Background: an optimization exercise with open tools, aiming at small area and a short achievable clock period. Do not read the settings as production practice. Only simulation tests tie the RTL to the original design; equivalence was not proved. The series may have gaps, and a smaller design here may also do less where the tests do not look.

==> flow/design.v, too long to show whole: its modules and the start of the top module <==
// module bit_shifter_1: 15 lines
// module pe_1: 15 lines
// module conv_calc_5ks: 4177 lines
module conv_calc_5ks(
    valid_in, clk, rst,
    out_data_0, out_data_1, out_data_2, out_data_3, out_data_4, out_data_5, out_data_6, out_data_7, out_data_8, out_data_9, out_data_10, out_data_11, out_data_12, out_data_13, out_data_14, out_data_15, out_data_16, out_data_17, out_data_18, out_data_19, out_data_20, out_data_21, out_data_22, out_data_23, out_data_24,
    out_weight_0, out_weight_1, out_weight_2, out_weight_3, out_weight_4, out_weight_5, out_weight_6, out_weight_7, out_weight_8, out_weight_9, out_weight_10, out_weight_11, out_weight_12, out_weight_13, out_weight_14, out_weight_15, out_weight_16, out_weight_17, out_weight_18, out_weight_19, out_weight_20, out_weight_21, out_weight_22, out_weight_23, out_weight_24, out_weight_25, out_weight_26, out_weight_27, out_weight_28, out_weight_29, out_weight_30, out_weight_31, out_weight_32, out_weight_33, out_weight_34, out_weight_35, out_weight_36, out_weight_37, out_weight_38, out_weight_39, out_weight_40, out_weight_41, out_weight_42, out_weight_43, out_weight_44, out_weight_45, out_weight_46, out_weight_47, out_weight_48, out_weight_49, out_weight_50, out_weight_51, out_weight_52, out_weight_53, out_weight_54, out_weight_55, out_weight_56, out_weight_57, out_weight_58, out_weight_59, out_weight_60, out_weight_61, out_weight_62, out_weight_63, out_weight_64, out_weight_65, out_weight_66, out_weight_67, out_weight_68, out_weight_69, out_weight_70, out_weight_71, out_weight_72, out_weight_73, out_weight_74,
    bias_0, bias_1, bias_2,
    conv_out_1, conv_out_2, conv_out_3,
    valid_out
);
  // ...
==> flow/run.sh <==
#!/bin/bash
# synth_recipe.tcl (not shown) runs the flow's synth.tcl, then flattens the netlist and writes it again
# the make line also repeats each setting of config.mk as NAME=value (left out here)
make -C /OpenROAD-flow-scripts/flow DESIGN_CONFIG=/design/flow/config.mk WORK_HOME=/design/flow/orfs CLKGATE_MAP_FILE= SYNTH_SCRIPT=/design/flow/synth_recipe.tcl finish
==> flow/config.mk <==
export PLATFORM = sky130hd
export DESIGN_NAME = conv_calc_5ks
export DESIGN_NICKNAME = conv_calc_5ks
export VERILOG_FILES = /design/flow/design.v
export SDC_FILE = /design/flow/constraint.sdc
export NUM_CORES = 4
export LEC_CHECK = 0
export CAP_MARGIN = 20
export CORE_MARGIN = 2
export CORE_UTILIZATION = 40
export SLEW_MARGIN = 20
==> flow/constraint.sdc <==
create_clock -name core_clock -period 14.0 [get_ports {clk}]
set_input_delay 2.8000 -clock core_clock [delete_from_list [all_inputs] [get_ports {clk}]]
set_output_delay 2.8000 -clock core_clock [all_outputs]
set_load 0.01 [all_outputs]
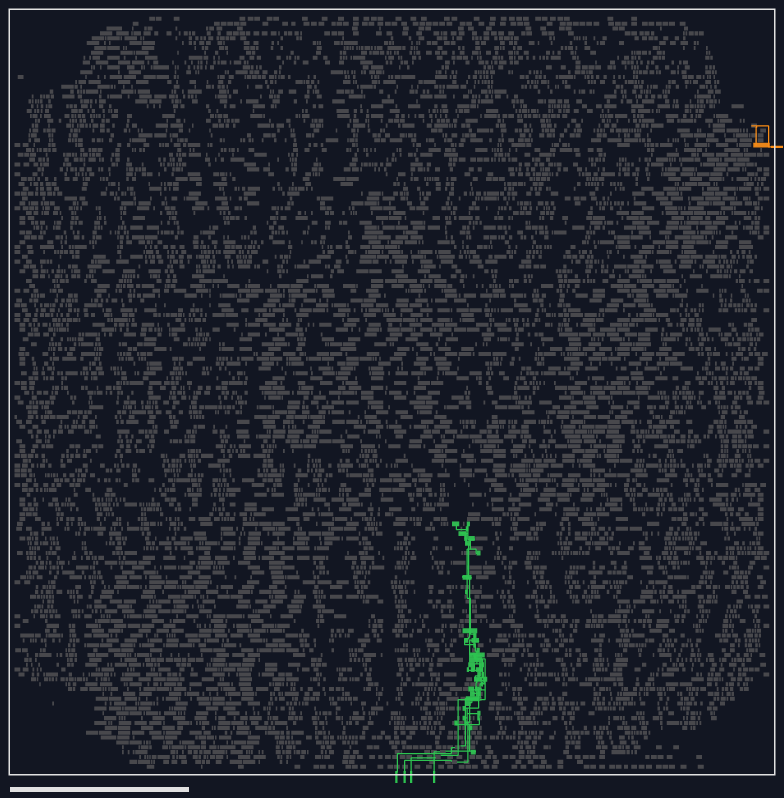
Fig. 1. Port wiring (run 1).
Bar = 100 µm.
green -> out_weight_11  # direction input, end cells 54, buffers 4, wire 695 µm
orange -> valid_in  # direction input, end cells 1, buffers 1, wire 34.9 µm

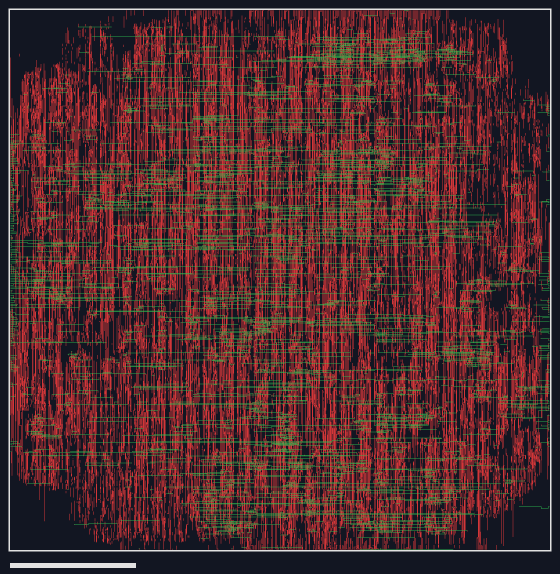
Fig. 2. Wiring by layer (run 1).
Bar = 100 µm. Two of the layers only.
green -> M3  # wire length 35.4 mm
red -> M2  # wire length 169 mm

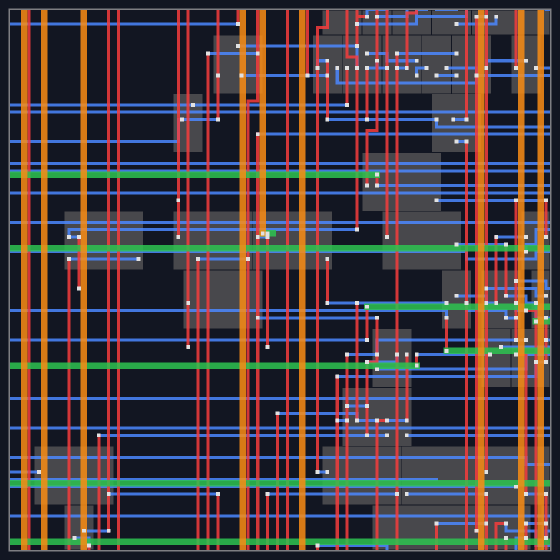
Fig. 3. Layout detail (run 1).
Window x 308 to 333, y 308 to 333 µm. Cells in gray, sequential cells in the stronger gray; small squares are vias.
blue -> M1
orange -> M4
green -> M3
red -> M2
sequential cells in the window = 0
cells with their middle in the window = 27
most frequent = clkdlybuf4s50_1 (8), nor2_1 (4), a21oi_1 (4)

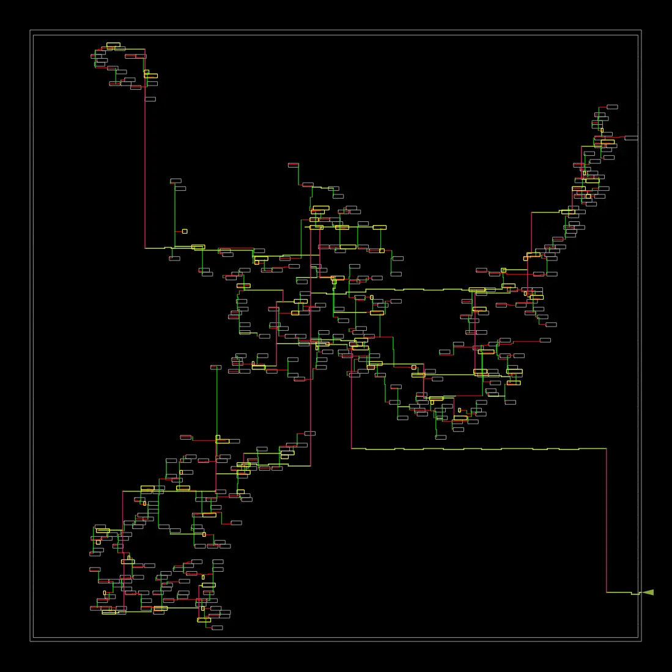
Fig. 4. Clock routing (run 1).
# clk buffers: 57
seq_cells: 313
CTS buffer count: 43

==> impl_metrics.toml, run 1 <==
[synthesis]
synth-adder-area-share = 0.309
synth_area_leaders = "fa_1, dfxtp_1, inv_1"
synth_edf_count = 0
synth_common_cells = "inv_1, fa_1, nand2_1, o21ai_0, nor2_1"
synth_top_area_cell = "fa_1"
synth_seq_cells = 313
yosysSeqAreaShare = 0.0873
synth_top_area_share = 0.287
ys_types = 85
yosysMostFrequentCell = "inv_1"
synthesis.area_mm2 = 0.0719
async_flop_share = 0.00319
synth_mux_area_frac = 0.0797
synth_top_family_by_area = "adder cells"
yosys_warnings = 1
syn_inst = 9243
yosys.area_share.simple = 0.135
synth_compound_area_frac = 0.220

[routing]
via_per_inst = 6.03
dr_total_vias = 70400
drc = 0
drtPass1Iterations = 7
wl_um = 385000
routedWlPerCell_um = 33.0
ant_nets = 0

[worst_setup_path]
worstSetupPathType = "register to output pin"
cpMostUsedCell = "inv_1"
cp_slowest_cell = "a2111oi_0"
path_cells = "inv_1 -> fa_1 -> inv_1 -> fa_1 -> inv_1 -> fa_1 -> inv_1 -> ha_1 -> a21oi_1 -> o221ai_1 -> o21a_1 -> a2111oi_0 -> o31a_1 -> o21bai_1 -> a21oi_1 -> clkdlybuf4s50_1"
critPathBufInv = 5
worstPathMaxFanout = 5
cp.depth = 16
critical_path_arrival_ns = 5.85
crit_family = "compound AO/OA/AOI/OAI gates"
worst_setup_path_start_kind = "register"
endpoint_kind = "output pin"
cp_slowest_stage_delay_ns = 0.80

[grt]
globalRouteMet2Util = 0.625
top_usage_layer = "met2"
met3_usage = 0.0806
met1_usage = 0.514
grt_use_total = 0.409
grt_pass1_vias = 65900
grt_first_pass_wirelength_um = 523000
antenna_found_initial = 65
grt_max_degree = 29
globalRouteOverflowTotal = 0

[timing]
hold_viol = 0
timing.final.crit_share = 0.618
grt_setup_unrepaired = "false"
relSlewSlack = 0.107
fin_hold_ws_ns = 2.32
slew_viol_final = 0
fin_crit_ns = 8.65
timing.final.ws_setup_ns = 5.35
setup_viol = 0
setup_tns_ns = 0
worst_pin_slew_ns = 1.33

[floorplan]
die_x_um = 428
initial_core_util = 0.403
rows = 155
dieHeight_um = 428
fp.coreArea_mm2 = 0.178
io_pins = 564
die-area_mm2 = 0.183

[clock_network]
cts_max_level = 2
cts_sinks = 313
holdBufCountCts = 0
postCtsResizedCells = 0
post-cts-setup-buffers = 0
cts-root-buf = "clkbuf_16"
cts.clk_slew.worst_paths_ns = 0.06
clockBufferDepth = 3

[finish]
design_area_mm2 = 0.0799
fin_nets = 10900
finalNonFillerCells = 11700
area_growth_pct = 11.2
drive_above_1_share = 0.0424

[place]
dpl_cell_area_mm2 = 0.0783
hpwl_um = 342000
gp_congestion = 1.15
dp.cells = 11500
portBuffers = 563
pre_cts_ws_ns = 5.07

[run_status]
status = "no timing/DRC/antenna violations"

[job]
drv_cap = 0

[worst_hold_path]
hold_path.class = "input pin to async pin"
-- run 1: per-layer routing --
metal  routed length (µm)  up-vias
met4                33800       28
met1               147000    34700
li1                     -    30800
met3                35400      788
met5                  180        -
met2               169000     4076
-- run 1: stage by stage --
step,util
floorplan,-
global placement,0.439
detailed placement,0.439
CTS,0.447
global route,0.448
finish,0.448
-- run 1: logic make-up after synthesis --
logic type      count (synthesis)
compound gates               2556
xor+xnor                      504
fa+ha+maj                    1158
buf+inv                      2043
flops                         313
mux                           475
simple gates                 2194
-- run 1: area by class of cell --
type,count,area (µm²)
sequential,313,6270
inverter,1378,5170
clock inverter,23,310
multi-input combinational,6887,57900
clock buffer,57,1170
fill,18000,98500
tap,2355,2950
antenna,41,103
timing repair buffer,615,6020
-- run 1: layout by cell type, fill, tap and decap left out, types with 46 or more instances in the layout --
cell type        count
buf_4               52
dfxtp_1            312
mux4_2              68
fa_1              1032
nor2_1             720
o211ai_1            49
or2_2               46
nor2b_1            104
a31oi_1            142
clkdlybuf4s50_1    562
nand2b_1            75
xnor2_1            308
mux2_2              97
a21o_1              70
nand2_1            863
nand3_1            108
a211oi_1           104
nor3_1              52
ha_1               124
xor2_1             195
o21a_1              93
inv_1             1329
o22ai_1            108
o21ai_0            863
a22oi_1             69
a21oi_1            582
mux2i_1            310
or3_1               51
Fig. 5: run 1, clock distribution
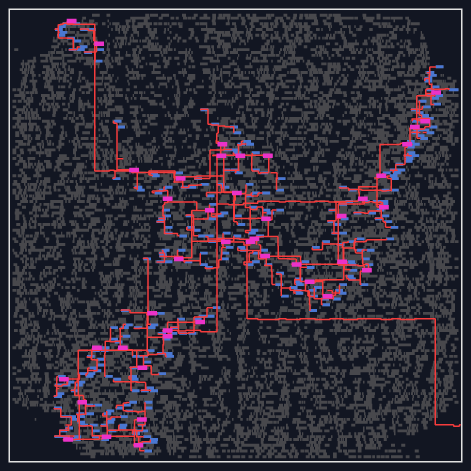

==> run 2: too many edits to list; what changed since run 1 <==
flow/design.v: 4207 -> 3587 lines; modules unchanged: 2
  conv_calc_5ks: edited, 4177 -> 3557 lines
--- a/flow/config.mk
+++ b/flow/config.mk
@@ -9,3 +9,4 @@
 export CORE_MARGIN = 2
 export CORE_UTILIZATION = 40
+export SETUP_SLACK_MARGIN = 5
 export SLEW_MARGIN = 20
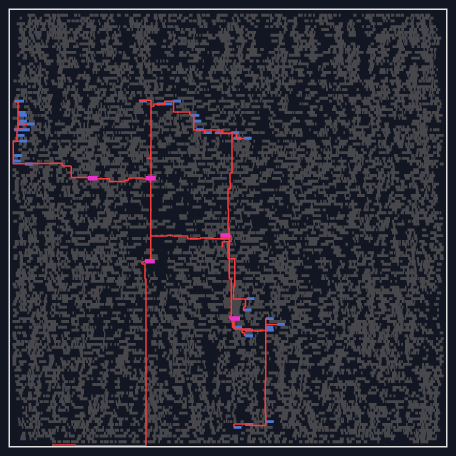
Fig. 6. Clock distribution (run 2).
magenta -> clock-net drivers  # count 5
red -> clock wires  # length 1460 µm
blue -> flip-flops  # count 37
routed clock nets = 6

==> run 2 against run 1 <==
Synthesized cell count shrank 5.0%. Final area grew 1.7%. Flip-flop and latch count shrank 276. Non-clock buffer count grew 279. Global-route usage grew 1.9 points. Final cell count shrank 3.5%. First-iteration DRC count shrank 8.6%. Utilization grew 3.8 points. Routed wire length shrank 1.7%.
==> impl_metrics.toml, run 2 <==
[clock_network]
cts_max_level = 2
clockBufferDepth = 2
holdBufCountCts = 0
cts.clk_slew.worst_paths_ns = 0.09
cts_sinks = 37
cts-root-buf = "clkbuf_16"
cts_made_buffers = 5

[place]
hpwl_um = 332000
gp_congestion = 1.10
portBuffers = 563
dpl_cell_area_mm2 = 0.0746
pre_cts_ws_ns = 2.05

[grt]
grt_pass1_vias = 65900
grt_first_pass_wirelength_um = 518000
globalRouteOverflowTotal = 0
antenna_found_initial = 30
grt_max_degree = 28

[synthesis]
synth_seq_cells = 37
yosys.area_share.simple = 0.134
yosysSeqAreaShare = 0.0111
synth_area_leaders = "fa_1, inv_1, mux2i_1"
synth_mux_area_frac = 0.104
syn_inst = 8779
synth_top_area_cell = "fa_1"
synthesis.area_mm2 = 0.0673
async_flop_share = 0.0270
ys_types = 82
yosysMostFrequentCell = "inv_1"
synth-adder-area-share = 0.331
synth_top_family_by_area = "adder cells"
synth_compound_area_frac = 0.242

[worst_setup_path]
worstPathMaxFanout = 10
worst_setup_path_start_kind = "input pin"
critical_path_arrival_ns = 10.39
cp.required_ns = 14.29
worstSetupPathType = "input pin to register"

[finish]
fin_nets = 10700
final_cell_mix = "inv_1, fa_1, nand2_1"
drive_above_1_share = 0.202
layout_commonest_cell = "inv_1"
area_growth_pct = 20.7
design_area_mm2 = 0.0813

[timing]
worst_pin_slew_ns = 1.03
setup_viol = 0
grt_setup_unrepaired = "true"
timing.final.ws_setup_ns = 3.90
hold_viol = 0
max_clock_freq_ghz = 0.0990
relSlewSlack = 0.310
fin_crit_ns = 10.10
slew_viol_final = 0
setup_tns_ns = 0

[floorplan]
io_pins = 564
die_x_um = 414
dieHeight_um = 414
die-area_mm2 = 0.172
rows = 150

[routing]
routedWlPerCell_um = 33.6
ant_nets = 0
drtPass1Iterations = 7
dr_total_vias = 70300
wl_um = 379000
drc = 0
via_per_inst = 6.24

[run_status]
status = "no timing/DRC/antenna violations"

[worst_hold_path]
hold_path.class = "input pin to async pin"
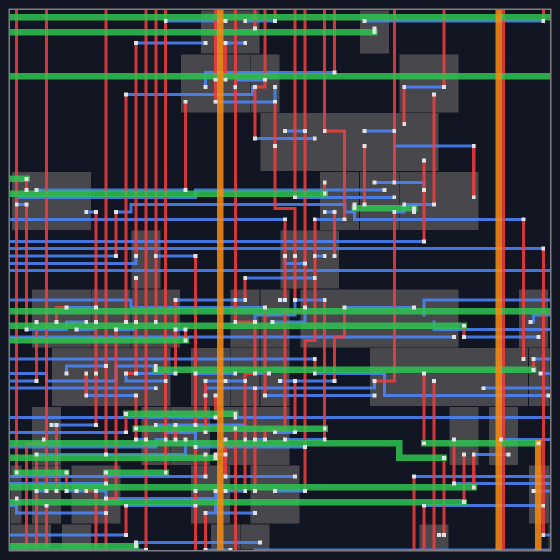
Fig. 7. Layout detail (run 2).
Window x 298 to 323, y 298 to 323 µm. Cells in gray, sequential cells in the stronger gray; small squares are vias.
red -> M2
orange -> M4
blue -> M1
green -> M3
sequential cells in the window = 0
cells with their middle in the window = 35
most frequent = inv_1 (6), nand2_1 (4), a21oi_1 (3)

## run 2: kinds of logic (layout without fill, tap and decap cells)
kind of cell | after synthesis | in the layout
simple gates | 1969 | 1969
xor+xnor | 477 | 477
mux | 612 | 612
buf+inv | 2057 | 2319
flops | 37 | 37
other cells | 0 | 15
compound gates | 2468 | 2468
fa+ha+maj | 1159 | 1159
## run 2: metrics by stage
| step | cells | utilization |
|---|---|---|
| floorplan | 8779 | - |
| global placement | 10900 | 0.445 |
| detailed placement | 10900 | 0.446 |
| CTS | 11200 | 0.478 |
| global route | 11200 | 0.486 |
| finish | 11300 | 0.486 |
## run 2: per-layer routing
metal / vias up / track usage / routed length, µm
li1: 30300 / - / -
met1: 35400 / 0.585 / 157000
met2: 3885 / 0.631 / 160000
met3: 651 / 0.0837 / 35000
met4: 20 / 0.239 / 26800
met5: - / 0 / 126
## run 2: final cells by class
class | instances | area (µm²)
Timing Repair Buffer | 894 | 8190
Antenna cell | 15 | 37.5
Clock inverter | 3 | 43.8
Tap cell | 2204 | 2760
Inverter | 1417 | 5560
Multi-Input combinational cell | 6685 | 63800
Clock buffer | 5 | 125
Fill cell | 16700 | 85900
Sequential cell | 37 | 746
## run 2: worst max-delay path, stage by stage
cell	delay [ns]
clkdlybuf4s50_1	0.69
o21ai_0	0.19
xor2_1	0.20
o22ai_1	0.39
mux2i_2	0.19
o22ai_4	0.34
fa_1	0.58
inv_1	0.13
fa_1	0.49
fa_1	0.60
fa_1	0.44
fa_1	0.50
inv_1	0.06
fa_1	0.53
fa_1	0.51
ha_1	0.33
a21oi_1	0.18
o211ai_1	0.10
buf_4	0.17
o2111ai_4	0.29
a21boi_2	0.15
o41ai_2	0.36
xnor2_1	0.16
## run 2: timing repair
item / in CTS / in global routing
pin swaps: 344 / 139
setup buffers: 245 / 49
gates resized for setup: 1690 / 410
endpoints found under the setup margin: 36 / 36
Fig. 8: run 2, clock routing
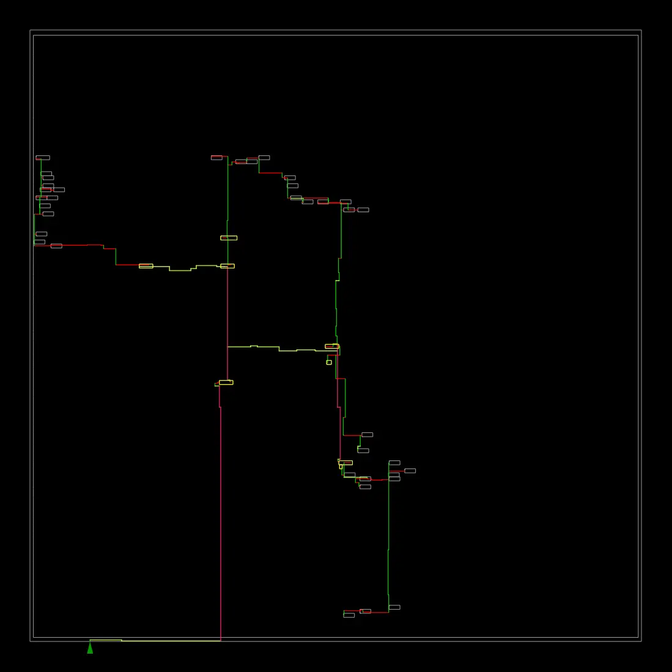

## Run 3: large edit since run 2, in outline
flow/design.v: 3587 -> 3801 lines; modules unchanged: 0
  bit_shifter_1: edited, 15 -> 12 lines
  pe_1: edited, 15 -> 13 lines
  conv_calc_5ks: edited, 3557 -> 3776 lines
==> module bit_shifter_1 as of run 3 <==
module bit_shifter_1(
    input  [2:0]  i_weight,
    input  [7:0]  i_activation,
    output [13:0] o_bit_shifted
);
wire [2:0]  m  = i_weight;
wire        g  = ~m[0] & (m[1] | m[2]);
wire [8:0]  y1 = ({i_activation, 1'b0} & {9{m[0]}}) | ({1'b0, i_activation} & {9{g}});
wire [10:0] y2 = m[1] ? {y1, 2'b00} : {2'b00, y1};
wire [14:0] y3 = m[2] ? {y2, 4'b0000} : {4'b0000, y2};
assign o_bit_shifted = y3[14:1];
endmodule
==> module pe_1 as of run 3 <==
module pe_1(
    input  [3:0]  i_weight,
    input  [7:0]  i_activation,
    output [13:0] o_pp
);
wire [13:0] t;
bit_shifter_1 u_bit_shifter_1(
    .i_weight     (i_weight[2:0]),
    .i_activation (i_activation),
    .o_bit_shifted(t)
);
assign o_pp = t ^ {14{i_weight[3]}};
endmodule
--- a/flow/config.mk
+++ b/flow/config.mk
@@ -9,4 +9,3 @@
 export CORE_MARGIN = 2
 export CORE_UTILIZATION = 40
-export SETUP_SLACK_MARGIN = 5
 export SLEW_MARGIN = 20
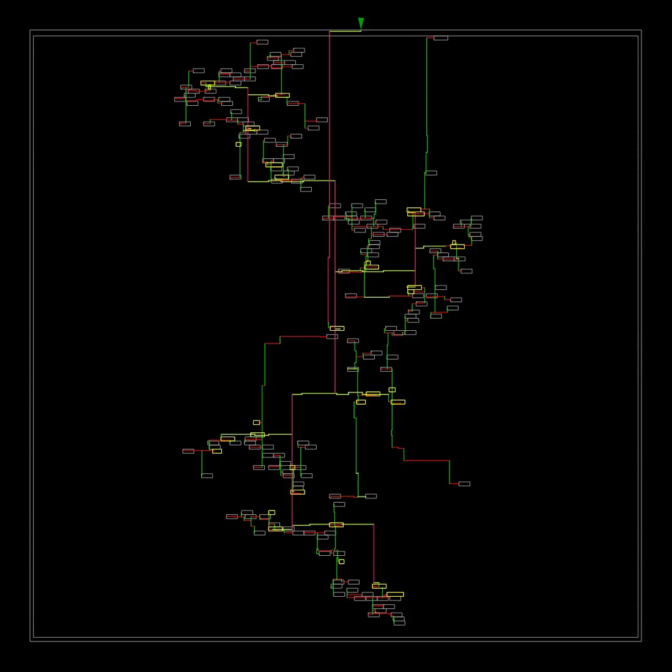
Fig. 9. Clock routing (run 3).
# clk buffers: 18
seq_cells: 169
CTS buffer count: 17

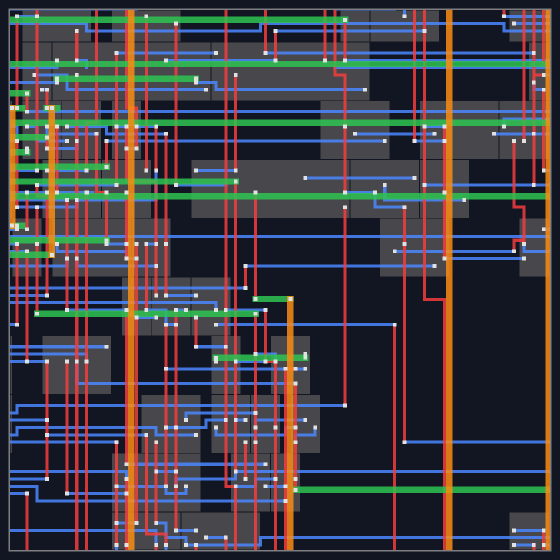
Fig. 10. Layout detail (run 3).
Window x 292 to 317, y 292 to 317 µm. Cells in gray, sequential cells in the stronger gray; small squares are vias.

==> run 3 against run 2 <==
Largest cell class unchanged. Global-route usage is 5.9 points lower. Die area is 3.7% lower. Still clean on timing, DRC and antenna. Final cell count is 11% lower. Final area is 12% lower. Hold slack worse by 0.19 ns.
==> impl_metrics.toml, run 3 <==
[floorplan]
die_x_um = 407
io_pins = 564
dieHeight_um = 407
initial_core_util = 0.403
fp.coreArea_mm2 = 0.161
rows = 147
die-area_mm2 = 0.165

[clock_network]
clockBufferDepth = 2
cts_tree = "yes"
post-cts-setup-buffers = 0
postCtsResizedCells = 0
cts-root-buf = "clkbuf_16"
cts_sinks = 169
holdBufCountCts = 0
cts.clk_slew.worst_paths_ns = 0.09
cts_max_level = 4

[synthesis]
yosys.area_share.xor_xnor = 0.146
synth_area_leaders = "fa_1, xnor2_1, mux2i_1"
synth_top_area_share = 0.322
synth_mux_area_frac = 0.0720
synth_top_area_cell = "fa_1"
synth_nets = 9612
synth_top_family_by_area = "adder cells"
synth_edf_count = 0
synth_seq_cells = 169
synthFlopType = "dfxtp_1"
yosys_warnings = 1
synth_compound_area_frac = 0.162
yosys.area_share.simple = 0.118
avgSynthCellArea_um2 = 8.19
synthesis.area_mm2 = 0.0648
synth-adder-area-share = 0.347
yosysSeqAreaShare = 0.0523
syn_inst = 7912
yosysMostFrequentCell = "fa_1"
synth_common_cells = "fa_1, inv_1, xnor2_1"
ys_types = 69
async_flop_share = 0.00592

[timing]
timing.final.crit_share = 0.688
grt_setup_unrepaired = "false"
slew_viol_final = 0
setup_viol = 0
worst_pin_slew_ns = 1.13
max_clock_freq_ghz = 0.104
fin_crit_ns = 9.64
setup_tns_ns = 0
hold_viol = 0
relSlewSlack = 0.242

[routing]
drtIter0Drc = 8050
ant_nets = 0
drc = 0
routedWlPerCell_um = 30.7
via_per_inst = 5.83
wl_um = 309000
dr_total_vias = 58600
drtPass1Iterations = 6

[grt]
grt_first_pass_wirelength_um = 425000
antenna_found_initial = 86
grt_use_total = 0.369
globalRouteOverflowTotal = 0
grt_max_degree = 25
grt_pass1_vias = 55400

[place]
portBuffers = 563
gp_congestion = 1.06
hpwl_um = 271000

[worst_setup_path]
cp_slowest_stage_delay_ns = 1.08
worstSetupPathType = "input pin to register"
path_cells = "clkdlybuf4s50_1 -> fa_1 -> fa_1 -> fa_1 -> fa_1 -> inv_1 -> fa_1 -> fa_1 -> fa_1 -> xnor2_1 -> inv_1 -> fa_1 -> inv_1 -> fa_1 -> fa_1 -> fa_1"
worst_setup_path_start_kind = "input pin"
cpMostUsedCell = "fa_1"
endpoint_kind = "register"
critical_path_arrival_ns = 10.03
cp.required_ns = 14.39
worstPathMaxFanout = 15
cp_slowest_cell = "clkdlybuf4s50_1"

[finish]
fin_nets = 9538
area_growth_pct = 10.3
drive_above_1_share = 0.0214
layout_commonest_cell = "fa_1"
final_cell_mix = "fa_1, inv_1, xnor2_1"

[job]
drv_cap = 0

[run_status]
status = "no timing/DRC/antenna violations"

[worst_hold_path]
hold_path.class = "input pin to async pin"
run 3: kinds of logic (layout without fill, tap and decap cells):
| group | after synthesis | count (layout) |
|---|---|---|
| other cells | 0 | 46 |
| compound gates | 1685 | 1685 |
| mux | 460 | 460 |
| xor+xnor | 1083 | 1083 |
| simple gates | 1590 | 1590 |
| flops | 169 | 169 |
| fa+ha+maj | 1173 | 1173 |
| buf+inv | 1752 | 1691 |
run 3: metrics by stage:
| stage | utilization | area [µm²] | hold slack [ns] | setup WS [ns] | instances |
|---|---|---|---|---|---|
| 3_3_place_gp | 0.440 | 70800 | 2.94 | 3.96 | 9979 |
| 5_1_grt | 0.444 | 71400 | 2.39 | 4.13 | 10000 |
| 4_1_cts | 0.444 | 71400 | 2.36 | 4.49 | 10000 |
| 3_5_place_dp | 0.440 | 70800 | 2.94 | 3.94 | 9979 |
| 6_report | 0.445 | 71500 | 2.40 | 4.36 | 10100 |
| 2_1_floorplan | - | 64800 | 2.53 | 4.85 | 7912 |
run 3: final cells by class:
| type | instances | area, µm² |
|---|---|---|
| fillers | 16200 | 89200 |
| multi-input cells | 5991 | 54800 |
| repair buffers | 596 | 5880 |
| inverters | 1063 | 3990 |
| flip-flops and latches | 169 | 3390 |
| well taps | 2160 | 2700 |
| clock buffers | 18 | 429 |
| clock inverters | 14 | 206 |
| diodes | 46 | 115 |
run 3: critical path, delay by kind of cell:
kind | cells | cell delay [ns]
xor gates and xnor gates | 1 | 0.38
adders and majority gates | 11 | 5.55
buffers and inverters | 4 | 1.29
run 3: layer usage:
metal	vias up	routed length [µm]	track usage	part of all wire
li1	25800	-	-	-
met1	28900	126000	0.501	0.41
met4	106	14100	0.146	0.046
met3	557	36500	0.111	0.12
met5	-	695	0	0.0023
met2	3196	132000	0.545	0.43
Fig. 11: run 3, wiring by layer
Bar = 100 µm. Two of the layers only.
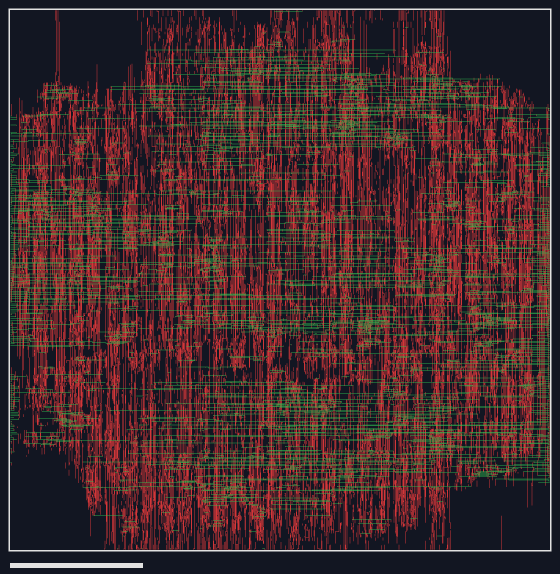

--- run 4: outline of the changes from run 3 ---
flow/design.v: 3801 -> 3897 lines; modules unchanged: 2
  conv_calc_5ks: edited, 3776 -> 3872 lines
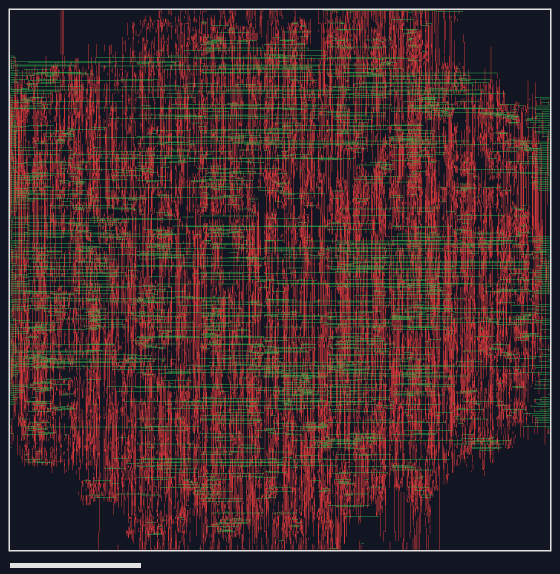
Fig. 12. Wiring by layer (run 4).
Bar = 100 µm. Two of the layers only.
green -> M3  # wire length 36.2 mm
red -> M2  # wire length 139 mm

==> run 4 against run 3 <==
Count of clock-buffer cells in the layout rose by 21. Synthesized cell count up 0.77%. Final cell count grew 0.93%. Critical endpoint is now r2_2_1. Highest routed layer unchanged.
==> impl_metrics.toml, run 4 <==
[place]
dp.cells = 10100
gp_congestion = 1.06
hpwl_um = 280000
portBuffers = 563
dpl_cell_area_mm2 = 0.0718

[synthesis]
ys_types = 75
synthesis.area_mm2 = 0.0662
yosysMostFrequentCell = "fa_1"
synth_top_area_share = 0.315
synth_area_leaders = "fa_1, xnor2_1, dfxtp_1"
synth_top_area_cell = "fa_1"
synth_common_cells = "fa_1, inv_1, xnor2_1"
syn_inst = 7973
synthFlopType = "dfxtp_1"
yosys_warnings = 1
synth_seq_cells = 217
synth_edf_count = 0
async_flop_share = 0.00461
yosysSeqAreaShare = 0.0657
synth_nets = 9673
avgSynthCellArea_um2 = 8.30

[floorplan]
initial_core_util = 0.402
rows = 149
fp.coreArea_mm2 = 0.165
die_x_um = 411
dieHeight_um = 411
die-area_mm2 = 0.169
io_pins = 564

[job]
drv_cap = 0

[clock_network]
cts-root-buf = "clkbuf_16"
post-cts-setup-buffers = 0
postCtsResizedCells = 0
cts_max_level = 1
cts_tree = "yes"
clockBufferDepth = 3
cts_sinks = 217
cts.clk_slew.worst_paths_ns = 0.08
cts_made_buffers = 28
holdBufCountCts = 0

[timing]
max_clock_freq_ghz = 0.108
hold_viol = 0
setup_viol = 0
timing.final.crit_share = 0.661
slew_viol_final = 0
worst_pin_slew_ns = 1.19
setup_tns_ns = 0
relSlewSlack = 0.206
fin_crit_ns = 9.26
grt_setup_unrepaired = "false"

[finish]
fin_nets = 9599
finalNonFillerCells = 10200
final_cell_mix = "fa_1, inv_1, xnor2_1"
area_growth_pct = 10.1
design_area_mm2 = 0.0729
drive_above_1_share = 0.0261
layout_commonest_cell = "fa_1"
num-fill-cells = 16400

[worst_setup_path]
worstPathMaxFanout = 15
endpoint_kind = "register"
critical_path_arrival_ns = 9.80
worst_setup_path_start_kind = "input pin"
worstSetupPathType = "input pin to register"
cp.required_ns = 14.54

[routing]
via_per_inst = 5.91
routedWlPerCell_um = 31.6
drtIter0Drc = 8394
wl_um = 321000
drtPass1Iterations = 6
drc = 0
dr_total_vias = 60000
ant_nets = 0

[grt]
grt_max_degree = 24
grt_first_pass_wirelength_um = 437000
globalRouteOverflowTotal = 0
grt_pass1_vias = 55900
antenna_found_initial = 72
grt_use_total = 0.370

[run_status]
status = "no timing/DRC/antenna violations"

[worst_hold_path]
hold_path.class = "input pin to async pin"
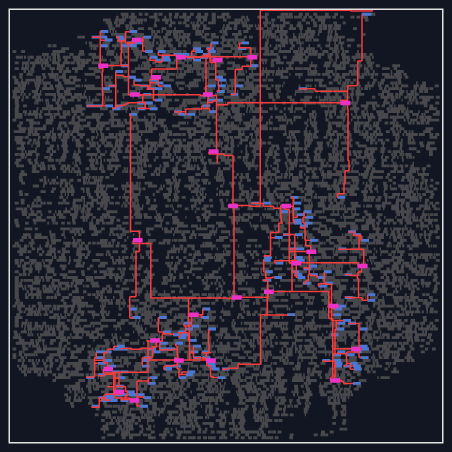
Fig. 13. Clock distribution (run 4).

## run 4: cell count changes in the layout (fill, tap and decap cells not counted), sizes merged, moves of 24 or more
cell	before	now
a21oi	657	684
xor2	354	390
xnor2	729	697
o21ai	377	432
nand2	439	470
nor2	481	448
dfxtp	168	216
nor2b	171	112
a32oi	111	136
and3	25	49
mux2i	408	362
a221oi	178	206
## run 4: kinds of logic after synthesis
group,Yosys count,share of synthesized area
flops,217,0.0657
fa+ha+maj,1173,0.340
xor+xnor,1087,0.144
compound gates,1792,0.170
simple gates,1541,0.111
mux,428,0.0672
buf+inv,1735,0.103
## run 4: metrics by stage
step / hold slack [ns] / utilization / worst slack (ns)
global placement: 2.94 / 0.436 / 4.22
CTS: 2.30 / 0.442 / 4.91
floorplan: 2.53 / - / 5.96
finish: 2.30 / 0.443 / 4.74
detailed placement: 2.95 / 0.436 / 4.25
global route: 2.31 / 0.442 / 4.66
## run 4: metal layers
layer  vias up  wire, µm  track usage
li1      26200         -            -
met1     29800    132000        0.513
met2      3476    139000        0.554
met3       423     36200       0.0947
met4        64     13500        0.134
met5         -       391            0
## run 4: layout make-up
cell class | instances | area [µm²] | area share
sequential | 217 | 4350 | 0.0597
timing repair buffer | 584 | 5790 | 0.0794
inverter | 1047 | 3930 | 0.0539
clock buffer | 39 | 812 | 0.0111
tap | 2189 | 2740 | 0.0376
clock inverter | 10 | 120 | 0.00165
antenna | 44 | 110 | 0.00151
multi-input combinational | 6021 | 55000 | 0.755
## run 4: critical path, cell delays in order
cell,delay (ns)
clkdlybuf4s50_1,0.98
fa_1,0.97
inv_1,0.19
fa_1,0.60
fa_1,0.45
fa_1,0.52
fa_1,0.43
fa_1,0.43
fa_1,0.49
xnor2_1,0.42
fa_1,0.51
inv_1,0.09
fa_1,0.41
inv_1,0.09
fa_1,0.38
Fig. 14: run 4, clock routing
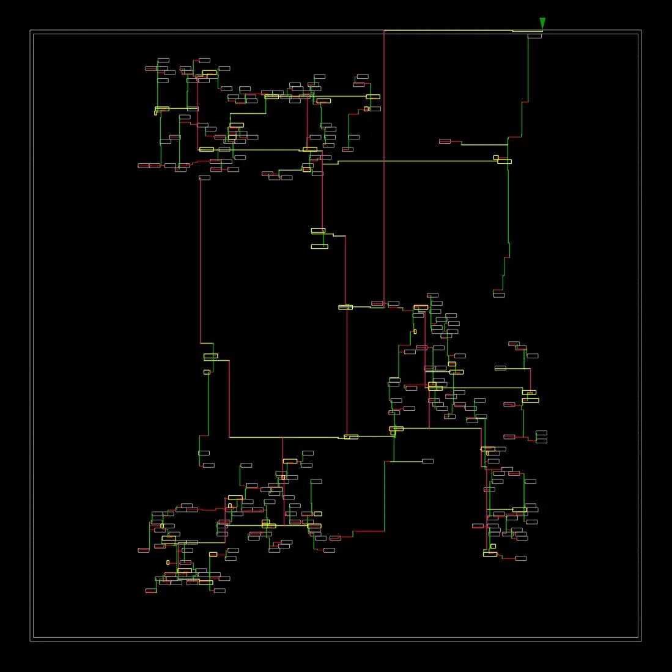

## Run 5: large edit since run 4, in outline
flow/design.v: 3897 -> 3084 lines; modules unchanged: 2
  conv_calc_5ks: edited, 3872 -> 3059 lines
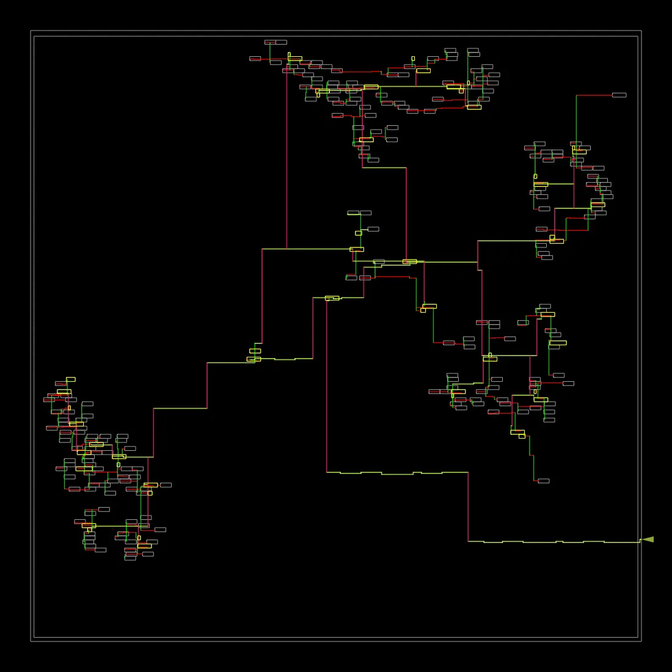
Fig. 15. Clock routing (run 5).
number of clock sinks: 217
seq_cells: 217
# clk buffers: 35
CTS buffer count: 29

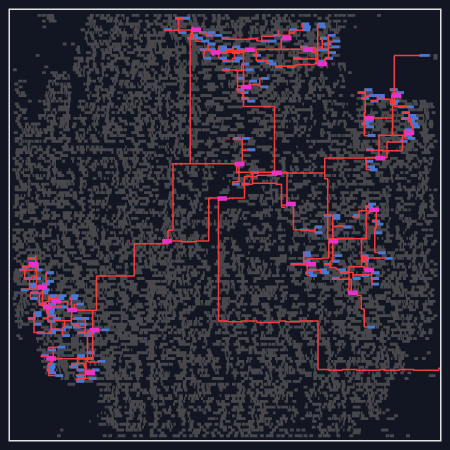
Fig. 16. Clock distribution (run 5).

==> run 5 against run 4 <==
Setup slack better by 1.4 ns. Flip-flop and latch count unchanged. Via count down 2.1%. Synthesized area down 0.82%. Critical path depth down 2. Still clean. Count of clock-buffer cells in the layout down 4. Global-route usage up 0.61 points.
==> impl_metrics.toml, run 5 <==
[timing]
fin_crit_ns = 7.86
worst_pin_slew_ns = 1.23
grt_setup_unrepaired = "false"
max_clock_freq_ghz = 0.127
hold_viol = 0
setup_viol = 0
timing.final.ws_setup_ns = 6.14
slew_viol_final = 0
relSlewSlack = 0.177
timing.final.crit_share = 0.561

[synthesis]
async_flop_share = 0.00461
syn_inst = 7673
yosys_warnings = 1
synth_area_leaders = "fa_1, xnor2_1, dfxtp_1"
synth_edf_count = 0
yosysMostFrequentCell = "fa_1"
yosysSeqAreaShare = 0.0663
synth_seq_cells = 217
synth_common_cells = "fa_1, xnor2_1, inv_1"
avgSynthCellArea_um2 = 8.55
synth_top_area_share = 0.338
synth_top_area_cell = "fa_1"
synthFlopType = "dfxtp_1"
ys_types = 65
synth_nets = 9423
synthesis.area_mm2 = 0.0656

[floorplan]
io_pins = 564
die_x_um = 409
rows = 148
fp.coreArea_mm2 = 0.163
initial_core_util = 0.403
die-area_mm2 = 0.167

[clock_network]
cts-root-buf = "clkbuf_16"
postCtsResizedCells = 0
cts_max_level = 1
cts.clk_slew.worst_paths_ns = 0.06
clockBufferDepth = 3
holdBufCountCts = 0
cts_tree = "yes"
post-cts-setup-buffers = 0

[worst_setup_path]
worst_setup_path_start_kind = "input pin"
cp.required_ns = 14.53
worstSetupPathType = "input pin to register"
worstPathMaxFanout = 14
endpoint_kind = "register"
critical_path_arrival_ns = 8.39

[place]
gp_congestion = 1.12
hpwl_um = 278000
dpl_cell_area_mm2 = 0.0716
pre_cts_ws_ns = 5.62
portBuffers = 563

[finish]
drive_above_1_share = 0.0235
num-fill-cells = 16000
final_cell_mix = "fa_1, xnor2_1, inv_1"
fin_nets = 9361
multiInputGateArea_mm2 = 0.0558
final_core_util = 0.447
regArea_mm2 = 0.00435
area_growth_pct = 10.8
layout_commonest_cell = "fa_1"
design_area_mm2 = 0.0727

[grt]
grt_pass1_vias = 56200
antenna_found_initial = 95
grt_max_degree = 26
grt_use_total = 0.376
globalRouteOverflowTotal = 0
grt_first_pass_wirelength_um = 440000

[routing]
ant_nets = 0
routedWlPerCell_um = 32.6
drtIter0Drc = 8054
drtPass1Iterations = 7
drc = 0
via_per_inst = 5.95
wl_um = 321000
dr_total_vias = 58800

[job]
drv_cap = 0

[worst_hold_path]
hold_path.class = "input pin to async pin"

[run_status]
status = "no timing/DRC/antenna violations"
run 5: cell families after synthesis:
family / share of synthesized area
AO/OA/AOI/OAI: 0.155
XOR/XNOR: 0.143
adder cells (fa/ha/maj): 0.360
buffers and inverters: 0.0835
flip-flops: 0.0663
multiplexers: 0.0777
AND/OR/NAND/NOR: 0.114
run 5: routing by layer:
metal / up-vias / share of wire / track usage
li1: 25400 / - / -
met1: 29300 / 0.39 / 0.493
met2: 3301 / 0.43 / 0.558
met3: 670 / 0.11 / 0.0951
met4: 66 / 0.072 / 0.225
met5: - / 0.0014 / 0
run 5: worst max-delay path: stages:
cell,delay (ns)
clkdlybuf4s50_1,0.65
clkinv_1,0.66
fa_1,0.70
inv_1,0.38
ha_1,0.24
inv_1,0.06
fa_1,0.48
fa_1,0.44
fa_1,0.43
fa_1,0.51
fa_1,0.52
inv_1,0.06
fa_1,0.44
run 5: final cells by class:
type / count / area share
diodes: 59 / 0.00203
clock buffers: 35 / 0.0103
clock inverters: 17 / 0.00260
inverters: 774 / 0.0400
multi-input cells: 5998 / 0.767
flip-flops and latches: 217 / 0.0598
well taps: 2175 / 0.0374
repair buffers: 591 / 0.0804
Fig. 17: run 5, wiring by layer
Bar = 100 µm. Two of the layers only.
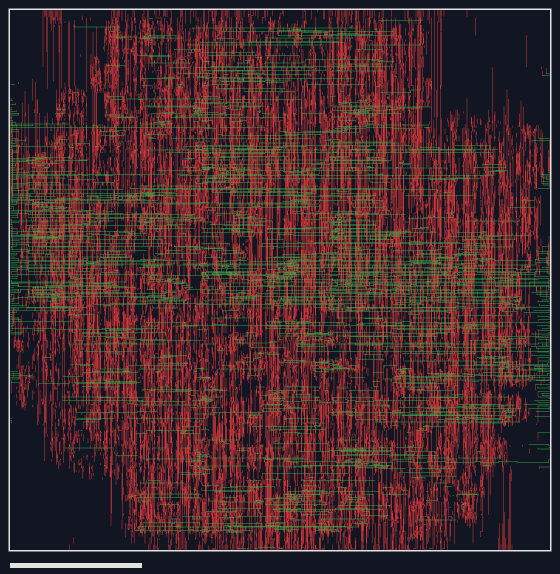

==> run 6: changes to the inputs <==
==> flow/flow/run.sh (new file) <==
#!/bin/bash
set -euo pipefail
MARGIN=${MARGIN:-7.5}
bash standard.sh SETUP_SLACK_MARGIN=$MARGIN finish > standard.log 2>&1
==> flow/standard.sh (new file) <==
#!/bin/bash
# synth_recipe.tcl (not shown) runs the flow's synth.tcl, then flattens the netlist and writes it again
# the make line also repeats each setting of config.mk as NAME=value (left out here)
make -C /OpenROAD-flow-scripts/flow DESIGN_CONFIG=/design/flow/config.mk WORK_HOME=/design/flow/orfs CLKGATE_MAP_FILE= SYNTH_SCRIPT=/design/flow/synth_recipe.tcl "${@:-finish}"
removed: flow/run.sh
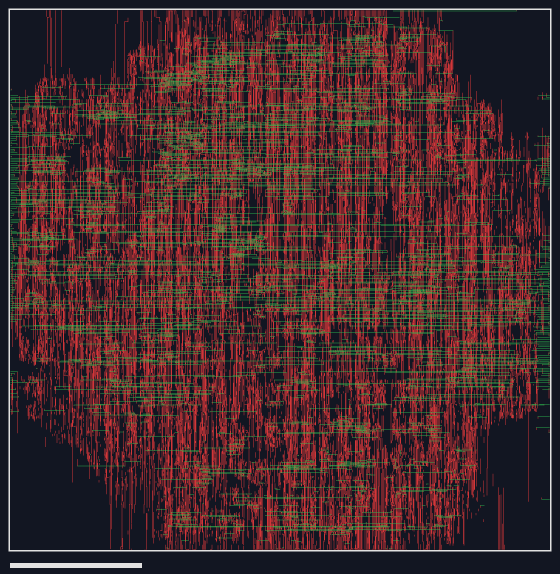
Fig. 18. Wiring by layer (run 6).
Bar = 100 µm. Two of the layers only.
green -> M3  # wire length 35.0 mm
red -> M2  # wire length 136 mm

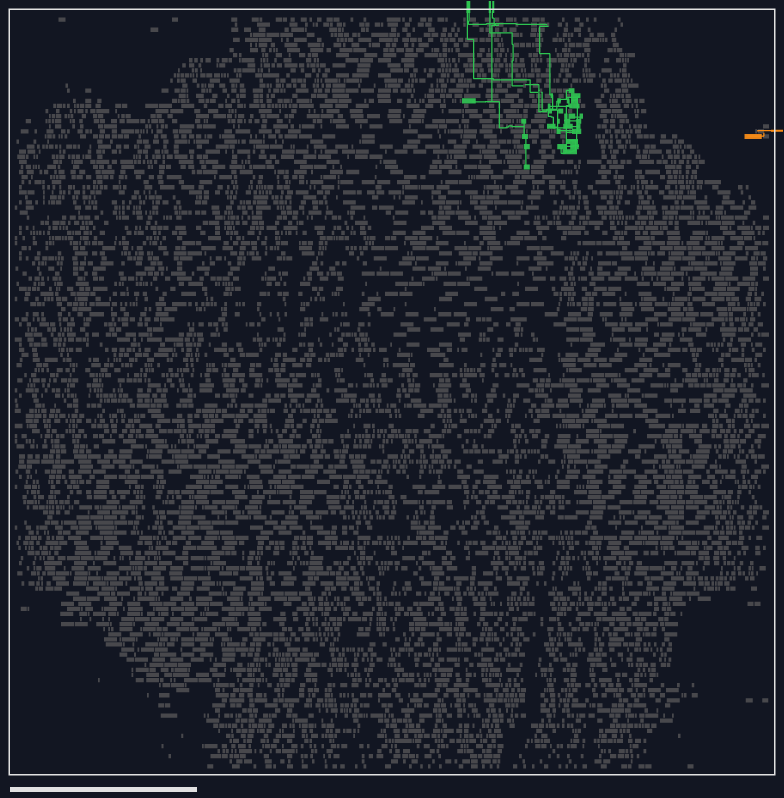
Fig. 19. Port wiring (run 6).
Bar = 100 µm.
green -> out_weight_11  # direction input, end cells 42, buffers 4, wire 622 µm
orange -> valid_in  # direction input, end cells 1, buffers 1, wire 18.8 µm

==> run 6 against run 5 <==
Still clean on timing, DRC and antenna. Flip-flop and latch count unchanged. Fmax rose by 16%. Via count is 2.1% higher. Final cell count increased by 1.7%. Global-route usage down 0.24 points. First-iteration DRC count shrank 3.9%. Synthesized cell count is the same. Die area did not move. Utilization increased by 1.6 points. Largest cell class unchanged.
==> impl_metrics.toml, run 6 <==
[routing]
ant_nets = 0
dr_total_vias = 60000
drtIter0Drc = 7737
drtPass1Iterations = 9

[clock_network]
cts_max_level = 1
cts_tree = "yes"
cts_sinks = 217

[worst_setup_path]
cp_slowest_stage_delay_ns = 0.55
cp_slowest_cell = "fa_1"
worstPathMaxFanout = 3
worstSetupPathType = "register to output pin"
endpoint_kind = "output pin"
path_cells = "fa_1 -> inv_2 -> fa_2 -> inv_2 -> ha_4 -> a211oi_2 -> nand2_1 -> a221o_2 -> buf_4 -> buf_6 -> o21a_1 -> o21a_1 -> nor2_2 -> xnor2_1 -> buf_2"
cp.required_ns = 11.20
worst_setup_path_start_kind = "register"

[timing]
timing.final.crit_share = 0.483
setup_viol = 0
fin_crit_ns = 6.76

[synthesis]
yosysSeqAreaShare = 0.0663
synth_top_area_cell = "fa_1"
yosysMostFrequentCell = "fa_1"
synth_area_leaders = "fa_1, xnor2_1, dfxtp_1"
synth_edf_count = 0
ys_types = 65
synthFlopType = "dfxtp_1"
synth_common_cells = "fa_1, xnor2_1, inv_1"
avgSynthCellArea_um2 = 8.55
synth_seq_cells = 217

[place]
dpl_cell_area_mm2 = 0.0716

[finish]
drive_above_1_share = 0.161
fin_nets = 9512
final_cell_mix = "fa_1, xnor2_1, inv_1"
design_area_mm2 = 0.0753

[grt]
grt_pass1_vias = 56300
grt_first_pass_wirelength_um = 438000
antenna_found_initial = 131
globalRouteOverflowTotal = 0
globalRouteMet2Util = 0.544
met3_usage = 0.0885

[floorplan]
fp.coreArea_mm2 = 0.163

[run_status]
status = "no timing/DRC/antenna violations"
==> run 6: cell counts after synthesis <==
No cell type changed its count.
==> run 6: routing by layer <==
layer | share of wire | up-vias
li1 | - | 25800
met1 | 0.39 | 29800
met2 | 0.42 | 3532
met3 | 0.11 | 773
met4 | 0.081 | 68
met5 | 0.0014 | -
==> run 6: per-stage QoR <==
step	worst slack (ns)	util
after CTS	7.21	0.457
after global placement	5.72	0.440
after floorplan	7.44	-
after detailed placement	5.80	0.440
final	7.24	0.463
after global routing	7.13	0.462
==> run 6: cells by family (layout without fill, tap and decap cells) <==
| group | count (synthesis) | count (layout) | synth area share |
|---|---|---|---|
| AOI/OAI and AO/OA | 1646 | 1646 | 0.155 |
| and+or+nand+nor | 1554 | 1554 | 0.114 |
| buffers and inverters | 1458 | 1569 | 0.0835 |
| adders and majority gates | 1223 | 1223 | 0.360 |
| xor gates and xnor gates | 1074 | 1074 | 0.143 |
| muxes | 501 | 501 | 0.0777 |
| DFF | 217 | 217 | 0.0663 |
| other | 0 | 73 | 0 |
==> run 6: cell type report <==
class	instances	area, µm²	area share
diodes	73	183	0.00243
clock buffers	37	838	0.0111
clock inverters	18	173	0.00229
inverters	774	3160	0.0420
multi-input cells	5998	58100	0.771
flip-flops and latches	217	4360	0.0579
well taps	2175	2720	0.0361
repair buffers	740	5780	0.0768
==> run 6: repair_timing <==
action,in CTS,in global routing
pin swaps,128,115
setup buffers,81,75
gates resized for setup,1564,1043
cloned,0,2
endpoints found under the setup margin,212,175
Fig. 20: run 6, clock distribution
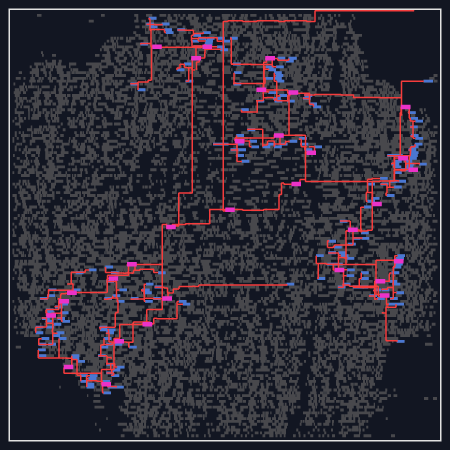

==> run 7: changes to the inputs <==
==> flow/flow/run.sh (replaced) <==
#!/bin/bash
set -euo pipefail
MARGIN=${MARGIN:-8.0}
bash standard.sh SETUP_SLACK_MARGIN=$MARGIN finish > standard.log 2>&1
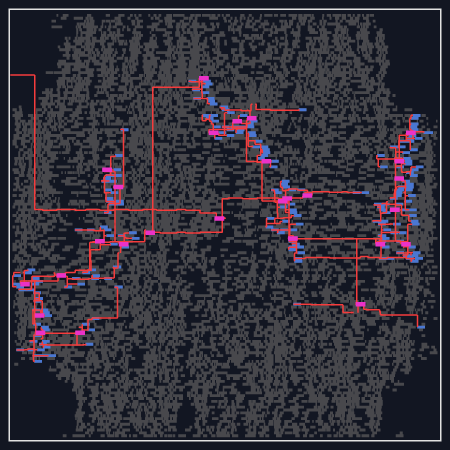
Fig. 21. Clock distribution (run 7).

==> run 7 against run 6 <==
Count of clock-buffer cells in the layout down 3. Synthesized cell count unchanged. Via count is 1.2% higher. Die area did not move. Fmax down 2.6%. Final cell count increased by 2.4%. Sequential share of layout area is 0.82 points lower. Flip-flop and latch count did not move. Critical path type unchanged. Largest cell class unchanged. Highest routed layer unchanged.
==> impl_metrics.toml, run 7 <==
[finish]
final_cell_mix = "xnor2_1, fa_1, inv_1"
num-fill-cells = 14500
drive_above_1_share = 0.388
layout_commonest_cell = "xnor2_1"
design_area_mm2 = 0.0879
fin_nets = 9805

[worst_setup_path]
endpoint_kind = "output pin"
cp_slowest_cell = "fa_1"
crit_family = "adder cells"
worstPathMaxFanout = 3
path_cells = "fa_1 -> fa_1 -> ha_4 -> nand4_1 -> a21oi_4 -> o2111ai_4 -> buf_6 -> a211oi_4 -> buf_4 -> o41ai_4 -> buf_4 -> o311ai_2 -> buf_2"
cp.required_ns = 11.20
cp_slowest_stage_delay_ns = 0.58
worstSetupPathType = "register to output pin"
worst_setup_path_start_kind = "register"
cp.depth = 13

[synthesis]
synth_common_cells = "fa_1, xnor2_1, inv_1"
synth_seq_cells = 217
avgSynthCellArea_um2 = 8.55
synth_nets = 9423
synth_area_leaders = "fa_1, xnor2_1, dfxtp_1"
synth_top_area_cell = "fa_1"
async_flop_share = 0.00461
synth_edf_count = 0
yosysSeqAreaShare = 0.0663
synthFlopType = "dfxtp_1"
yosysMostFrequentCell = "fa_1"
synthesis.area_mm2 = 0.0656
ys_types = 65

[run_status]
status = "no timing/DRC/antenna violations"

[floorplan]
fp.coreArea_mm2 = 0.163
die_x_um = 409
io_pins = 564
die-area_mm2 = 0.167

[timing]
grt_setup_unrepaired = "true"
fin_crit_ns = 6.94
setup_tns_ns = 0
slew_viol_final = 0
timing.final.crit_share = 0.496
setup_viol = 0
relSlewSlack = 0.474
hold_viol = 0
worst_pin_slew_ns = 0.778

[place]
hpwl_um = 271000
portBuffers = 563
dpl_cell_area_mm2 = 0.0734
gp_congestion = 1.07

[routing]
dr_total_vias = 60700
via_per_inst = 5.90
drtIter0Drc = 6894
drtPass1Iterations = 8
ant_nets = 0
routedWlPerCell_um = 31.6
wl_um = 324000
drc = 0

[clock_network]
cts_tree = "yes"
clockBufferDepth = 3
cts_sinks = 217
cts_max_level = 1
cts_made_buffers = 27
cts-root-buf = "clkbuf_16"

[worst_hold_path]
hold_path.class = "input pin to async pin"

[grt]
grt_pass1_vias = 58300
grt_first_pass_wirelength_um = 439000
grt_use_total = 0.372
antenna_found_initial = 40
globalRouteOverflowTotal = 0
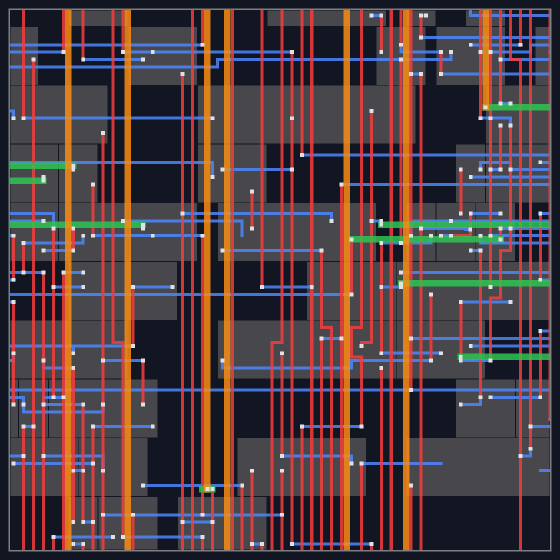
Fig. 22. Layout detail (run 7).
Window x 294 to 319, y 294 to 319 µm. Cells in gray, sequential cells in the stronger gray; small squares are vias.
green -> M3
orange -> M4
blue -> M1
red -> M2
cells with their middle in the window = 34
most frequent = xnor2_1 (5), fa_1 (3), buf_4 (3)
sequential cells in the window = 0

run 7: cell families after synthesis:
group	Yosys count	share of synthesized area
compound gates	1646	0.155
mux	501	0.0777
flops	217	0.0663
fa+ha+maj	1223	0.360
xor+xnor	1074	0.143
buf+inv	1458	0.0835
simple gates	1554	0.114
run 7: layer usage:
metal  track usage  share of wire  vias up
met2         0.570           0.44     3036
met3        0.0626          0.085      693
met1         0.482           0.39    30500
met4         0.254          0.085        8
li1              -              -    26400
met5             0        0.00017        -
run 7: through the flow:
step	worst slack (ns)	utilization	hold slack (ns)	std cells
floorplan	7.49	-	2.53	7673
detailed placement	6.03	0.451	2.94	9754
CTS	7.06	0.502	2.31	10100
global route	6.99	0.540	2.35	10300
finish	7.06	0.540	2.33	10300
global placement	5.98	0.451	2.94	9754
run 7: timing repair:
item,4_1_cts,5_1_grt
setup endpoints to repair,225,175
setup buffers,283,145
hold buffers,0,0
pin swaps,640,702
gates resized for setup,4096,1258
gates cloned,8,11
run 7: area by class of cell:
class	instances	area (µm²)	share of cell area
sequential	217	4360	0.0496
tap	2175	2720	0.0310
clock buffer	34	732	0.00833
multi-input combinational	5998	65500	0.746
antenna	25	62.6	0.000712
timing repair buffer	1037	10900	0.124
inverter	774	3380	0.0385
clock inverter	15	185	0.00211
Fig. 23: run 7, wiring by layer
Bar = 100 µm. Two of the layers only.
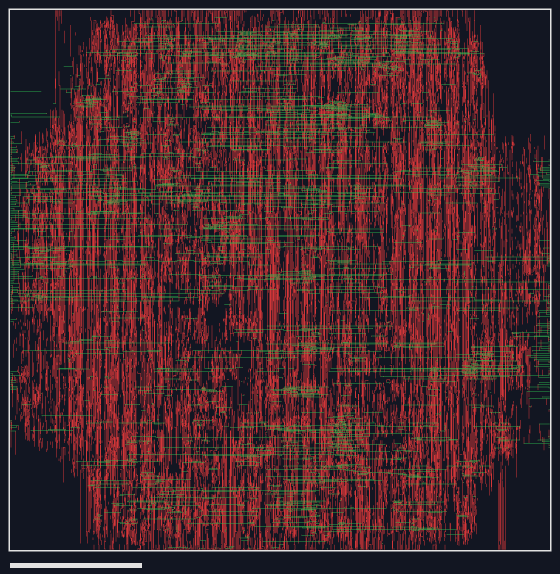

==> run 8: changes to the inputs <==
--- a/flow/config.mk
+++ b/flow/config.mk
@@ -10,2 +10,3 @@
 export CORE_UTILIZATION = 40
 export SLEW_MARGIN = 20
+export TNS_END_PERCENT = 0
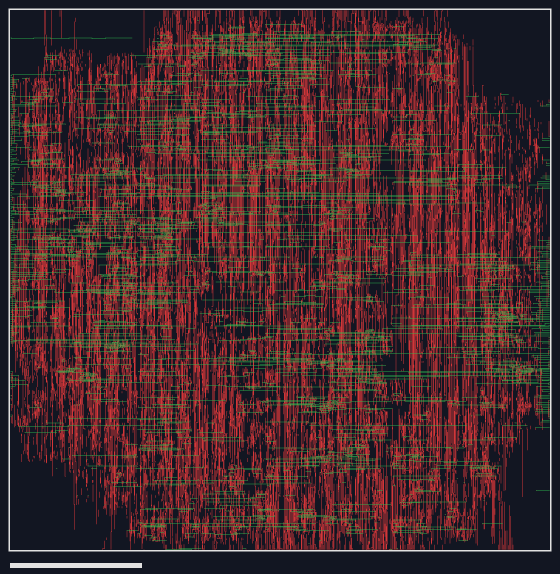
Fig. 24. Wiring by layer (run 8).
Bar = 100 µm. Two of the layers only.
WL/cell: 32.9 µm
Detailed Route WL: 325000 µm
Global Route Usage Sum: 0.381
DR vias: 58500

==> run 8 against run 7 <==
Synthesized cell count stayed put. Hold slack worse by 0.053 ns.
==> impl_metrics.toml, run 8 <==
[run_status]
status = "no timing/DRC/antenna violations"

[synthesis]
synth_top_area_cell = "fa_1"
yosysSeqAreaShare = 0.0663
synth_seq_cells = 217
synthesis.area_mm2 = 0.0656
synth_common_cells = "fa_1, xnor2_1, inv_1"
synth_nets = 9423
avgSynthCellArea_um2 = 8.55
ys_types = 65

[place]
portBuffers = 563
gp_congestion = 1.13

[routing]
drtPass1Iterations = 8
drc = 0
ant_nets = 0
via_per_inst = 5.93
drtIter0Drc = 7881

[floorplan]
io_pins = 564
die_x_um = 409
die-area_mm2 = 0.167

[worst_setup_path]
path_cells = "clkdlybuf4s50_1 -> clkinv_1 -> xnor2_1 -> fa_1 -> fa_1 -> fa_1 -> fa_1 -> inv_1"
endpoint_kind = "register"
worstSetupPathType = "input pin to register"
cp_slowest_cell = "xnor2_1"
worst_setup_path_start_kind = "input pin"

[clock_network]
cts_sinks = 217
cts_tree = "yes"
cts_max_level = 1
cts-root-buf = "clkbuf_16"

[timing]
hold_viol = 0
grt_setup_unrepaired = "true"
worst_pin_slew_ns = 1.24
fin_crit_ns = 7.02
relSlewSlack = 0.159

[grt]
globalRouteOverflowTotal = 0
antenna_found_initial = 71

[worst_hold_path]
hold_path.class = "input pin to async pin"

[finish]
layout_commonest_cell = "fa_1"
final_cell_mix = "fa_1, xnor2_1, inv_1"
fin_nets = 9384
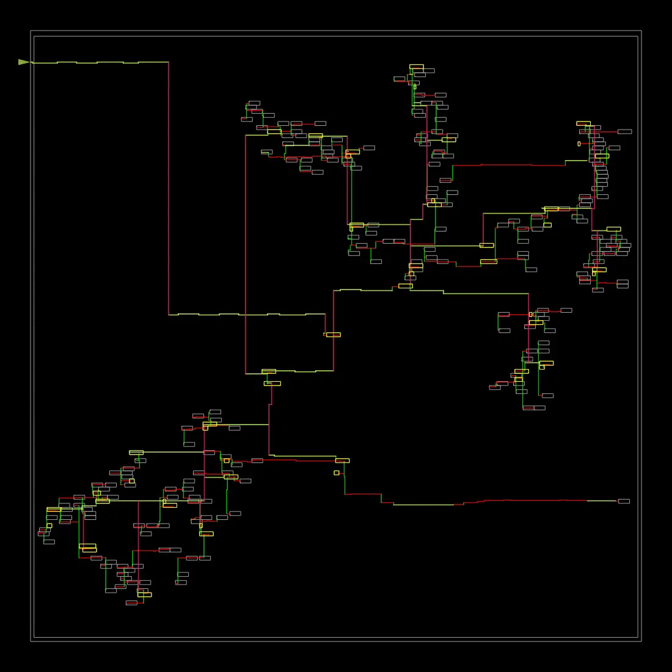
Fig. 25. Clock routing (run 8).
CTS buffer count: 30

[run 8: per-layer routing]
layer | GRT usage | wire length (µm) | up-vias
met5 | 0 | 237 | -
met4 | 0.212 | 23000 | 36
met3 | 0.0723 | 31300 | 573
met2 | 0.570 | 139000 | 3344
met1 | 0.516 | 131000 | 29100
li1 | - | - | 25400
[run 8: what timing repair did]
action / CTS / global route
endpoints found under the hold margin: 0 / 0
resized for setup: 475 / 248
pin swaps: 17 / 5
setup endpoints to repair: 228 / 227
setup buffers: 19 / 1
[run 8: cells by family after synthesis]
| logic type | synth area share |
|---|---|
| adders and majority gates | 0.360 |
| AOI/OAI and AO/OA | 0.155 |
| muxes | 0.0777 |
| xor gates and xnor gates | 0.143 |
| and+or+nand+nor | 0.114 |
| DFF | 0.0663 |
| buffers and inverters | 0.0835 |
[run 8: worst max-delay path, delay by kind of cell]
kind                     cells  cell delay [ns]
XOR/XNOR                     1             1.00
adder cells (fa/ha/maj)      4             2.16
buffers and inverters        3             1.58
[run 8: cell type report]
cell class              count  area, µm²
fillers                 16200      89600
repair buffers            613       5610
flip-flops and latches    217       4350
clock buffers              35        800
multi-input cells        5998      56400
clock inverters            17        190
diodes                     41        103
well taps                2175       2720
inverters                 774       2960
[run 8: stage by stage]
step / hold WS [ns] / worst slack (ns) / utilization / cell area, µm²
floorplan: 2.53 / 7.49 / - / 66100
global placement: 2.94 / 5.92 / 0.440 / 71700
detailed placement: 2.95 / 5.87 / 0.440 / 71700
CTS: 2.24 / 7.12 / 0.449 / 73000
global route: 2.29 / 6.95 / 0.449 / 73100
finish: 2.27 / 6.98 / 0.449 / 73100
Fig. 26: run 8, port wiring
Bar = 100 µm.
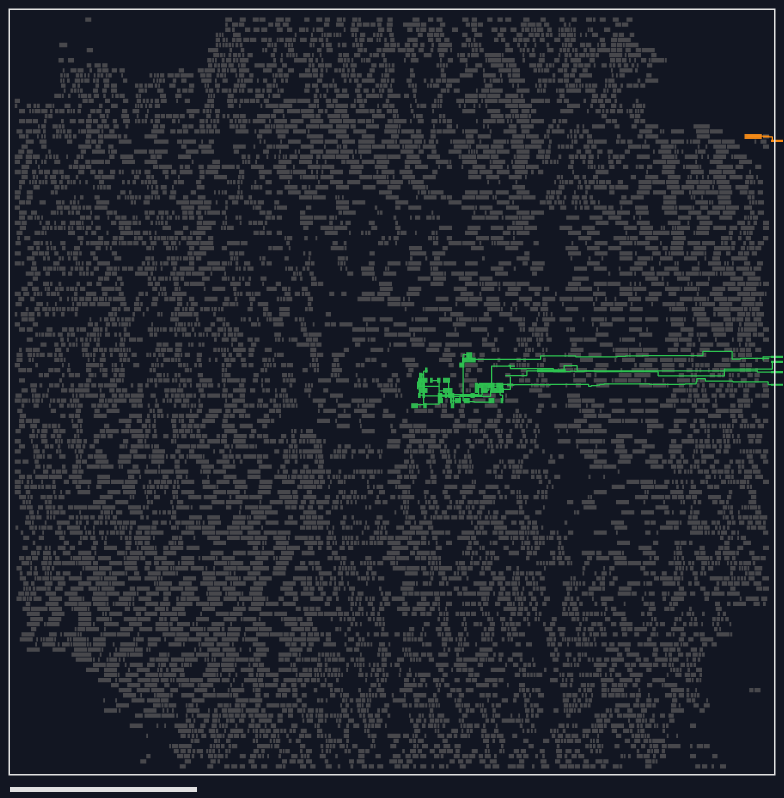

--- run 9: outline of the changes from run 8 ---
flow/design.v: 3084 -> 3084 lines; modules unchanged: 2
  conv_calc_5ks: edited, 3059 -> 3059 lines
==> flow/flow/run.sh (replaced) <==
#!/bin/bash
set -euo pipefail
MARGIN=${MARGIN:-7.5}
bash standard.sh SETUP_SLACK_MARGIN=$MARGIN finish > standard.log 2>&1
--- a/flow/config.mk
+++ b/flow/config.mk
@@ -10,3 +10,2 @@
 export CORE_UTILIZATION = 40
 export SLEW_MARGIN = 20
-export TNS_END_PERCENT = 0
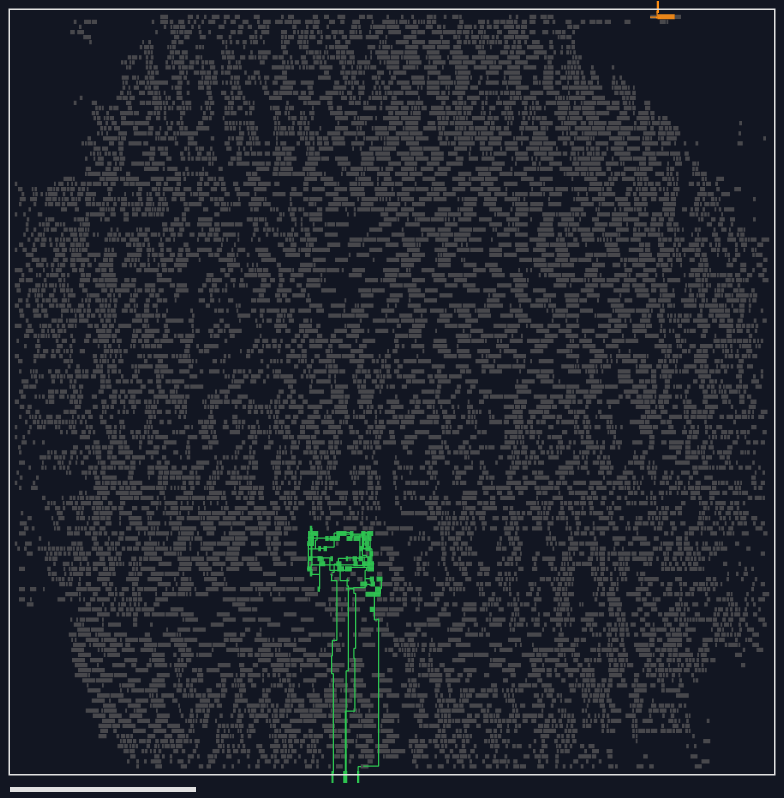
Fig. 27. Port wiring (run 9).
Bar = 100 µm.
I/O pin count: 564
port bufs: 563

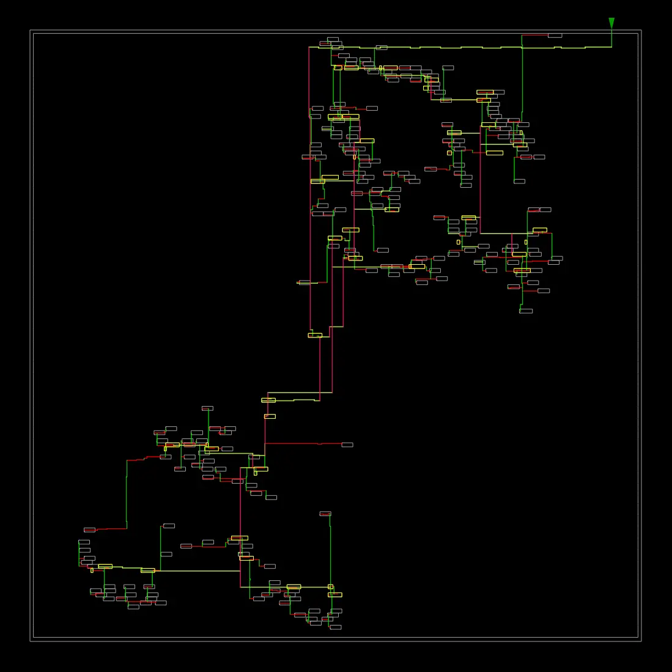
Fig. 28. Clock routing (run 9).
# clk buffers: 36
CTS buffer count: 27

==> run 9 against run 8 <==
Still clean on timing, DRC and antenna. First-iteration DRC count grew 3.3%. Final cell count grew 2.0%. Final area grew 3.9%. Synthesized area grew 0.62%. Sequential share of layout area shrank 0.20 points. Fmax grew 4.6%. Largest cell class unchanged.
==> impl_metrics.toml, run 9 <==
[run_status]
status = "no timing/DRC/antenna violations"

[finish]
design_area_mm2 = 0.0760
area_growth_pct = 15.0
final_core_util = 0.462
layout_commonest_cell = "fa_1"
multiInputGateArea_mm2 = 0.0591
drive_above_1_share = 0.170
num-fill-cells = 16400
fin_nets = 9567
final_cell_mix = "fa_1, xnor2_1, inv_1"
regArea_mm2 = 0.00437

[synthesis]
ys_types = 70
synth_top_area_share = 0.337
synthFlopType = "dfxtp_1"
yosysMostFrequentCell = "fa_1"
synth_top_area_cell = "fa_1"
yosysSeqAreaShare = 0.0659
synth_seq_cells = 217
synth_compound_area_frac = 0.159
synth-adder-area-share = 0.358
synth_mux_area_frac = 0.0734
synth_common_cells = "fa_1, xnor2_1, inv_1"
synthesis.area_mm2 = 0.0660
yosys_warnings = 1
synth_top_family_by_area = "adder cells"
syn_inst = 7733
synth_area_leaders = "fa_1, xnor2_1, dfxtp_1"
yosys.area_share.xor_xnor = 0.142
synth_nets = 9484
async_flop_share = 0.00461
yosys.area_share.simple = 0.119
avgSynthCellArea_um2 = 8.54
synth_edf_count = 0

[clock_network]
cts-root-buf = "clkbuf_16"
cts_max_level = 1
cts_sinks = 217
cts.clk_slew.worst_paths_ns = 0.07
cts_tree = "yes"
clockBufferDepth = 3

[grt]
grt_first_pass_wirelength_um = 450000
antenna_found_initial = 77
grt_max_degree = 25
grt_pass1_vias = 56600
grt_use_total = 0.385
globalRouteOverflowTotal = 0

[timing]
setup_tns_ns = 0
timing.final.crit_share = 0.480
hold_viol = 0
fin_crit_ns = 6.71
slew_viol_final = 0
relSlewSlack = 0.378
grt_setup_unrepaired = "true"
worst_pin_slew_ns = 0.933
setup_viol = 0
max_clock_freq_ghz = 0.149

[worst_setup_path]
worst_setup_path_start_kind = "register"
worstPathMaxFanout = 3
cp_slowest_cell = "fa_1"
worstSetupPathType = "register to output pin"
cp_slowest_stage_delay_ns = 0.53
cp.required_ns = 11.20
path_cells = "fa_1 -> inv_1 -> fa_1 -> inv_1 -> ha_1 -> nand4_1 -> nand3b_1 -> a2111oi_4 -> nor3_4 -> buf_6 -> a221o_1 -> xor2_1 -> buf_2"
critical_path_arrival_ns = 3.91
endpoint_kind = "output pin"

[routing]
wl_um = 333000
drtPass1Iterations = 6
ant_nets = 0
dr_total_vias = 60200
drc = 0
via_per_inst = 5.98
routedWlPerCell_um = 33.1
drtIter0Drc = 8140

[place]
gp_congestion = 1.11
dpl_cell_area_mm2 = 0.0720
hpwl_um = 288000

[worst_hold_path]
hold_path.class = "input pin to async pin"

[floorplan]
dieHeight_um = 410
die_x_um = 410
die-area_mm2 = 0.168
fp.coreArea_mm2 = 0.164
initial_core_util = 0.402
rows = 149

[job]
drv_cap = 0
-- run 9: what timing repair did --
item,CTS,global route
gates resized for setup,1634,1124
buffers inserted,97,55
endpoints found under the hold margin,0,0
gates cloned,0,1
endpoints found under the setup margin,214,171
pin swaps,91,134
hold buffers,0,0
-- run 9: cell type report --
| type | instances | share of cell area |
|---|---|---|
| Clock buffer | 36 | 0.00947 |
| Multi-Input combinational cell | 6079 | 0.778 |
| Clock inverter | 13 | 0.00349 |
| Inverter | 762 | 0.0412 |
| Sequential cell | 217 | 0.0575 |
| Tap cell | 2189 | 0.0361 |
| Timing Repair Buffer | 729 | 0.0732 |
| Antenna cell | 45 | 0.00148 |
-- run 9: logic make-up (layout without fill, tap and decap cells) --
family / count (synthesis) / count (layout)
flops: 217 / 217
other cells: 0 / 45
buf+inv: 1437 / 1540
fa+ha+maj: 1224 / 1224
compound gates: 1688 / 1688
xor+xnor: 1074 / 1074
mux: 477 / 477
simple gates: 1616 / 1616
-- run 9: worst max-delay path, delay by kind of cell, from the launching register on --
| kind | cells | cell delay [ns] |
|---|---|---|
| simple gates | 3 | 0.39 |
| buf+inv | 4 | 0.40 |
| compound gates | 2 | 0.77 |
| flops | 1 | 0.32 |
| xor+xnor | 1 | 0.17 |
| fa+ha+maj | 3 | 1.27 |
-- run 9: routing by layer --
layer / wire length [µm] / GRT usage
met1: 133000 / 0.521
met2: 141000 / 0.573
met3: 37500 / 0.100
met4: 21200 / 0.181
met5: 375 / 0
-- run 9: through the flow --
stage | setup WS [ns] | instances | hold slack, ns
2_1_floorplan | 7.49 | 7733 | 2.53
3_3_place_gp | 5.81 | 9823 | 2.94
3_5_place_dp | 5.94 | 9823 | 2.94
4_1_cts | 7.33 | 9969 | 2.28
5_1_grt | 7.19 | 10000 | 2.32
6_report | 7.29 | 10100 | 2.30
Fig. 29: run 9, wiring by layer
Bar = 100 µm. Two of the layers only.
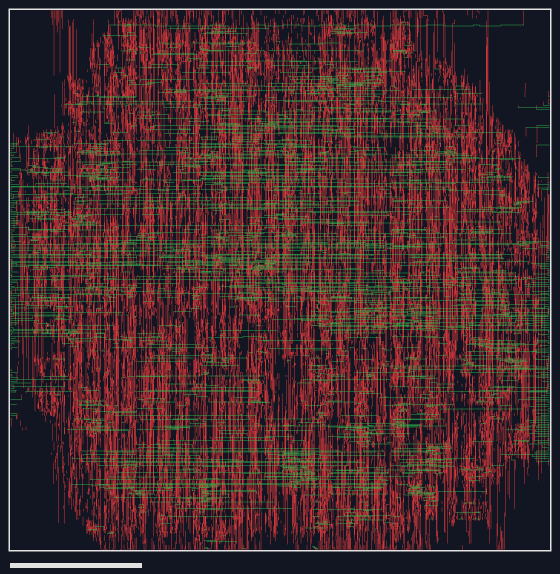

## Run 10: large edit since run 9, in outline
flow/design.v: 3084 -> 2970 lines; modules unchanged: 2
  conv_calc_5ks: edited, 3059 -> 2945 lines
==> flow/flow/run.sh (replaced) <==
#!/bin/bash
set -euo pipefail
MARGIN=${MARGIN:-8.0}
bash standard.sh SETUP_SLACK_MARGIN=$MARGIN finish > standard.log 2>&1
--- a/flow/config.mk
+++ b/flow/config.mk
@@ -10,2 +10,3 @@
 export CORE_UTILIZATION = 40
 export SLEW_MARGIN = 20
+export TNS_END_PERCENT = 0
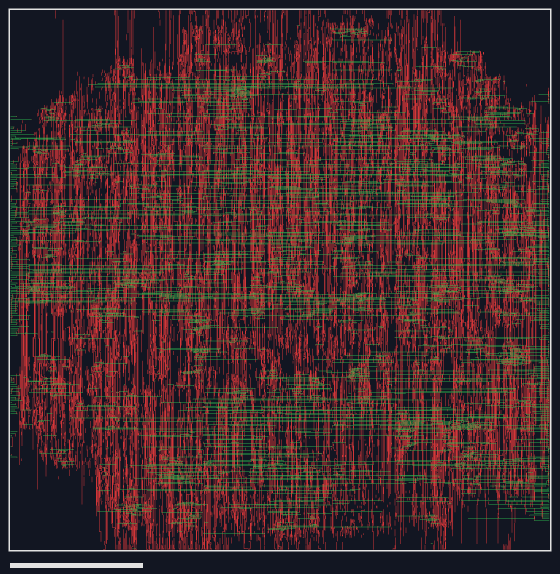
Fig. 30. Wiring by layer (run 10).
Bar = 100 µm. Two of the layers only.
red -> M2  # wire length 134 mm
green -> M3  # wire length 37.6 mm

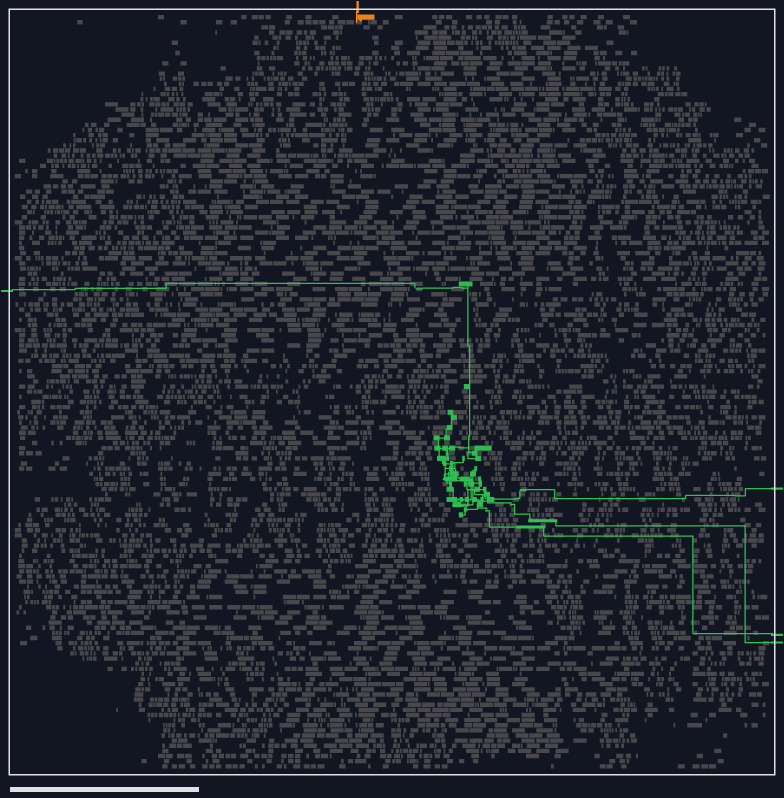
Fig. 31. Port wiring (run 10).
Bar = 100 µm.

==> run 10 against run 9 <==
Final area down 5.1%. Global-route usage down 0.91 points. Critical path depth down 2. Largest cell class unchanged.
==> impl_metrics.toml, run 10 <==
[floorplan]
initial_core_util = 0.401
die-area_mm2 = 0.164
die_x_um = 405
dieHeight_um = 405
rows = 147
fp.coreArea_mm2 = 0.160

[worst_setup_path]
worst_setup_path_start_kind = "input pin"
endpoint_kind = "register"
worstPathMaxFanout = 12
cp.required_ns = 14.50
critical_path_arrival_ns = 7.35
worstSetupPathType = "input pin to register"

[timing]
setup_viol = 0
relSlewSlack = 0.273
fin_hold_ws_ns = 2.31
slew_viol_final = 0
max_clock_freq_ghz = 0.146
grt_setup_unrepaired = "true"
setup_tns_ns = 0
timing.final.crit_share = 0.489
worst_pin_slew_ns = 1.09
fin_crit_ns = 6.84

[clock_network]
holdBufCountCts = 0
cts_max_level = 1
clockBufferDepth = 3
cts_tree = "yes"
cts_made_buffers = 24

[synthesis]
yosysSeqAreaShare = 0.0676
synthFlopType = "dfxtp_1"
synth_common_cells = "fa_1, inv_1, xor2_1"
synth_seq_cells = 217
synth_top_area_share = 0.330
avgSynthCellArea_um2 = 8.51
syn_inst = 7555
async_flop_share = 0.00461
yosysMostFrequentCell = "fa_1"
synth_nets = 9249
yosys_warnings = 1
ys_types = 66

[grt]
grt_max_degree = 24
grt_pass1_vias = 55000
grt_use_total = 0.376
globalRouteOverflowTotal = 0

[job]
drv_cap = 0

[finish]
design_area_mm2 = 0.0721
layout_commonest_cell = "fa_1"
area_growth_pct = 12.1
fin_nets = 9182
drive_above_1_share = 0.0819
num-fill-cells = 16000
finalNonFillerCells = 9724

[place]
gp_congestion = 1.06
dp.cells = 9600
portBuffers = 563
dpl_cell_area_mm2 = 0.0704

[routing]
dr_total_vias = 58300
ant_nets = 0
via_per_inst = 5.99
drtIter0Drc = 7585
drc = 0
wl_um = 314000
drtPass1Iterations = 8

[run_status]
status = "no timing/DRC/antenna violations"
[run 10: cell families after synthesis]
group	Yosys count	share of synthesized area
xor gates and xnor gates	1076	0.147
and+or+nand+nor	1469	0.110
adders and majority gates	1167	0.351
AOI/OAI and AO/OA	1732	0.171
DFF	217	0.0676
buffers and inverters	1450	0.0848
muxes	444	0.0694
[run 10: cell type report]
cell class	count	area, µm²	share of cell area
antenna	58	145	0.00201
clock buffer	30	673	0.00934
clock inverter	14	185	0.00257
inverter	743	2850	0.0396
multi-input combinational	5888	55700	0.772
sequential	217	4350	0.0603
tap	2160	2700	0.0375
timing repair buffer	614	5510	0.0765
[run 10: through the flow]
| stage | util | setup slack [ns] |
|---|---|---|
| final | 0.450 | 7.16 |
| after global routing | 0.449 | 7.12 |
| after CTS | 0.448 | 7.26 |
| after detailed placement | 0.439 | 6.01 |
| after global placement | 0.439 | 5.98 |
| after floorplan | - | 7.55 |
[run 10: repair_timing]
item | 4_1_cts | 5_1_grt
cloned | 0 | 0
endpoints found under the setup margin | 231 | 229
buffers inserted | 12 | 10
resized for setup | 891 | 341
pin swaps | 26 | 18
[run 10: critical path, stage by stage]
cell and delay [ns]:
clkdlybuf4s15_1 0.65, mux2i_1 0.15, o21ai_0 0.29, nand2_1 0.12
xor2_1 0.21, fa_1 0.88, fa_1 0.58, fa_1 0.53
fa_1 0.56, fa_1 0.52, inv_1 0.04
[run 10: metal layers]
metal  global-route usage  part of all wire  vias to the layer above
li1                     -                 -                    25200
met1                0.514              0.41                    29200
met2                0.558              0.43                     3284
met3                0.110              0.12                      520
met4                0.144             0.047                       78
met5                    0            0.0015                        -
Fig. 32: run 10, clock routing
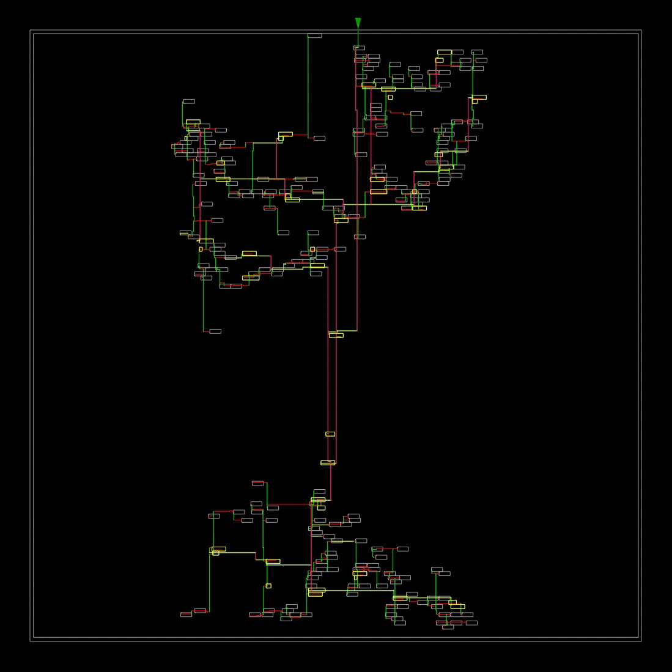

==> run 11: changes to the inputs <==
==> flow/flow/run.sh (replaced) <==
#!/bin/bash
set -euo pipefail
MARGIN=${MARGIN:-7.5}
bash standard.sh SETUP_SLACK_MARGIN=$MARGIN finish > standard.log 2>&1
--- a/flow/config.mk
+++ b/flow/config.mk
@@ -10,3 +10,2 @@
 export CORE_UTILIZATION = 40
 export SLEW_MARGIN = 20
-export TNS_END_PERCENT = 0
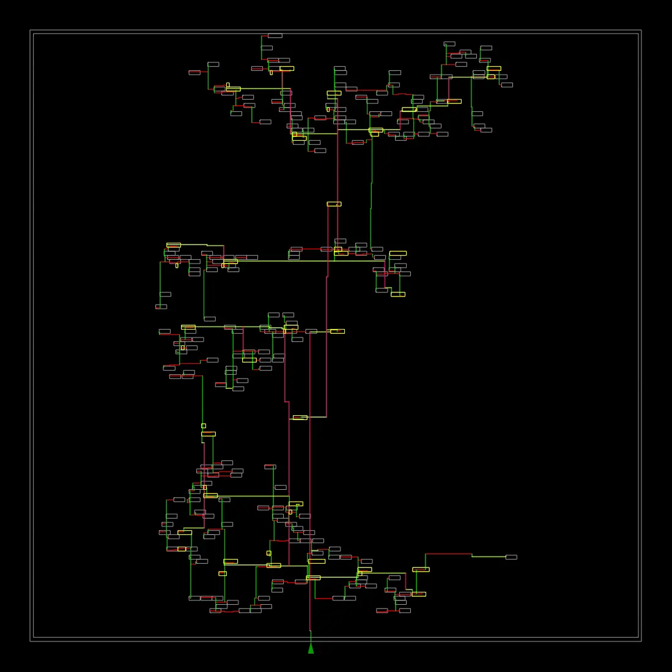
Fig. 33. Clock routing (run 11).
# clk buffers: 37

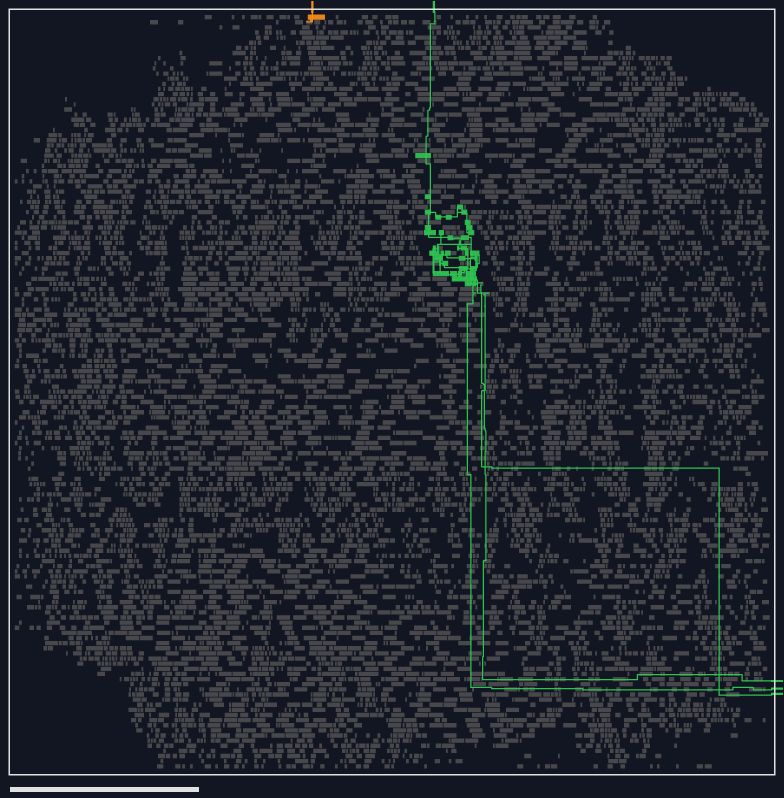
Fig. 34. Port wiring (run 11).
Bar = 100 µm.
green -> out_weight_11  # direction input, end cells 54, buffers 4, wire 1600 µm
orange -> valid_in  # direction input, end cells 1, buffers 1, wire 11.6 µm

==> run 11 against run 10 <==
Still clean. Routed wire length increased by 1.2%. Synthesized area unchanged. Utilization increased by 2.1 points. Final area increased by 4.7%. Critical path type is now register to output pin.
==> impl_metrics.toml, run 11 <==
[grt]
globalRouteOverflowTotal = 0

[floorplan]
rows = 147
die_x_um = 405
initial_core_util = 0.401
die-area_mm2 = 0.164

[clock_network]
cts_made_buffers = 27
cts_max_level = 1
cts_tree = "yes"
holdBufCountCts = 0

[synthesis]
async_flop_share = 0.00461
yosysSeqAreaShare = 0.0676
yosys_warnings = 1
synth_seq_cells = 217
synth_nets = 9249
ys_types = 66
synth_common_cells = "fa_1, inv_1, xor2_1"
yosysMostFrequentCell = "fa_1"
synthFlopType = "dfxtp_1"

[worst_setup_path]
critical_path_arrival_ns = 3.96
worstSetupPathType = "register to output pin"
endpoint_kind = "output pin"
cp.required_ns = 11.20
worstPathMaxFanout = 2

[place]
portBuffers = 563
dp.cells = 9618
gp_congestion = 1.06

[finish]
num-fill-cells = 15700
finalNonFillerCells = 9926
layout_commonest_cell = "fa_1"
multiInputGateArea_mm2 = 0.0579
area_growth_pct = 17.3
drive_above_1_share = 0.184

[routing]
wl_um = 318000
drtPass1Iterations = 6
ant_nets = 0
dr_total_vias = 58700
drc = 0
via_per_inst = 5.92

[timing]
setup_tns_ns = 0
slew_viol_final = 0
max_clock_freq_ghz = 0.148
fin_crit_ns = 6.76
worst_pin_slew_ns = 1.10
fin_hold_ws_ns = 2.35
relSlewSlack = 0.266

[run_status]
status = "no timing/DRC/antenna violations"
[run 11: cells by family after synthesis]
family                     synth area share
buffers and inverters                0.0848
adders and majority gates             0.351
AOI/OAI and AO/OA                     0.171
and+or+nand+nor                       0.110
DFF                                  0.0676
xor gates and xnor gates              0.147
muxes                                0.0694
[run 11: critical path, stage by stage (launching register included)]
cell and delay, ns:
dfxtp_2 0.32, fa_1 0.50, fa_1 0.56, ha_4 0.22
a21o_1 0.22, a211oi_4 0.25, or3b_4 0.41, a211o_1 0.35
a31o_1 0.24, xor2_1 0.15, buf_2 0.15
[run 11: final cells by class]
class,instances,share of cell area
multi-input combinational,5888,0.768
timing repair buffer,798,0.0861
sequential,217,0.0579
inverter,743,0.0380
tap,2160,0.0358
clock buffer,37,0.0101
antenna,72,0.00239
clock inverter,11,0.00186
[run 11: timing repair]
action / CTS / global route
cloned: 3 / 1
endpoints found under the setup margin: 212 / 163
setup buffers: 108 / 76
pin swaps: 174 / 246
resized for setup: 1864 / 1230
[run 11: routing by layer]
metal | global-route usage | up-vias | wire [µm]
met3 | 0.108 | 587 | 38000
met4 | 0.144 | 48 | 17400
li1 | - | 25600 | -
met1 | 0.523 | 29300 | 129000
met2 | 0.559 | 3244 | 133000
met5 | 0 | - | 294
[run 11: per-stage QoR]
stage          worst slack (ns)  area, µm²
6_report                   7.24      75400
5_1_grt                    7.17      75300
4_1_cts                    7.24      73800
3_5_place_dp               6.02      70400
3_3_place_gp               6.04      70400
2_1_floorplan              7.45      64700
Fig. 35: run 11, layout detail
Window x 291 to 316, y 291 to 316 µm. Cells in gray, sequential cells in the stronger gray; small squares are vias.
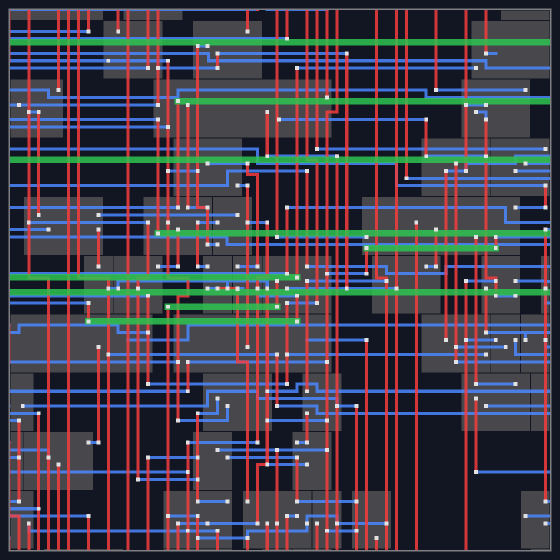

==> run 12: changes to the inputs <==
==> flow/run.sh (new file) <==
#!/bin/bash
# synth_recipe.tcl (not shown) runs the flow's synth.tcl, then flattens the netlist and writes it again
# the make line also repeats each setting of config.mk as NAME=value (left out here)
make -C /OpenROAD-flow-scripts/flow DESIGN_CONFIG=/design/flow/config.mk WORK_HOME=/design/flow/orfs CLKGATE_MAP_FILE= SYNTH_SCRIPT=/design/flow/synth_recipe.tcl finish
removed: flow/flow/run.sh
removed: flow/standard.sh
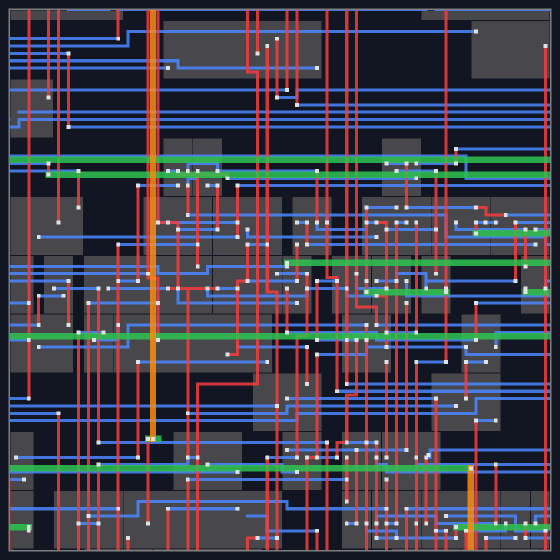
Fig. 36. Layout detail (run 12).
Window x 291 to 316, y 291 to 316 µm. Cells in gray, sequential cells in the stronger gray; small squares are vias.
blue -> M1
orange -> M4
red -> M2
green -> M3
sequential cells in the window = 0
most frequent = xnor2_1 (8)
cells with their middle in the window = 38

==> run 12 against run 11 <==
Routed wire length down 2.9%. Utilization down 2.6 points. Via count down 1.7%. Critical path type is now input pin to register. Critical path depth up 3. Count of clock-buffer cells in the layout down 5.
==> impl_metrics.toml, run 12 <==
[worst_setup_path]
worstPathMaxFanout = 19
endpoint_kind = "register"
cp.required_ns = 14.50
cp_slowest_stage_delay_ns = 0.76
cpMostUsedCell = "fa_1"
worstSetupPathType = "input pin to register"
path_cells = "clkdlybuf4s50_1 -> nor2b_1 -> a21oi_1 -> nor2_1 -> a31oi_1 -> o21ai_0 -> xnor2_1 -> fa_1 -> fa_1 -> fa_1 -> fa_1 -> inv_1 -> fa_1"
critical_path_arrival_ns = 7.97
worst_setup_path_start_kind = "input pin"
cp_slowest_cell = "clkdlybuf4s50_1"

[floorplan]
die_x_um = 405
io_pins = 564
initial_core_util = 0.401
fp.coreArea_mm2 = 0.160
die-area_mm2 = 0.164
rows = 147

[clock_network]
cts_made_buffers = 27
post-cts-setup-buffers = 0
postCtsResizedCells = 0
cts_tree = "yes"
holdBufCountCts = 0
cts_max_level = 1

[job]
drv_cap = 0

[run_status]
status = "no timing/DRC/antenna violations"

[place]
hpwl_um = 270000
pre_cts_ws_ns = 6.03
gp_congestion = 1.08
dp.cells = 9604
portBuffers = 563

[finish]
drive_above_1_share = 0.0157
layout_commonest_cell = "fa_1"
num-fill-cells = 15800
fin_nets = 9167
finalNonFillerCells = 9713
area_growth_pct = 10.8

[timing]
fin_crit_ns = 7.47
max_clock_freq_ghz = 0.134
setup_viol = 0
worst_pin_slew_ns = 1.13
setup_tns_ns = 0
relSlewSlack = 0.243
timing.final.ws_setup_ns = 6.53
slew_viol_final = 0
fin_hold_ws_ns = 2.30

[grt]
globalRouteOverflowTotal = 0
grt_pass1_vias = 53900
antenna_found_initial = 82

[routing]
wl_um = 309000
drtIter0Drc = 8130
drc = 0
ant_nets = 0
dr_total_vias = 57700
routedWlPerCell_um = 31.8
via_per_inst = 5.95
drtPass1Iterations = 7

[synthesis]
yosys.area_share.simple = 0.110
yosysMostFrequentCell = "fa_1"
synth_common_cells = "fa_1, inv_1, xor2_1"
avgSynthCellArea_um2 = 8.51
synth_mux_area_frac = 0.0694
synthFlopType = "dfxtp_1"
yosys.area_share.xor_xnor = 0.147
synth-adder-area-share = 0.351
synth_compound_area_frac = 0.171
synth_top_family_by_area = "adder cells"
synth_nets = 9249
synth_seq_cells = 217
yosys_warnings = 1
async_flop_share = 0.00461
synthesis.area_mm2 = 0.0643
synth_top_area_cell = "fa_1"
ys_types = 66
synth_top_area_share = 0.330
yosysSeqAreaShare = 0.0676

[power_and_ir_drop]
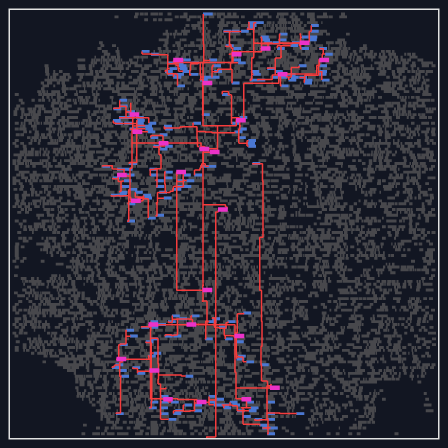
Fig. 37. Clock distribution (run 12).
blue -> flip-flops  # count 217
magenta -> clock-net drivers  # count 27
red -> clock wires  # length 4190 µm
routed clock nets = 28

-- run 12: area by class of cell --
type	count	area, µm²	area share
antenna	59	148	0.00207
clock buffer	32	724	0.0102
clock inverter	18	163	0.00228
inverter	743	2790	0.0391
multi-input combinational	5888	54500	0.765
sequential	217	4350	0.0610
tap	2160	2700	0.0379
timing repair buffer	596	5880	0.0825
-- run 12: worst max-delay path, delay by kind of cell --
family          cells  cell delay [ns]
buf+inv             2             0.82
xor+xnor            1             0.18
simple gates        2             0.57
compound gates      3             0.81
fa+ha+maj           5             2.78
-- run 12: kinds of logic (layout without fill, tap and decap cells) --
kind of cell | count (synthesis) | after routing
buf+inv | 1450 | 1389
flops | 217 | 217
compound gates | 1732 | 1732
mux | 444 | 444
xor+xnor | 1076 | 1076
simple gates | 1469 | 1469
other cells | 0 | 59
fa+ha+maj | 1167 | 1167
-- run 12: through the flow --
| step | util | instance area (µm²) |
|---|---|---|
| 2_1_floorplan | - | 64300 |
| 3_3_place_gp | 0.438 | 70200 |
| 3_5_place_dp | 0.438 | 70200 |
| 4_1_cts | 0.444 | 71100 |
| 5_1_grt | 0.444 | 71200 |
| 6_report | 0.445 | 71300 |
-- run 12: per-layer routing --
metal / up-vias / wire [µm] / GRT usage
met5: - / 301 / 0
met4: 48 / 13500 / 0.137
met3: 509 / 36700 / 0.113
met2: 3342 / 133000 / 0.554
met1: 28600 / 125000 / 0.500
li1: 25200 / - / -
Fig. 38: run 12, clock routing
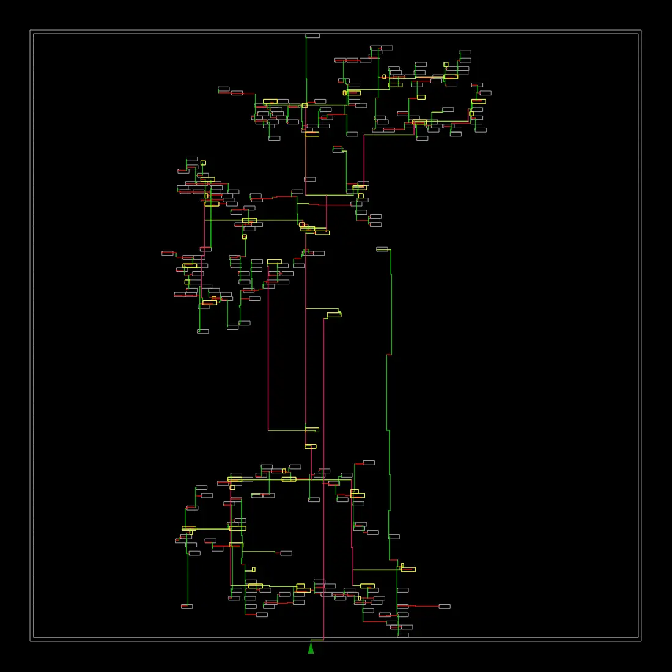

==> run 13: changes to the inputs <==
==> flow/flow/run.sh (new file) <==
#!/bin/bash
set -euo pipefail
MARGIN=${MARGIN:-8.0}
bash standard.sh SETUP_SLACK_MARGIN=$MARGIN \
  "BUFFER_PORTS_ARGS=-buffer_cell sky130_fd_sc_hd__buf_2" \
  finish > standard.log 2>&1
==> flow/standard.sh (new file) <==
#!/bin/bash
# synth_recipe.tcl (not shown) runs the flow's synth.tcl, then flattens the netlist and writes it again
# the make line also repeats each setting of config.mk as NAME=value (left out here)
make -C /OpenROAD-flow-scripts/flow DESIGN_CONFIG=/design/flow/config.mk WORK_HOME=/design/flow/orfs CLKGATE_MAP_FILE= SYNTH_SCRIPT=/design/flow/synth_recipe.tcl "${@:-finish}"
--- a/flow/config.mk
+++ b/flow/config.mk
@@ -10,2 +10,3 @@
 export CORE_UTILIZATION = 40
 export SLEW_MARGIN = 20
+export TNS_END_PERCENT = 0
removed: flow/run.sh
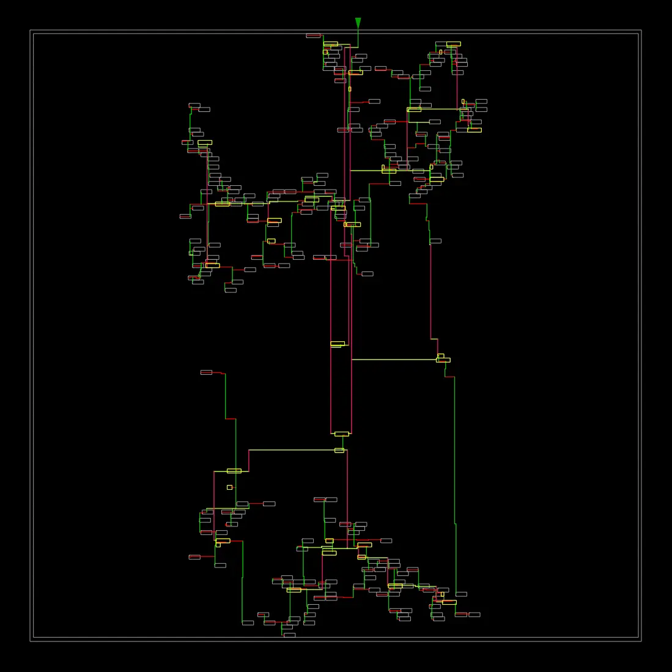
Fig. 39. Clock routing (run 13).
# clk buffers: 32
CTS buffer count: 24

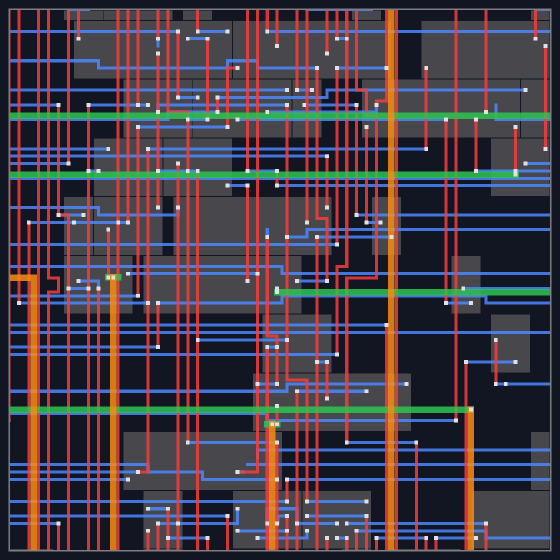
Fig. 40. Layout detail (run 13).
Window x 291 to 316, y 291 to 316 µm. Cells in gray, sequential cells in the stronger gray; small squares are vias.
red -> M2
blue -> M1
green -> M3
orange -> M4
cells with their middle in the window = 25
most frequent = fa_1 (8), xnor2_1 (6), inv_1 (4)
sequential cells in the window = 0

==> run 13 against run 12 <==
Final area fell by 3.9%. Sequential share of layout area rose by 0.26 points. Utilization fell by 1.7 points. Via count rose by 0.16%. Die area did not move. Critical path depth fell by 3. Hold slack got worse by 0.26 ns. Fmax rose by 10%. Non-clock buffer count fell by 25.
==> impl_metrics.toml, run 13 <==
[run_status]
status = "no timing/DRC/antenna violations"

[finish]
drive_above_1_share = 0.0949
fin_nets = 9139
layout_commonest_cell = "fa_1"
final_cell_mix = "fa_1, inv_1, xor2_1"
final_core_util = 0.427
area_growth_pct = 6.45

[routing]
drtIter0Drc = 7684
dr_total_vias = 57800
drc = 0
drtPass1Iterations = 6
routedWlPerCell_um = 32.2
ant_nets = 0
wl_um = 312000
via_per_inst = 5.97

[timing]
fin_crit_ns = 6.79
setup_tns_ns = 0
grt_setup_unrepaired = "true"
max_clock_freq_ghz = 0.147
worst_pin_slew_ns = 0.765
hold_viol = 0
fin_hold_ws_ns = 2.04
slew_viol_final = 0
setup_viol = 0
relSlewSlack = 0.486
timing.final.crit_share = 0.485

[place]
portBuffers = 563
gp_congestion = 1.09
hpwl_um = 273000

[floorplan]
die-area_mm2 = 0.164
fp.coreArea_mm2 = 0.160
die_x_um = 405
initial_core_util = 0.401
io_pins = 564
dieHeight_um = 405
rows = 147

[clock_network]
cts-root-buf = "clkbuf_16"
cts_sinks = 217
cts_tree = "yes"
cts.clk_slew.worst_paths_ns = 0.08
clockBufferDepth = 3
cts_max_level = 1

[worst_setup_path]
worstPathMaxFanout = 4
critical_path_arrival_ns = 3.99
worst_setup_path_start_kind = "register"
cp.required_ns = 11.20
worstSetupPathType = "register to output pin"
endpoint_kind = "output pin"

[synthesis]
ys_types = 66
synth_edf_count = 0
synth_area_leaders = "fa_1, xor2_1, dfxtp_1"
syn_inst = 7555
async_flop_share = 0.00461
avgSynthCellArea_um2 = 8.51
synth_top_area_cell = "fa_1"
yosys_warnings = 1
synthFlopType = "dfxtp_1"
yosysMostFrequentCell = "fa_1"
synth_nets = 9249
yosysSeqAreaShare = 0.0676
synth_seq_cells = 217
synthesis.area_mm2 = 0.0643
synth_top_area_share = 0.330
synth_common_cells = "fa_1, inv_1, xor2_1"

[grt]
grt_pass1_vias = 54500
globalRouteOverflowTotal = 0
antenna_found_initial = 145
grt_max_degree = 24
grt_use_total = 0.374
grt_first_pass_wirelength_um = 428000

[worst_hold_path]
hold_path.class = "input pin to async pin"

[job]
drv_cap = 0
[run 13: kinds of logic after synthesis]
group	Yosys count	synth area share
muxes	444	0.0694
DFF	217	0.0676
adders and majority gates	1167	0.351
buffers and inverters	1450	0.0848
AOI/OAI and AO/OA	1732	0.171
and+or+nand+nor	1469	0.110
xor gates and xnor gates	1076	0.147
[run 13: what timing repair did]
item / CTS / global route
gates resized for setup: 10 / 14
endpoints found under the setup margin: 200 / 205
hold endpoints to repair: 0 / 0
setup buffers: 2 / 5
cloned: 0 / 0
pin swaps: 6 / 10
hold buffers: 0 / 0
[run 13: per-layer routing]
layer / up-vias / track usage / part of all wire
met4: 122 / 0.140 / 0.044
li1: 25200 / - / -
met5: - / 0 / 0.0025
met2: 3062 / 0.556 / 0.43
met1: 29000 / 0.503 / 0.41
met3: 511 / 0.121 / 0.12
[run 13: metrics by stage]
stage	setup slack (ns)	instance area [µm²]	std cells
floorplan	7.55	65100	7555
global placement	6.75	67400	9572
detailed placement	6.65	67400	9572
CTS	7.20	68200	9613
global route	7.13	68300	9643
finish	7.21	68500	9689
[run 13: cell type report]
cell class / instances / area (µm²)
Multi-Input combinational cell: 5888 / 54800
Tap cell: 2160 / 2700
Sequential cell: 217 / 4350
Clock buffer: 32 / 661
Fill cell: 16300 / 91700
Inverter: 743 / 2820
Clock inverter: 7 / 61.3
Antenna cell: 71 / 178
Timing Repair Buffer: 571 / 2880
[run 13: critical path: stages, from the launching register on]
cell,delay (ns)
dfxtp_2,0.34
fa_1,0.50
fa_2,0.60
ha_4,0.22
and2_4,0.18
a211oi_4,0.22
or3b_4,0.42
a211o_1,0.35
a31o_4,0.27
xor2_1,0.13
buf_2,0.15
==> run 14: changes to the inputs <==
==> flow/flow/run.sh (replaced) <==
#!/bin/bash
set -euo pipefail
MARGIN=${MARGIN:-9.0}
bash standard.sh SETUP_SLACK_MARGIN=$MARGIN \
  "BUFFER_PORTS_ARGS=-buffer_cell sky130_fd_sc_hd__buf_2" \
  finish > standard.log 2>&1
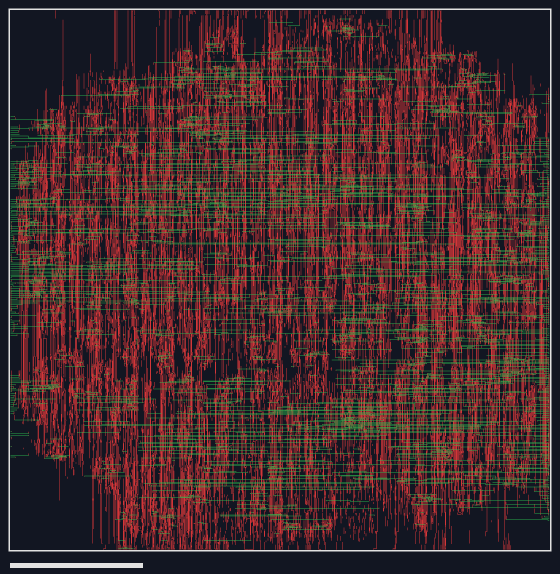
Fig. 41. Wiring by layer (run 14).
Bar = 100 µm. Two of the layers only.
red -> M2  # wire length 134 mm
green -> M3  # wire length 36.8 mm

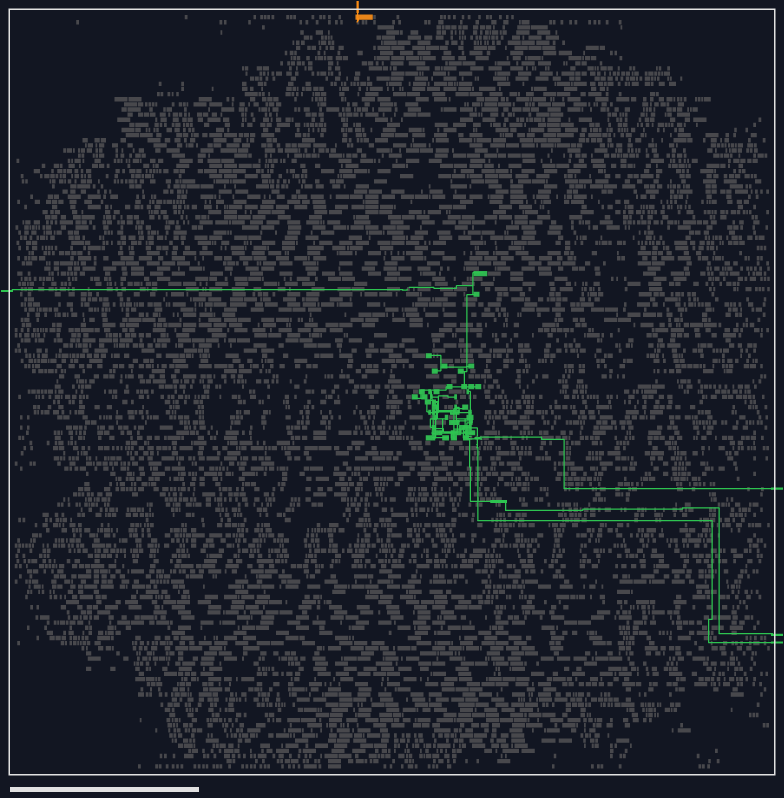
Fig. 42. Port wiring (run 14).
Bar = 100 µm.
green -> out_weight_11  # direction input, end cells 54, buffers 4, wire 1440 µm
orange -> valid_in  # direction input, end cells 1, buffers 1, wire 7.90 µm

==> run 14 against run 13 <==
Count of clock-buffer cells in the layout is the same. Routed wire length unchanged. Fmax unchanged. Sequential share of layout area stayed put. Utilization unchanged. First-iteration DRC count stayed put. Non-clock buffer count unchanged. Final area did not move. Global-route usage unchanged. Critical path type unchanged.
==> impl_metrics.toml, run 14 <==
[floorplan]
die-area_mm2 = 0.164
initial_core_util = 0.401
fp.coreArea_mm2 = 0.160
dieHeight_um = 405
rows = 147
io_pins = 564
die_x_um = 405

[grt]
grt_pass1_vias = 54500
globalRouteOverflowTotal = 0
grt_max_degree = 24
grt_use_total = 0.374
grt_first_pass_wirelength_um = 428000
antenna_found_initial = 145

[synthesis]
syn_inst = 7555
yosysMostFrequentCell = "fa_1"
synthFlopType = "dfxtp_1"
synth_top_area_share = 0.330
synth_top_area_cell = "fa_1"
synth_nets = 9249
synthesis.area_mm2 = 0.0643
yosys_warnings = 1
synth_common_cells = "fa_1, inv_1, xor2_1"
synth_seq_cells = 217
synth_edf_count = 0
synth_area_leaders = "fa_1, xor2_1, dfxtp_1"
ys_types = 66
yosysSeqAreaShare = 0.0676
async_flop_share = 0.00461
avgSynthCellArea_um2 = 8.51

[clock_network]
cts-root-buf = "clkbuf_16"
cts_made_buffers = 24
cts_max_level = 1
cts.clk_slew.worst_paths_ns = 0.08
cts_tree = "yes"
cts_sinks = 217
clockBufferDepth = 3

[routing]
drc = 0
dr_total_vias = 57800
drtPass1Iterations = 6
routedWlPerCell_um = 32.2
ant_nets = 0
via_per_inst = 5.97
drtIter0Drc = 7684
wl_um = 312000

[worst_setup_path]
cp.required_ns = 11.20
worstPathMaxFanout = 4
worst_setup_path_start_kind = "register"
endpoint_kind = "output pin"
worstSetupPathType = "register to output pin"
critical_path_arrival_ns = 3.99

[finish]
num-fill-cells = 16300
finalNonFillerCells = 9689
design_area_mm2 = 0.0685
fin_nets = 9139
drive_above_1_share = 0.0949
final_cell_mix = "fa_1, inv_1, xor2_1"
area_growth_pct = 6.45
layout_commonest_cell = "fa_1"

[timing]
relSlewSlack = 0.486
max_clock_freq_ghz = 0.147
grt_setup_unrepaired = "true"
hold_viol = 0
timing.final.ws_setup_ns = 7.21
fin_crit_ns = 6.79
slew_viol_final = 0
worst_pin_slew_ns = 0.765
setup_viol = 0
timing.final.crit_share = 0.485
setup_tns_ns = 0

[run_status]
status = "no timing/DRC/antenna violations"

[place]
dpl_cell_area_mm2 = 0.0674
gp_congestion = 1.09
portBuffers = 563
pre_cts_ws_ns = 6.65
dp.cells = 9572
hpwl_um = 273000

[job]
drv_cap = 0

[worst_hold_path]
hold_path.class = "input pin to async pin"
==> run 14: cell counts after synthesis <==
No cell type changed its count.
==> run 14: worst max-delay path, stage by stage, from the launching register on <==
cell and delay [ns]:
dfxtp_2 0.34, fa_1 0.50, fa_2 0.60, ha_4 0.22, and2_4 0.18, a211oi_4 0.22, or3b_4 0.42, a211o_1 0.35
a31o_4 0.27, xor2_1 0.13, buf_2 0.15
==> run 14: cell families (layout without fill, tap and decap cells) <==
group	after synthesis	count (layout)	share of synthesized area
simple gates	1469	1469	0.110
xor+xnor	1076	1076	0.147
fa+ha+maj	1167	1167	0.351
flops	217	217	0.0676
other cells	0	71	0
compound gates	1732	1732	0.171
buf+inv	1450	1353	0.0848
mux	444	444	0.0694
==> run 14: routing by layer <==
metal,GRT usage,share of wire
met5,0,0.0025
met4,0.140,0.044
met3,0.121,0.12
met2,0.556,0.43
met1,0.503,0.41
==> run 14: layout make-up <==
cell class | count | area (µm²) | area share
Sequential cell | 217 | 4350 | 0.0636
Timing Repair Buffer | 571 | 2880 | 0.0420
Tap cell | 2160 | 2700 | 0.0395
Clock inverter | 7 | 61.3 | 0.000896
Clock buffer | 32 | 661 | 0.00965
Antenna cell | 71 | 178 | 0.00260
Multi-Input combinational cell | 5888 | 54800 | 0.801
Inverter | 743 | 2820 | 0.0411
==> run 14: repair_timing <==
item	4_1_cts	5_1_grt
setup endpoints to repair	234	236
setup buffers	2	5
hold buffers	0	0
pin swaps	6	10
resized for setup	10	14
==> run 14: per-stage QoR <==
step,hold slack (ns),utilization
5_1_grt,2.04,0.427
3_3_place_gp,2.63,0.421
4_1_cts,2.02,0.426
3_5_place_dp,2.63,0.421
2_1_floorplan,2.53,-
6_report,2.04,0.427

==> layout pictures side by side <==
Port wiring.
Bar = 100 µm.
(a)
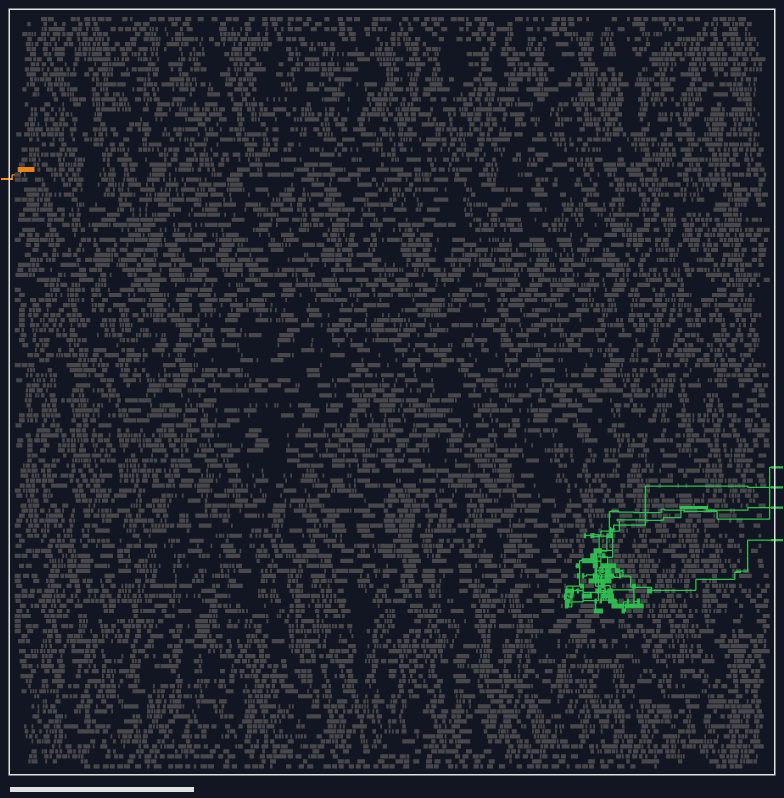
(b)
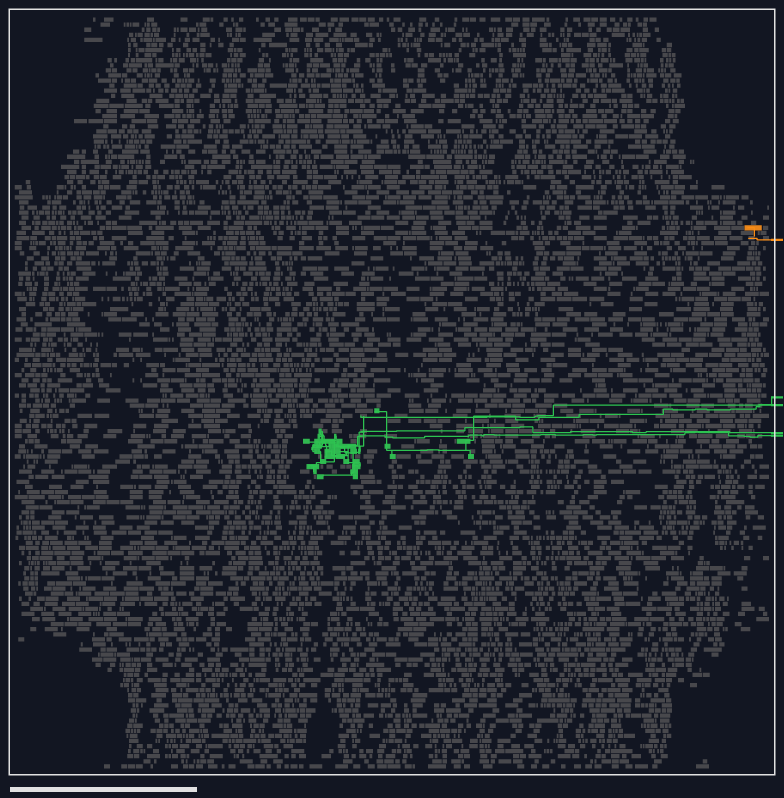
(c)
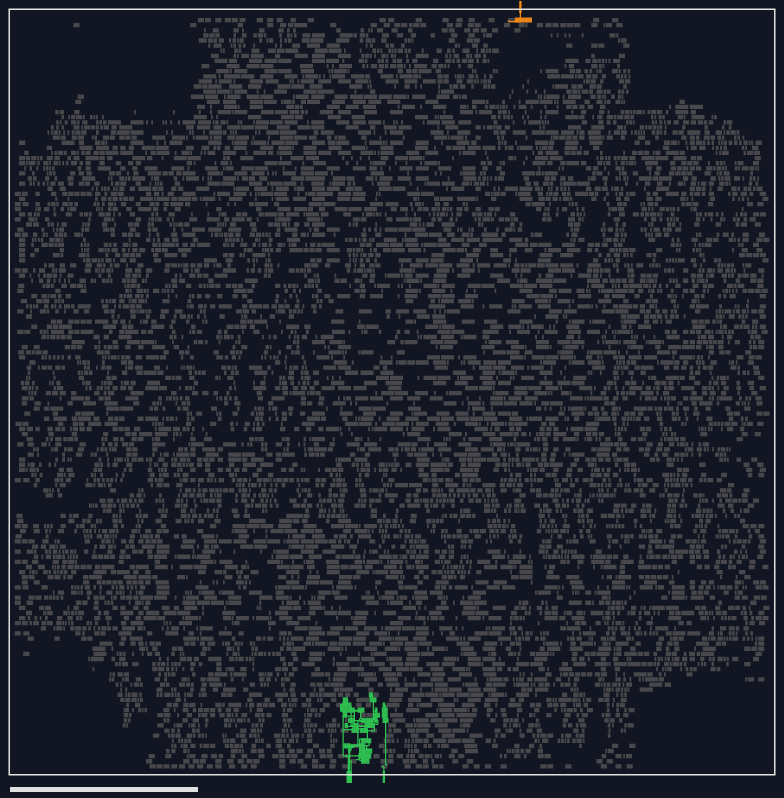
(d)
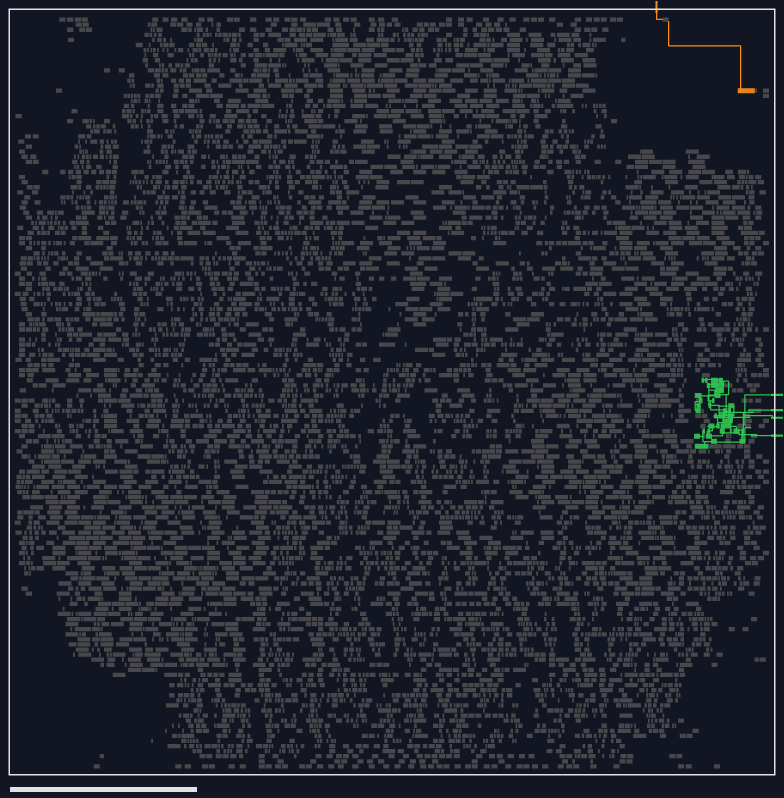
(e)
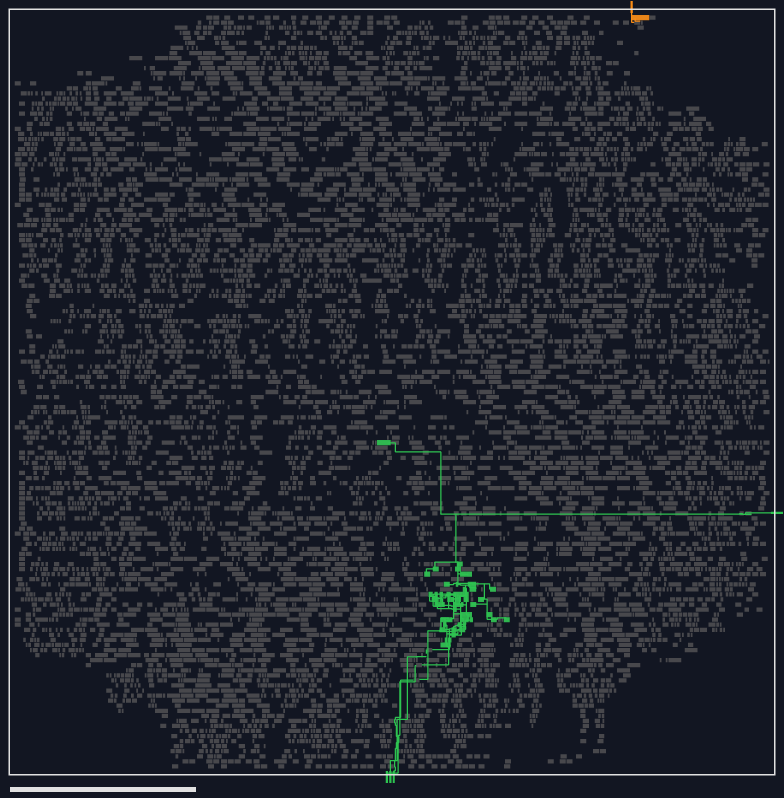
(f)
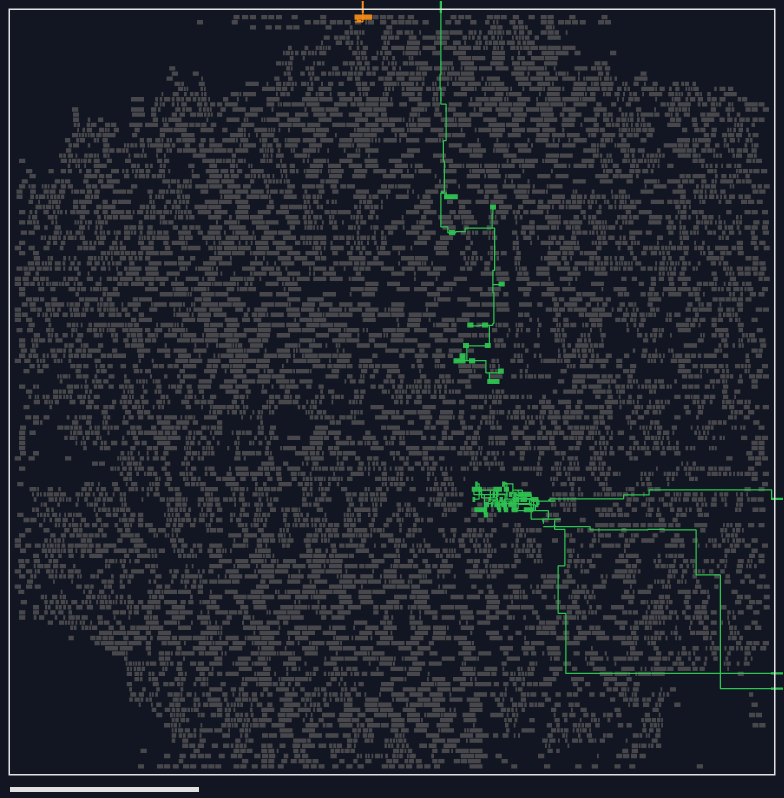
run 12: (f)
run 4: (e)
run 5: (d)
run 2: (a)
run 7: (b)
run 3: (c)

Key to (b):
green -> out_weight_11  # direction input, end cells 42, buffers 4, wire 1250 µm
orange -> valid_in  # direction input, end cells 1, buffers 1, wire 22.6 µm

## separate check: timing with driven ports
No port has a modelled driver above. Below, the same layouts with a new extraction and two added sets of constraints.
Step 1 (the two cells are an assumption about what drives the block):
set clk [get_ports {clk}]
set_driving_cell -lib_cell sky130_fd_sc_hd__clkbuf_16 $clk
set_driving_cell -lib_cell sky130_fd_sc_hd__buf_2 [delete_from_list [all_inputs] $clk]
Step 2 moves the port delays by t, midway between the first and last clock arrival at a register: inputs arrive t later, outputs are due t later. That takes back most of the time a late clock gives input paths.
Three values: ideal, step 1, step 2; two values: the first two.
run	t (ns)	setup WS [ns]	hold WS [ns]	worst setup path at the end
run 1	0.723	5.348 / 5.254 / 4.838	2.319 / 2.255 / 2.978	input to register
run 2	0.420	3.900 / 3.883 / 3.462	2.586 / 2.540 / 2.961	input to register
run 3	0.570	4.362 / 4.337 / 3.767	2.398 / 2.360 / 2.930	input to register
run 4	0.719	4.743 / 4.788 / 4.069	2.298 / 2.243 / 2.962	input to register
run 5	0.749	6.140 / 6.208 / 5.459	2.282 / 2.212 / 2.961	input to register
run 6	0.720	7.239 / 7.157 / 6.758	2.287 / 2.228 / 2.948	input to register
run 7	0.693	7.061 / 6.975 / 7.068	2.327 / 2.266 / 2.958	input to register
run 8	0.738	6.980 / 7.005 / 6.267	2.275 / 2.208 / 2.946	input to register
run 9	0.706	7.286 / 7.191 / 6.757	2.298 / 2.225 / 2.931	input to register
run 10	0.659	7.159 / 7.106 / 6.447	2.311 / 2.271 / 2.929	input to register
run 11	0.658	7.236 / 7.173 / 6.762	2.348 / 2.314 / 2.972	input to register
run 12	0.689	6.531 / 6.467 / 5.779	2.298 / 2.250 / 2.939	input to register
run 13	0.665	7.215 / 7.151 / 6.595	2.037 / 1.994 / 2.658	input to register
run 14	0.665	7.215 / 7.151 / 6.595	2.037 / 1.994 / 2.658	input to register
After both steps every run listed still meets setup and hold. For run 12, which loses most, drivers alone change the setup slack by -0.064 ns; drivers and shift together by -0.752 ns.
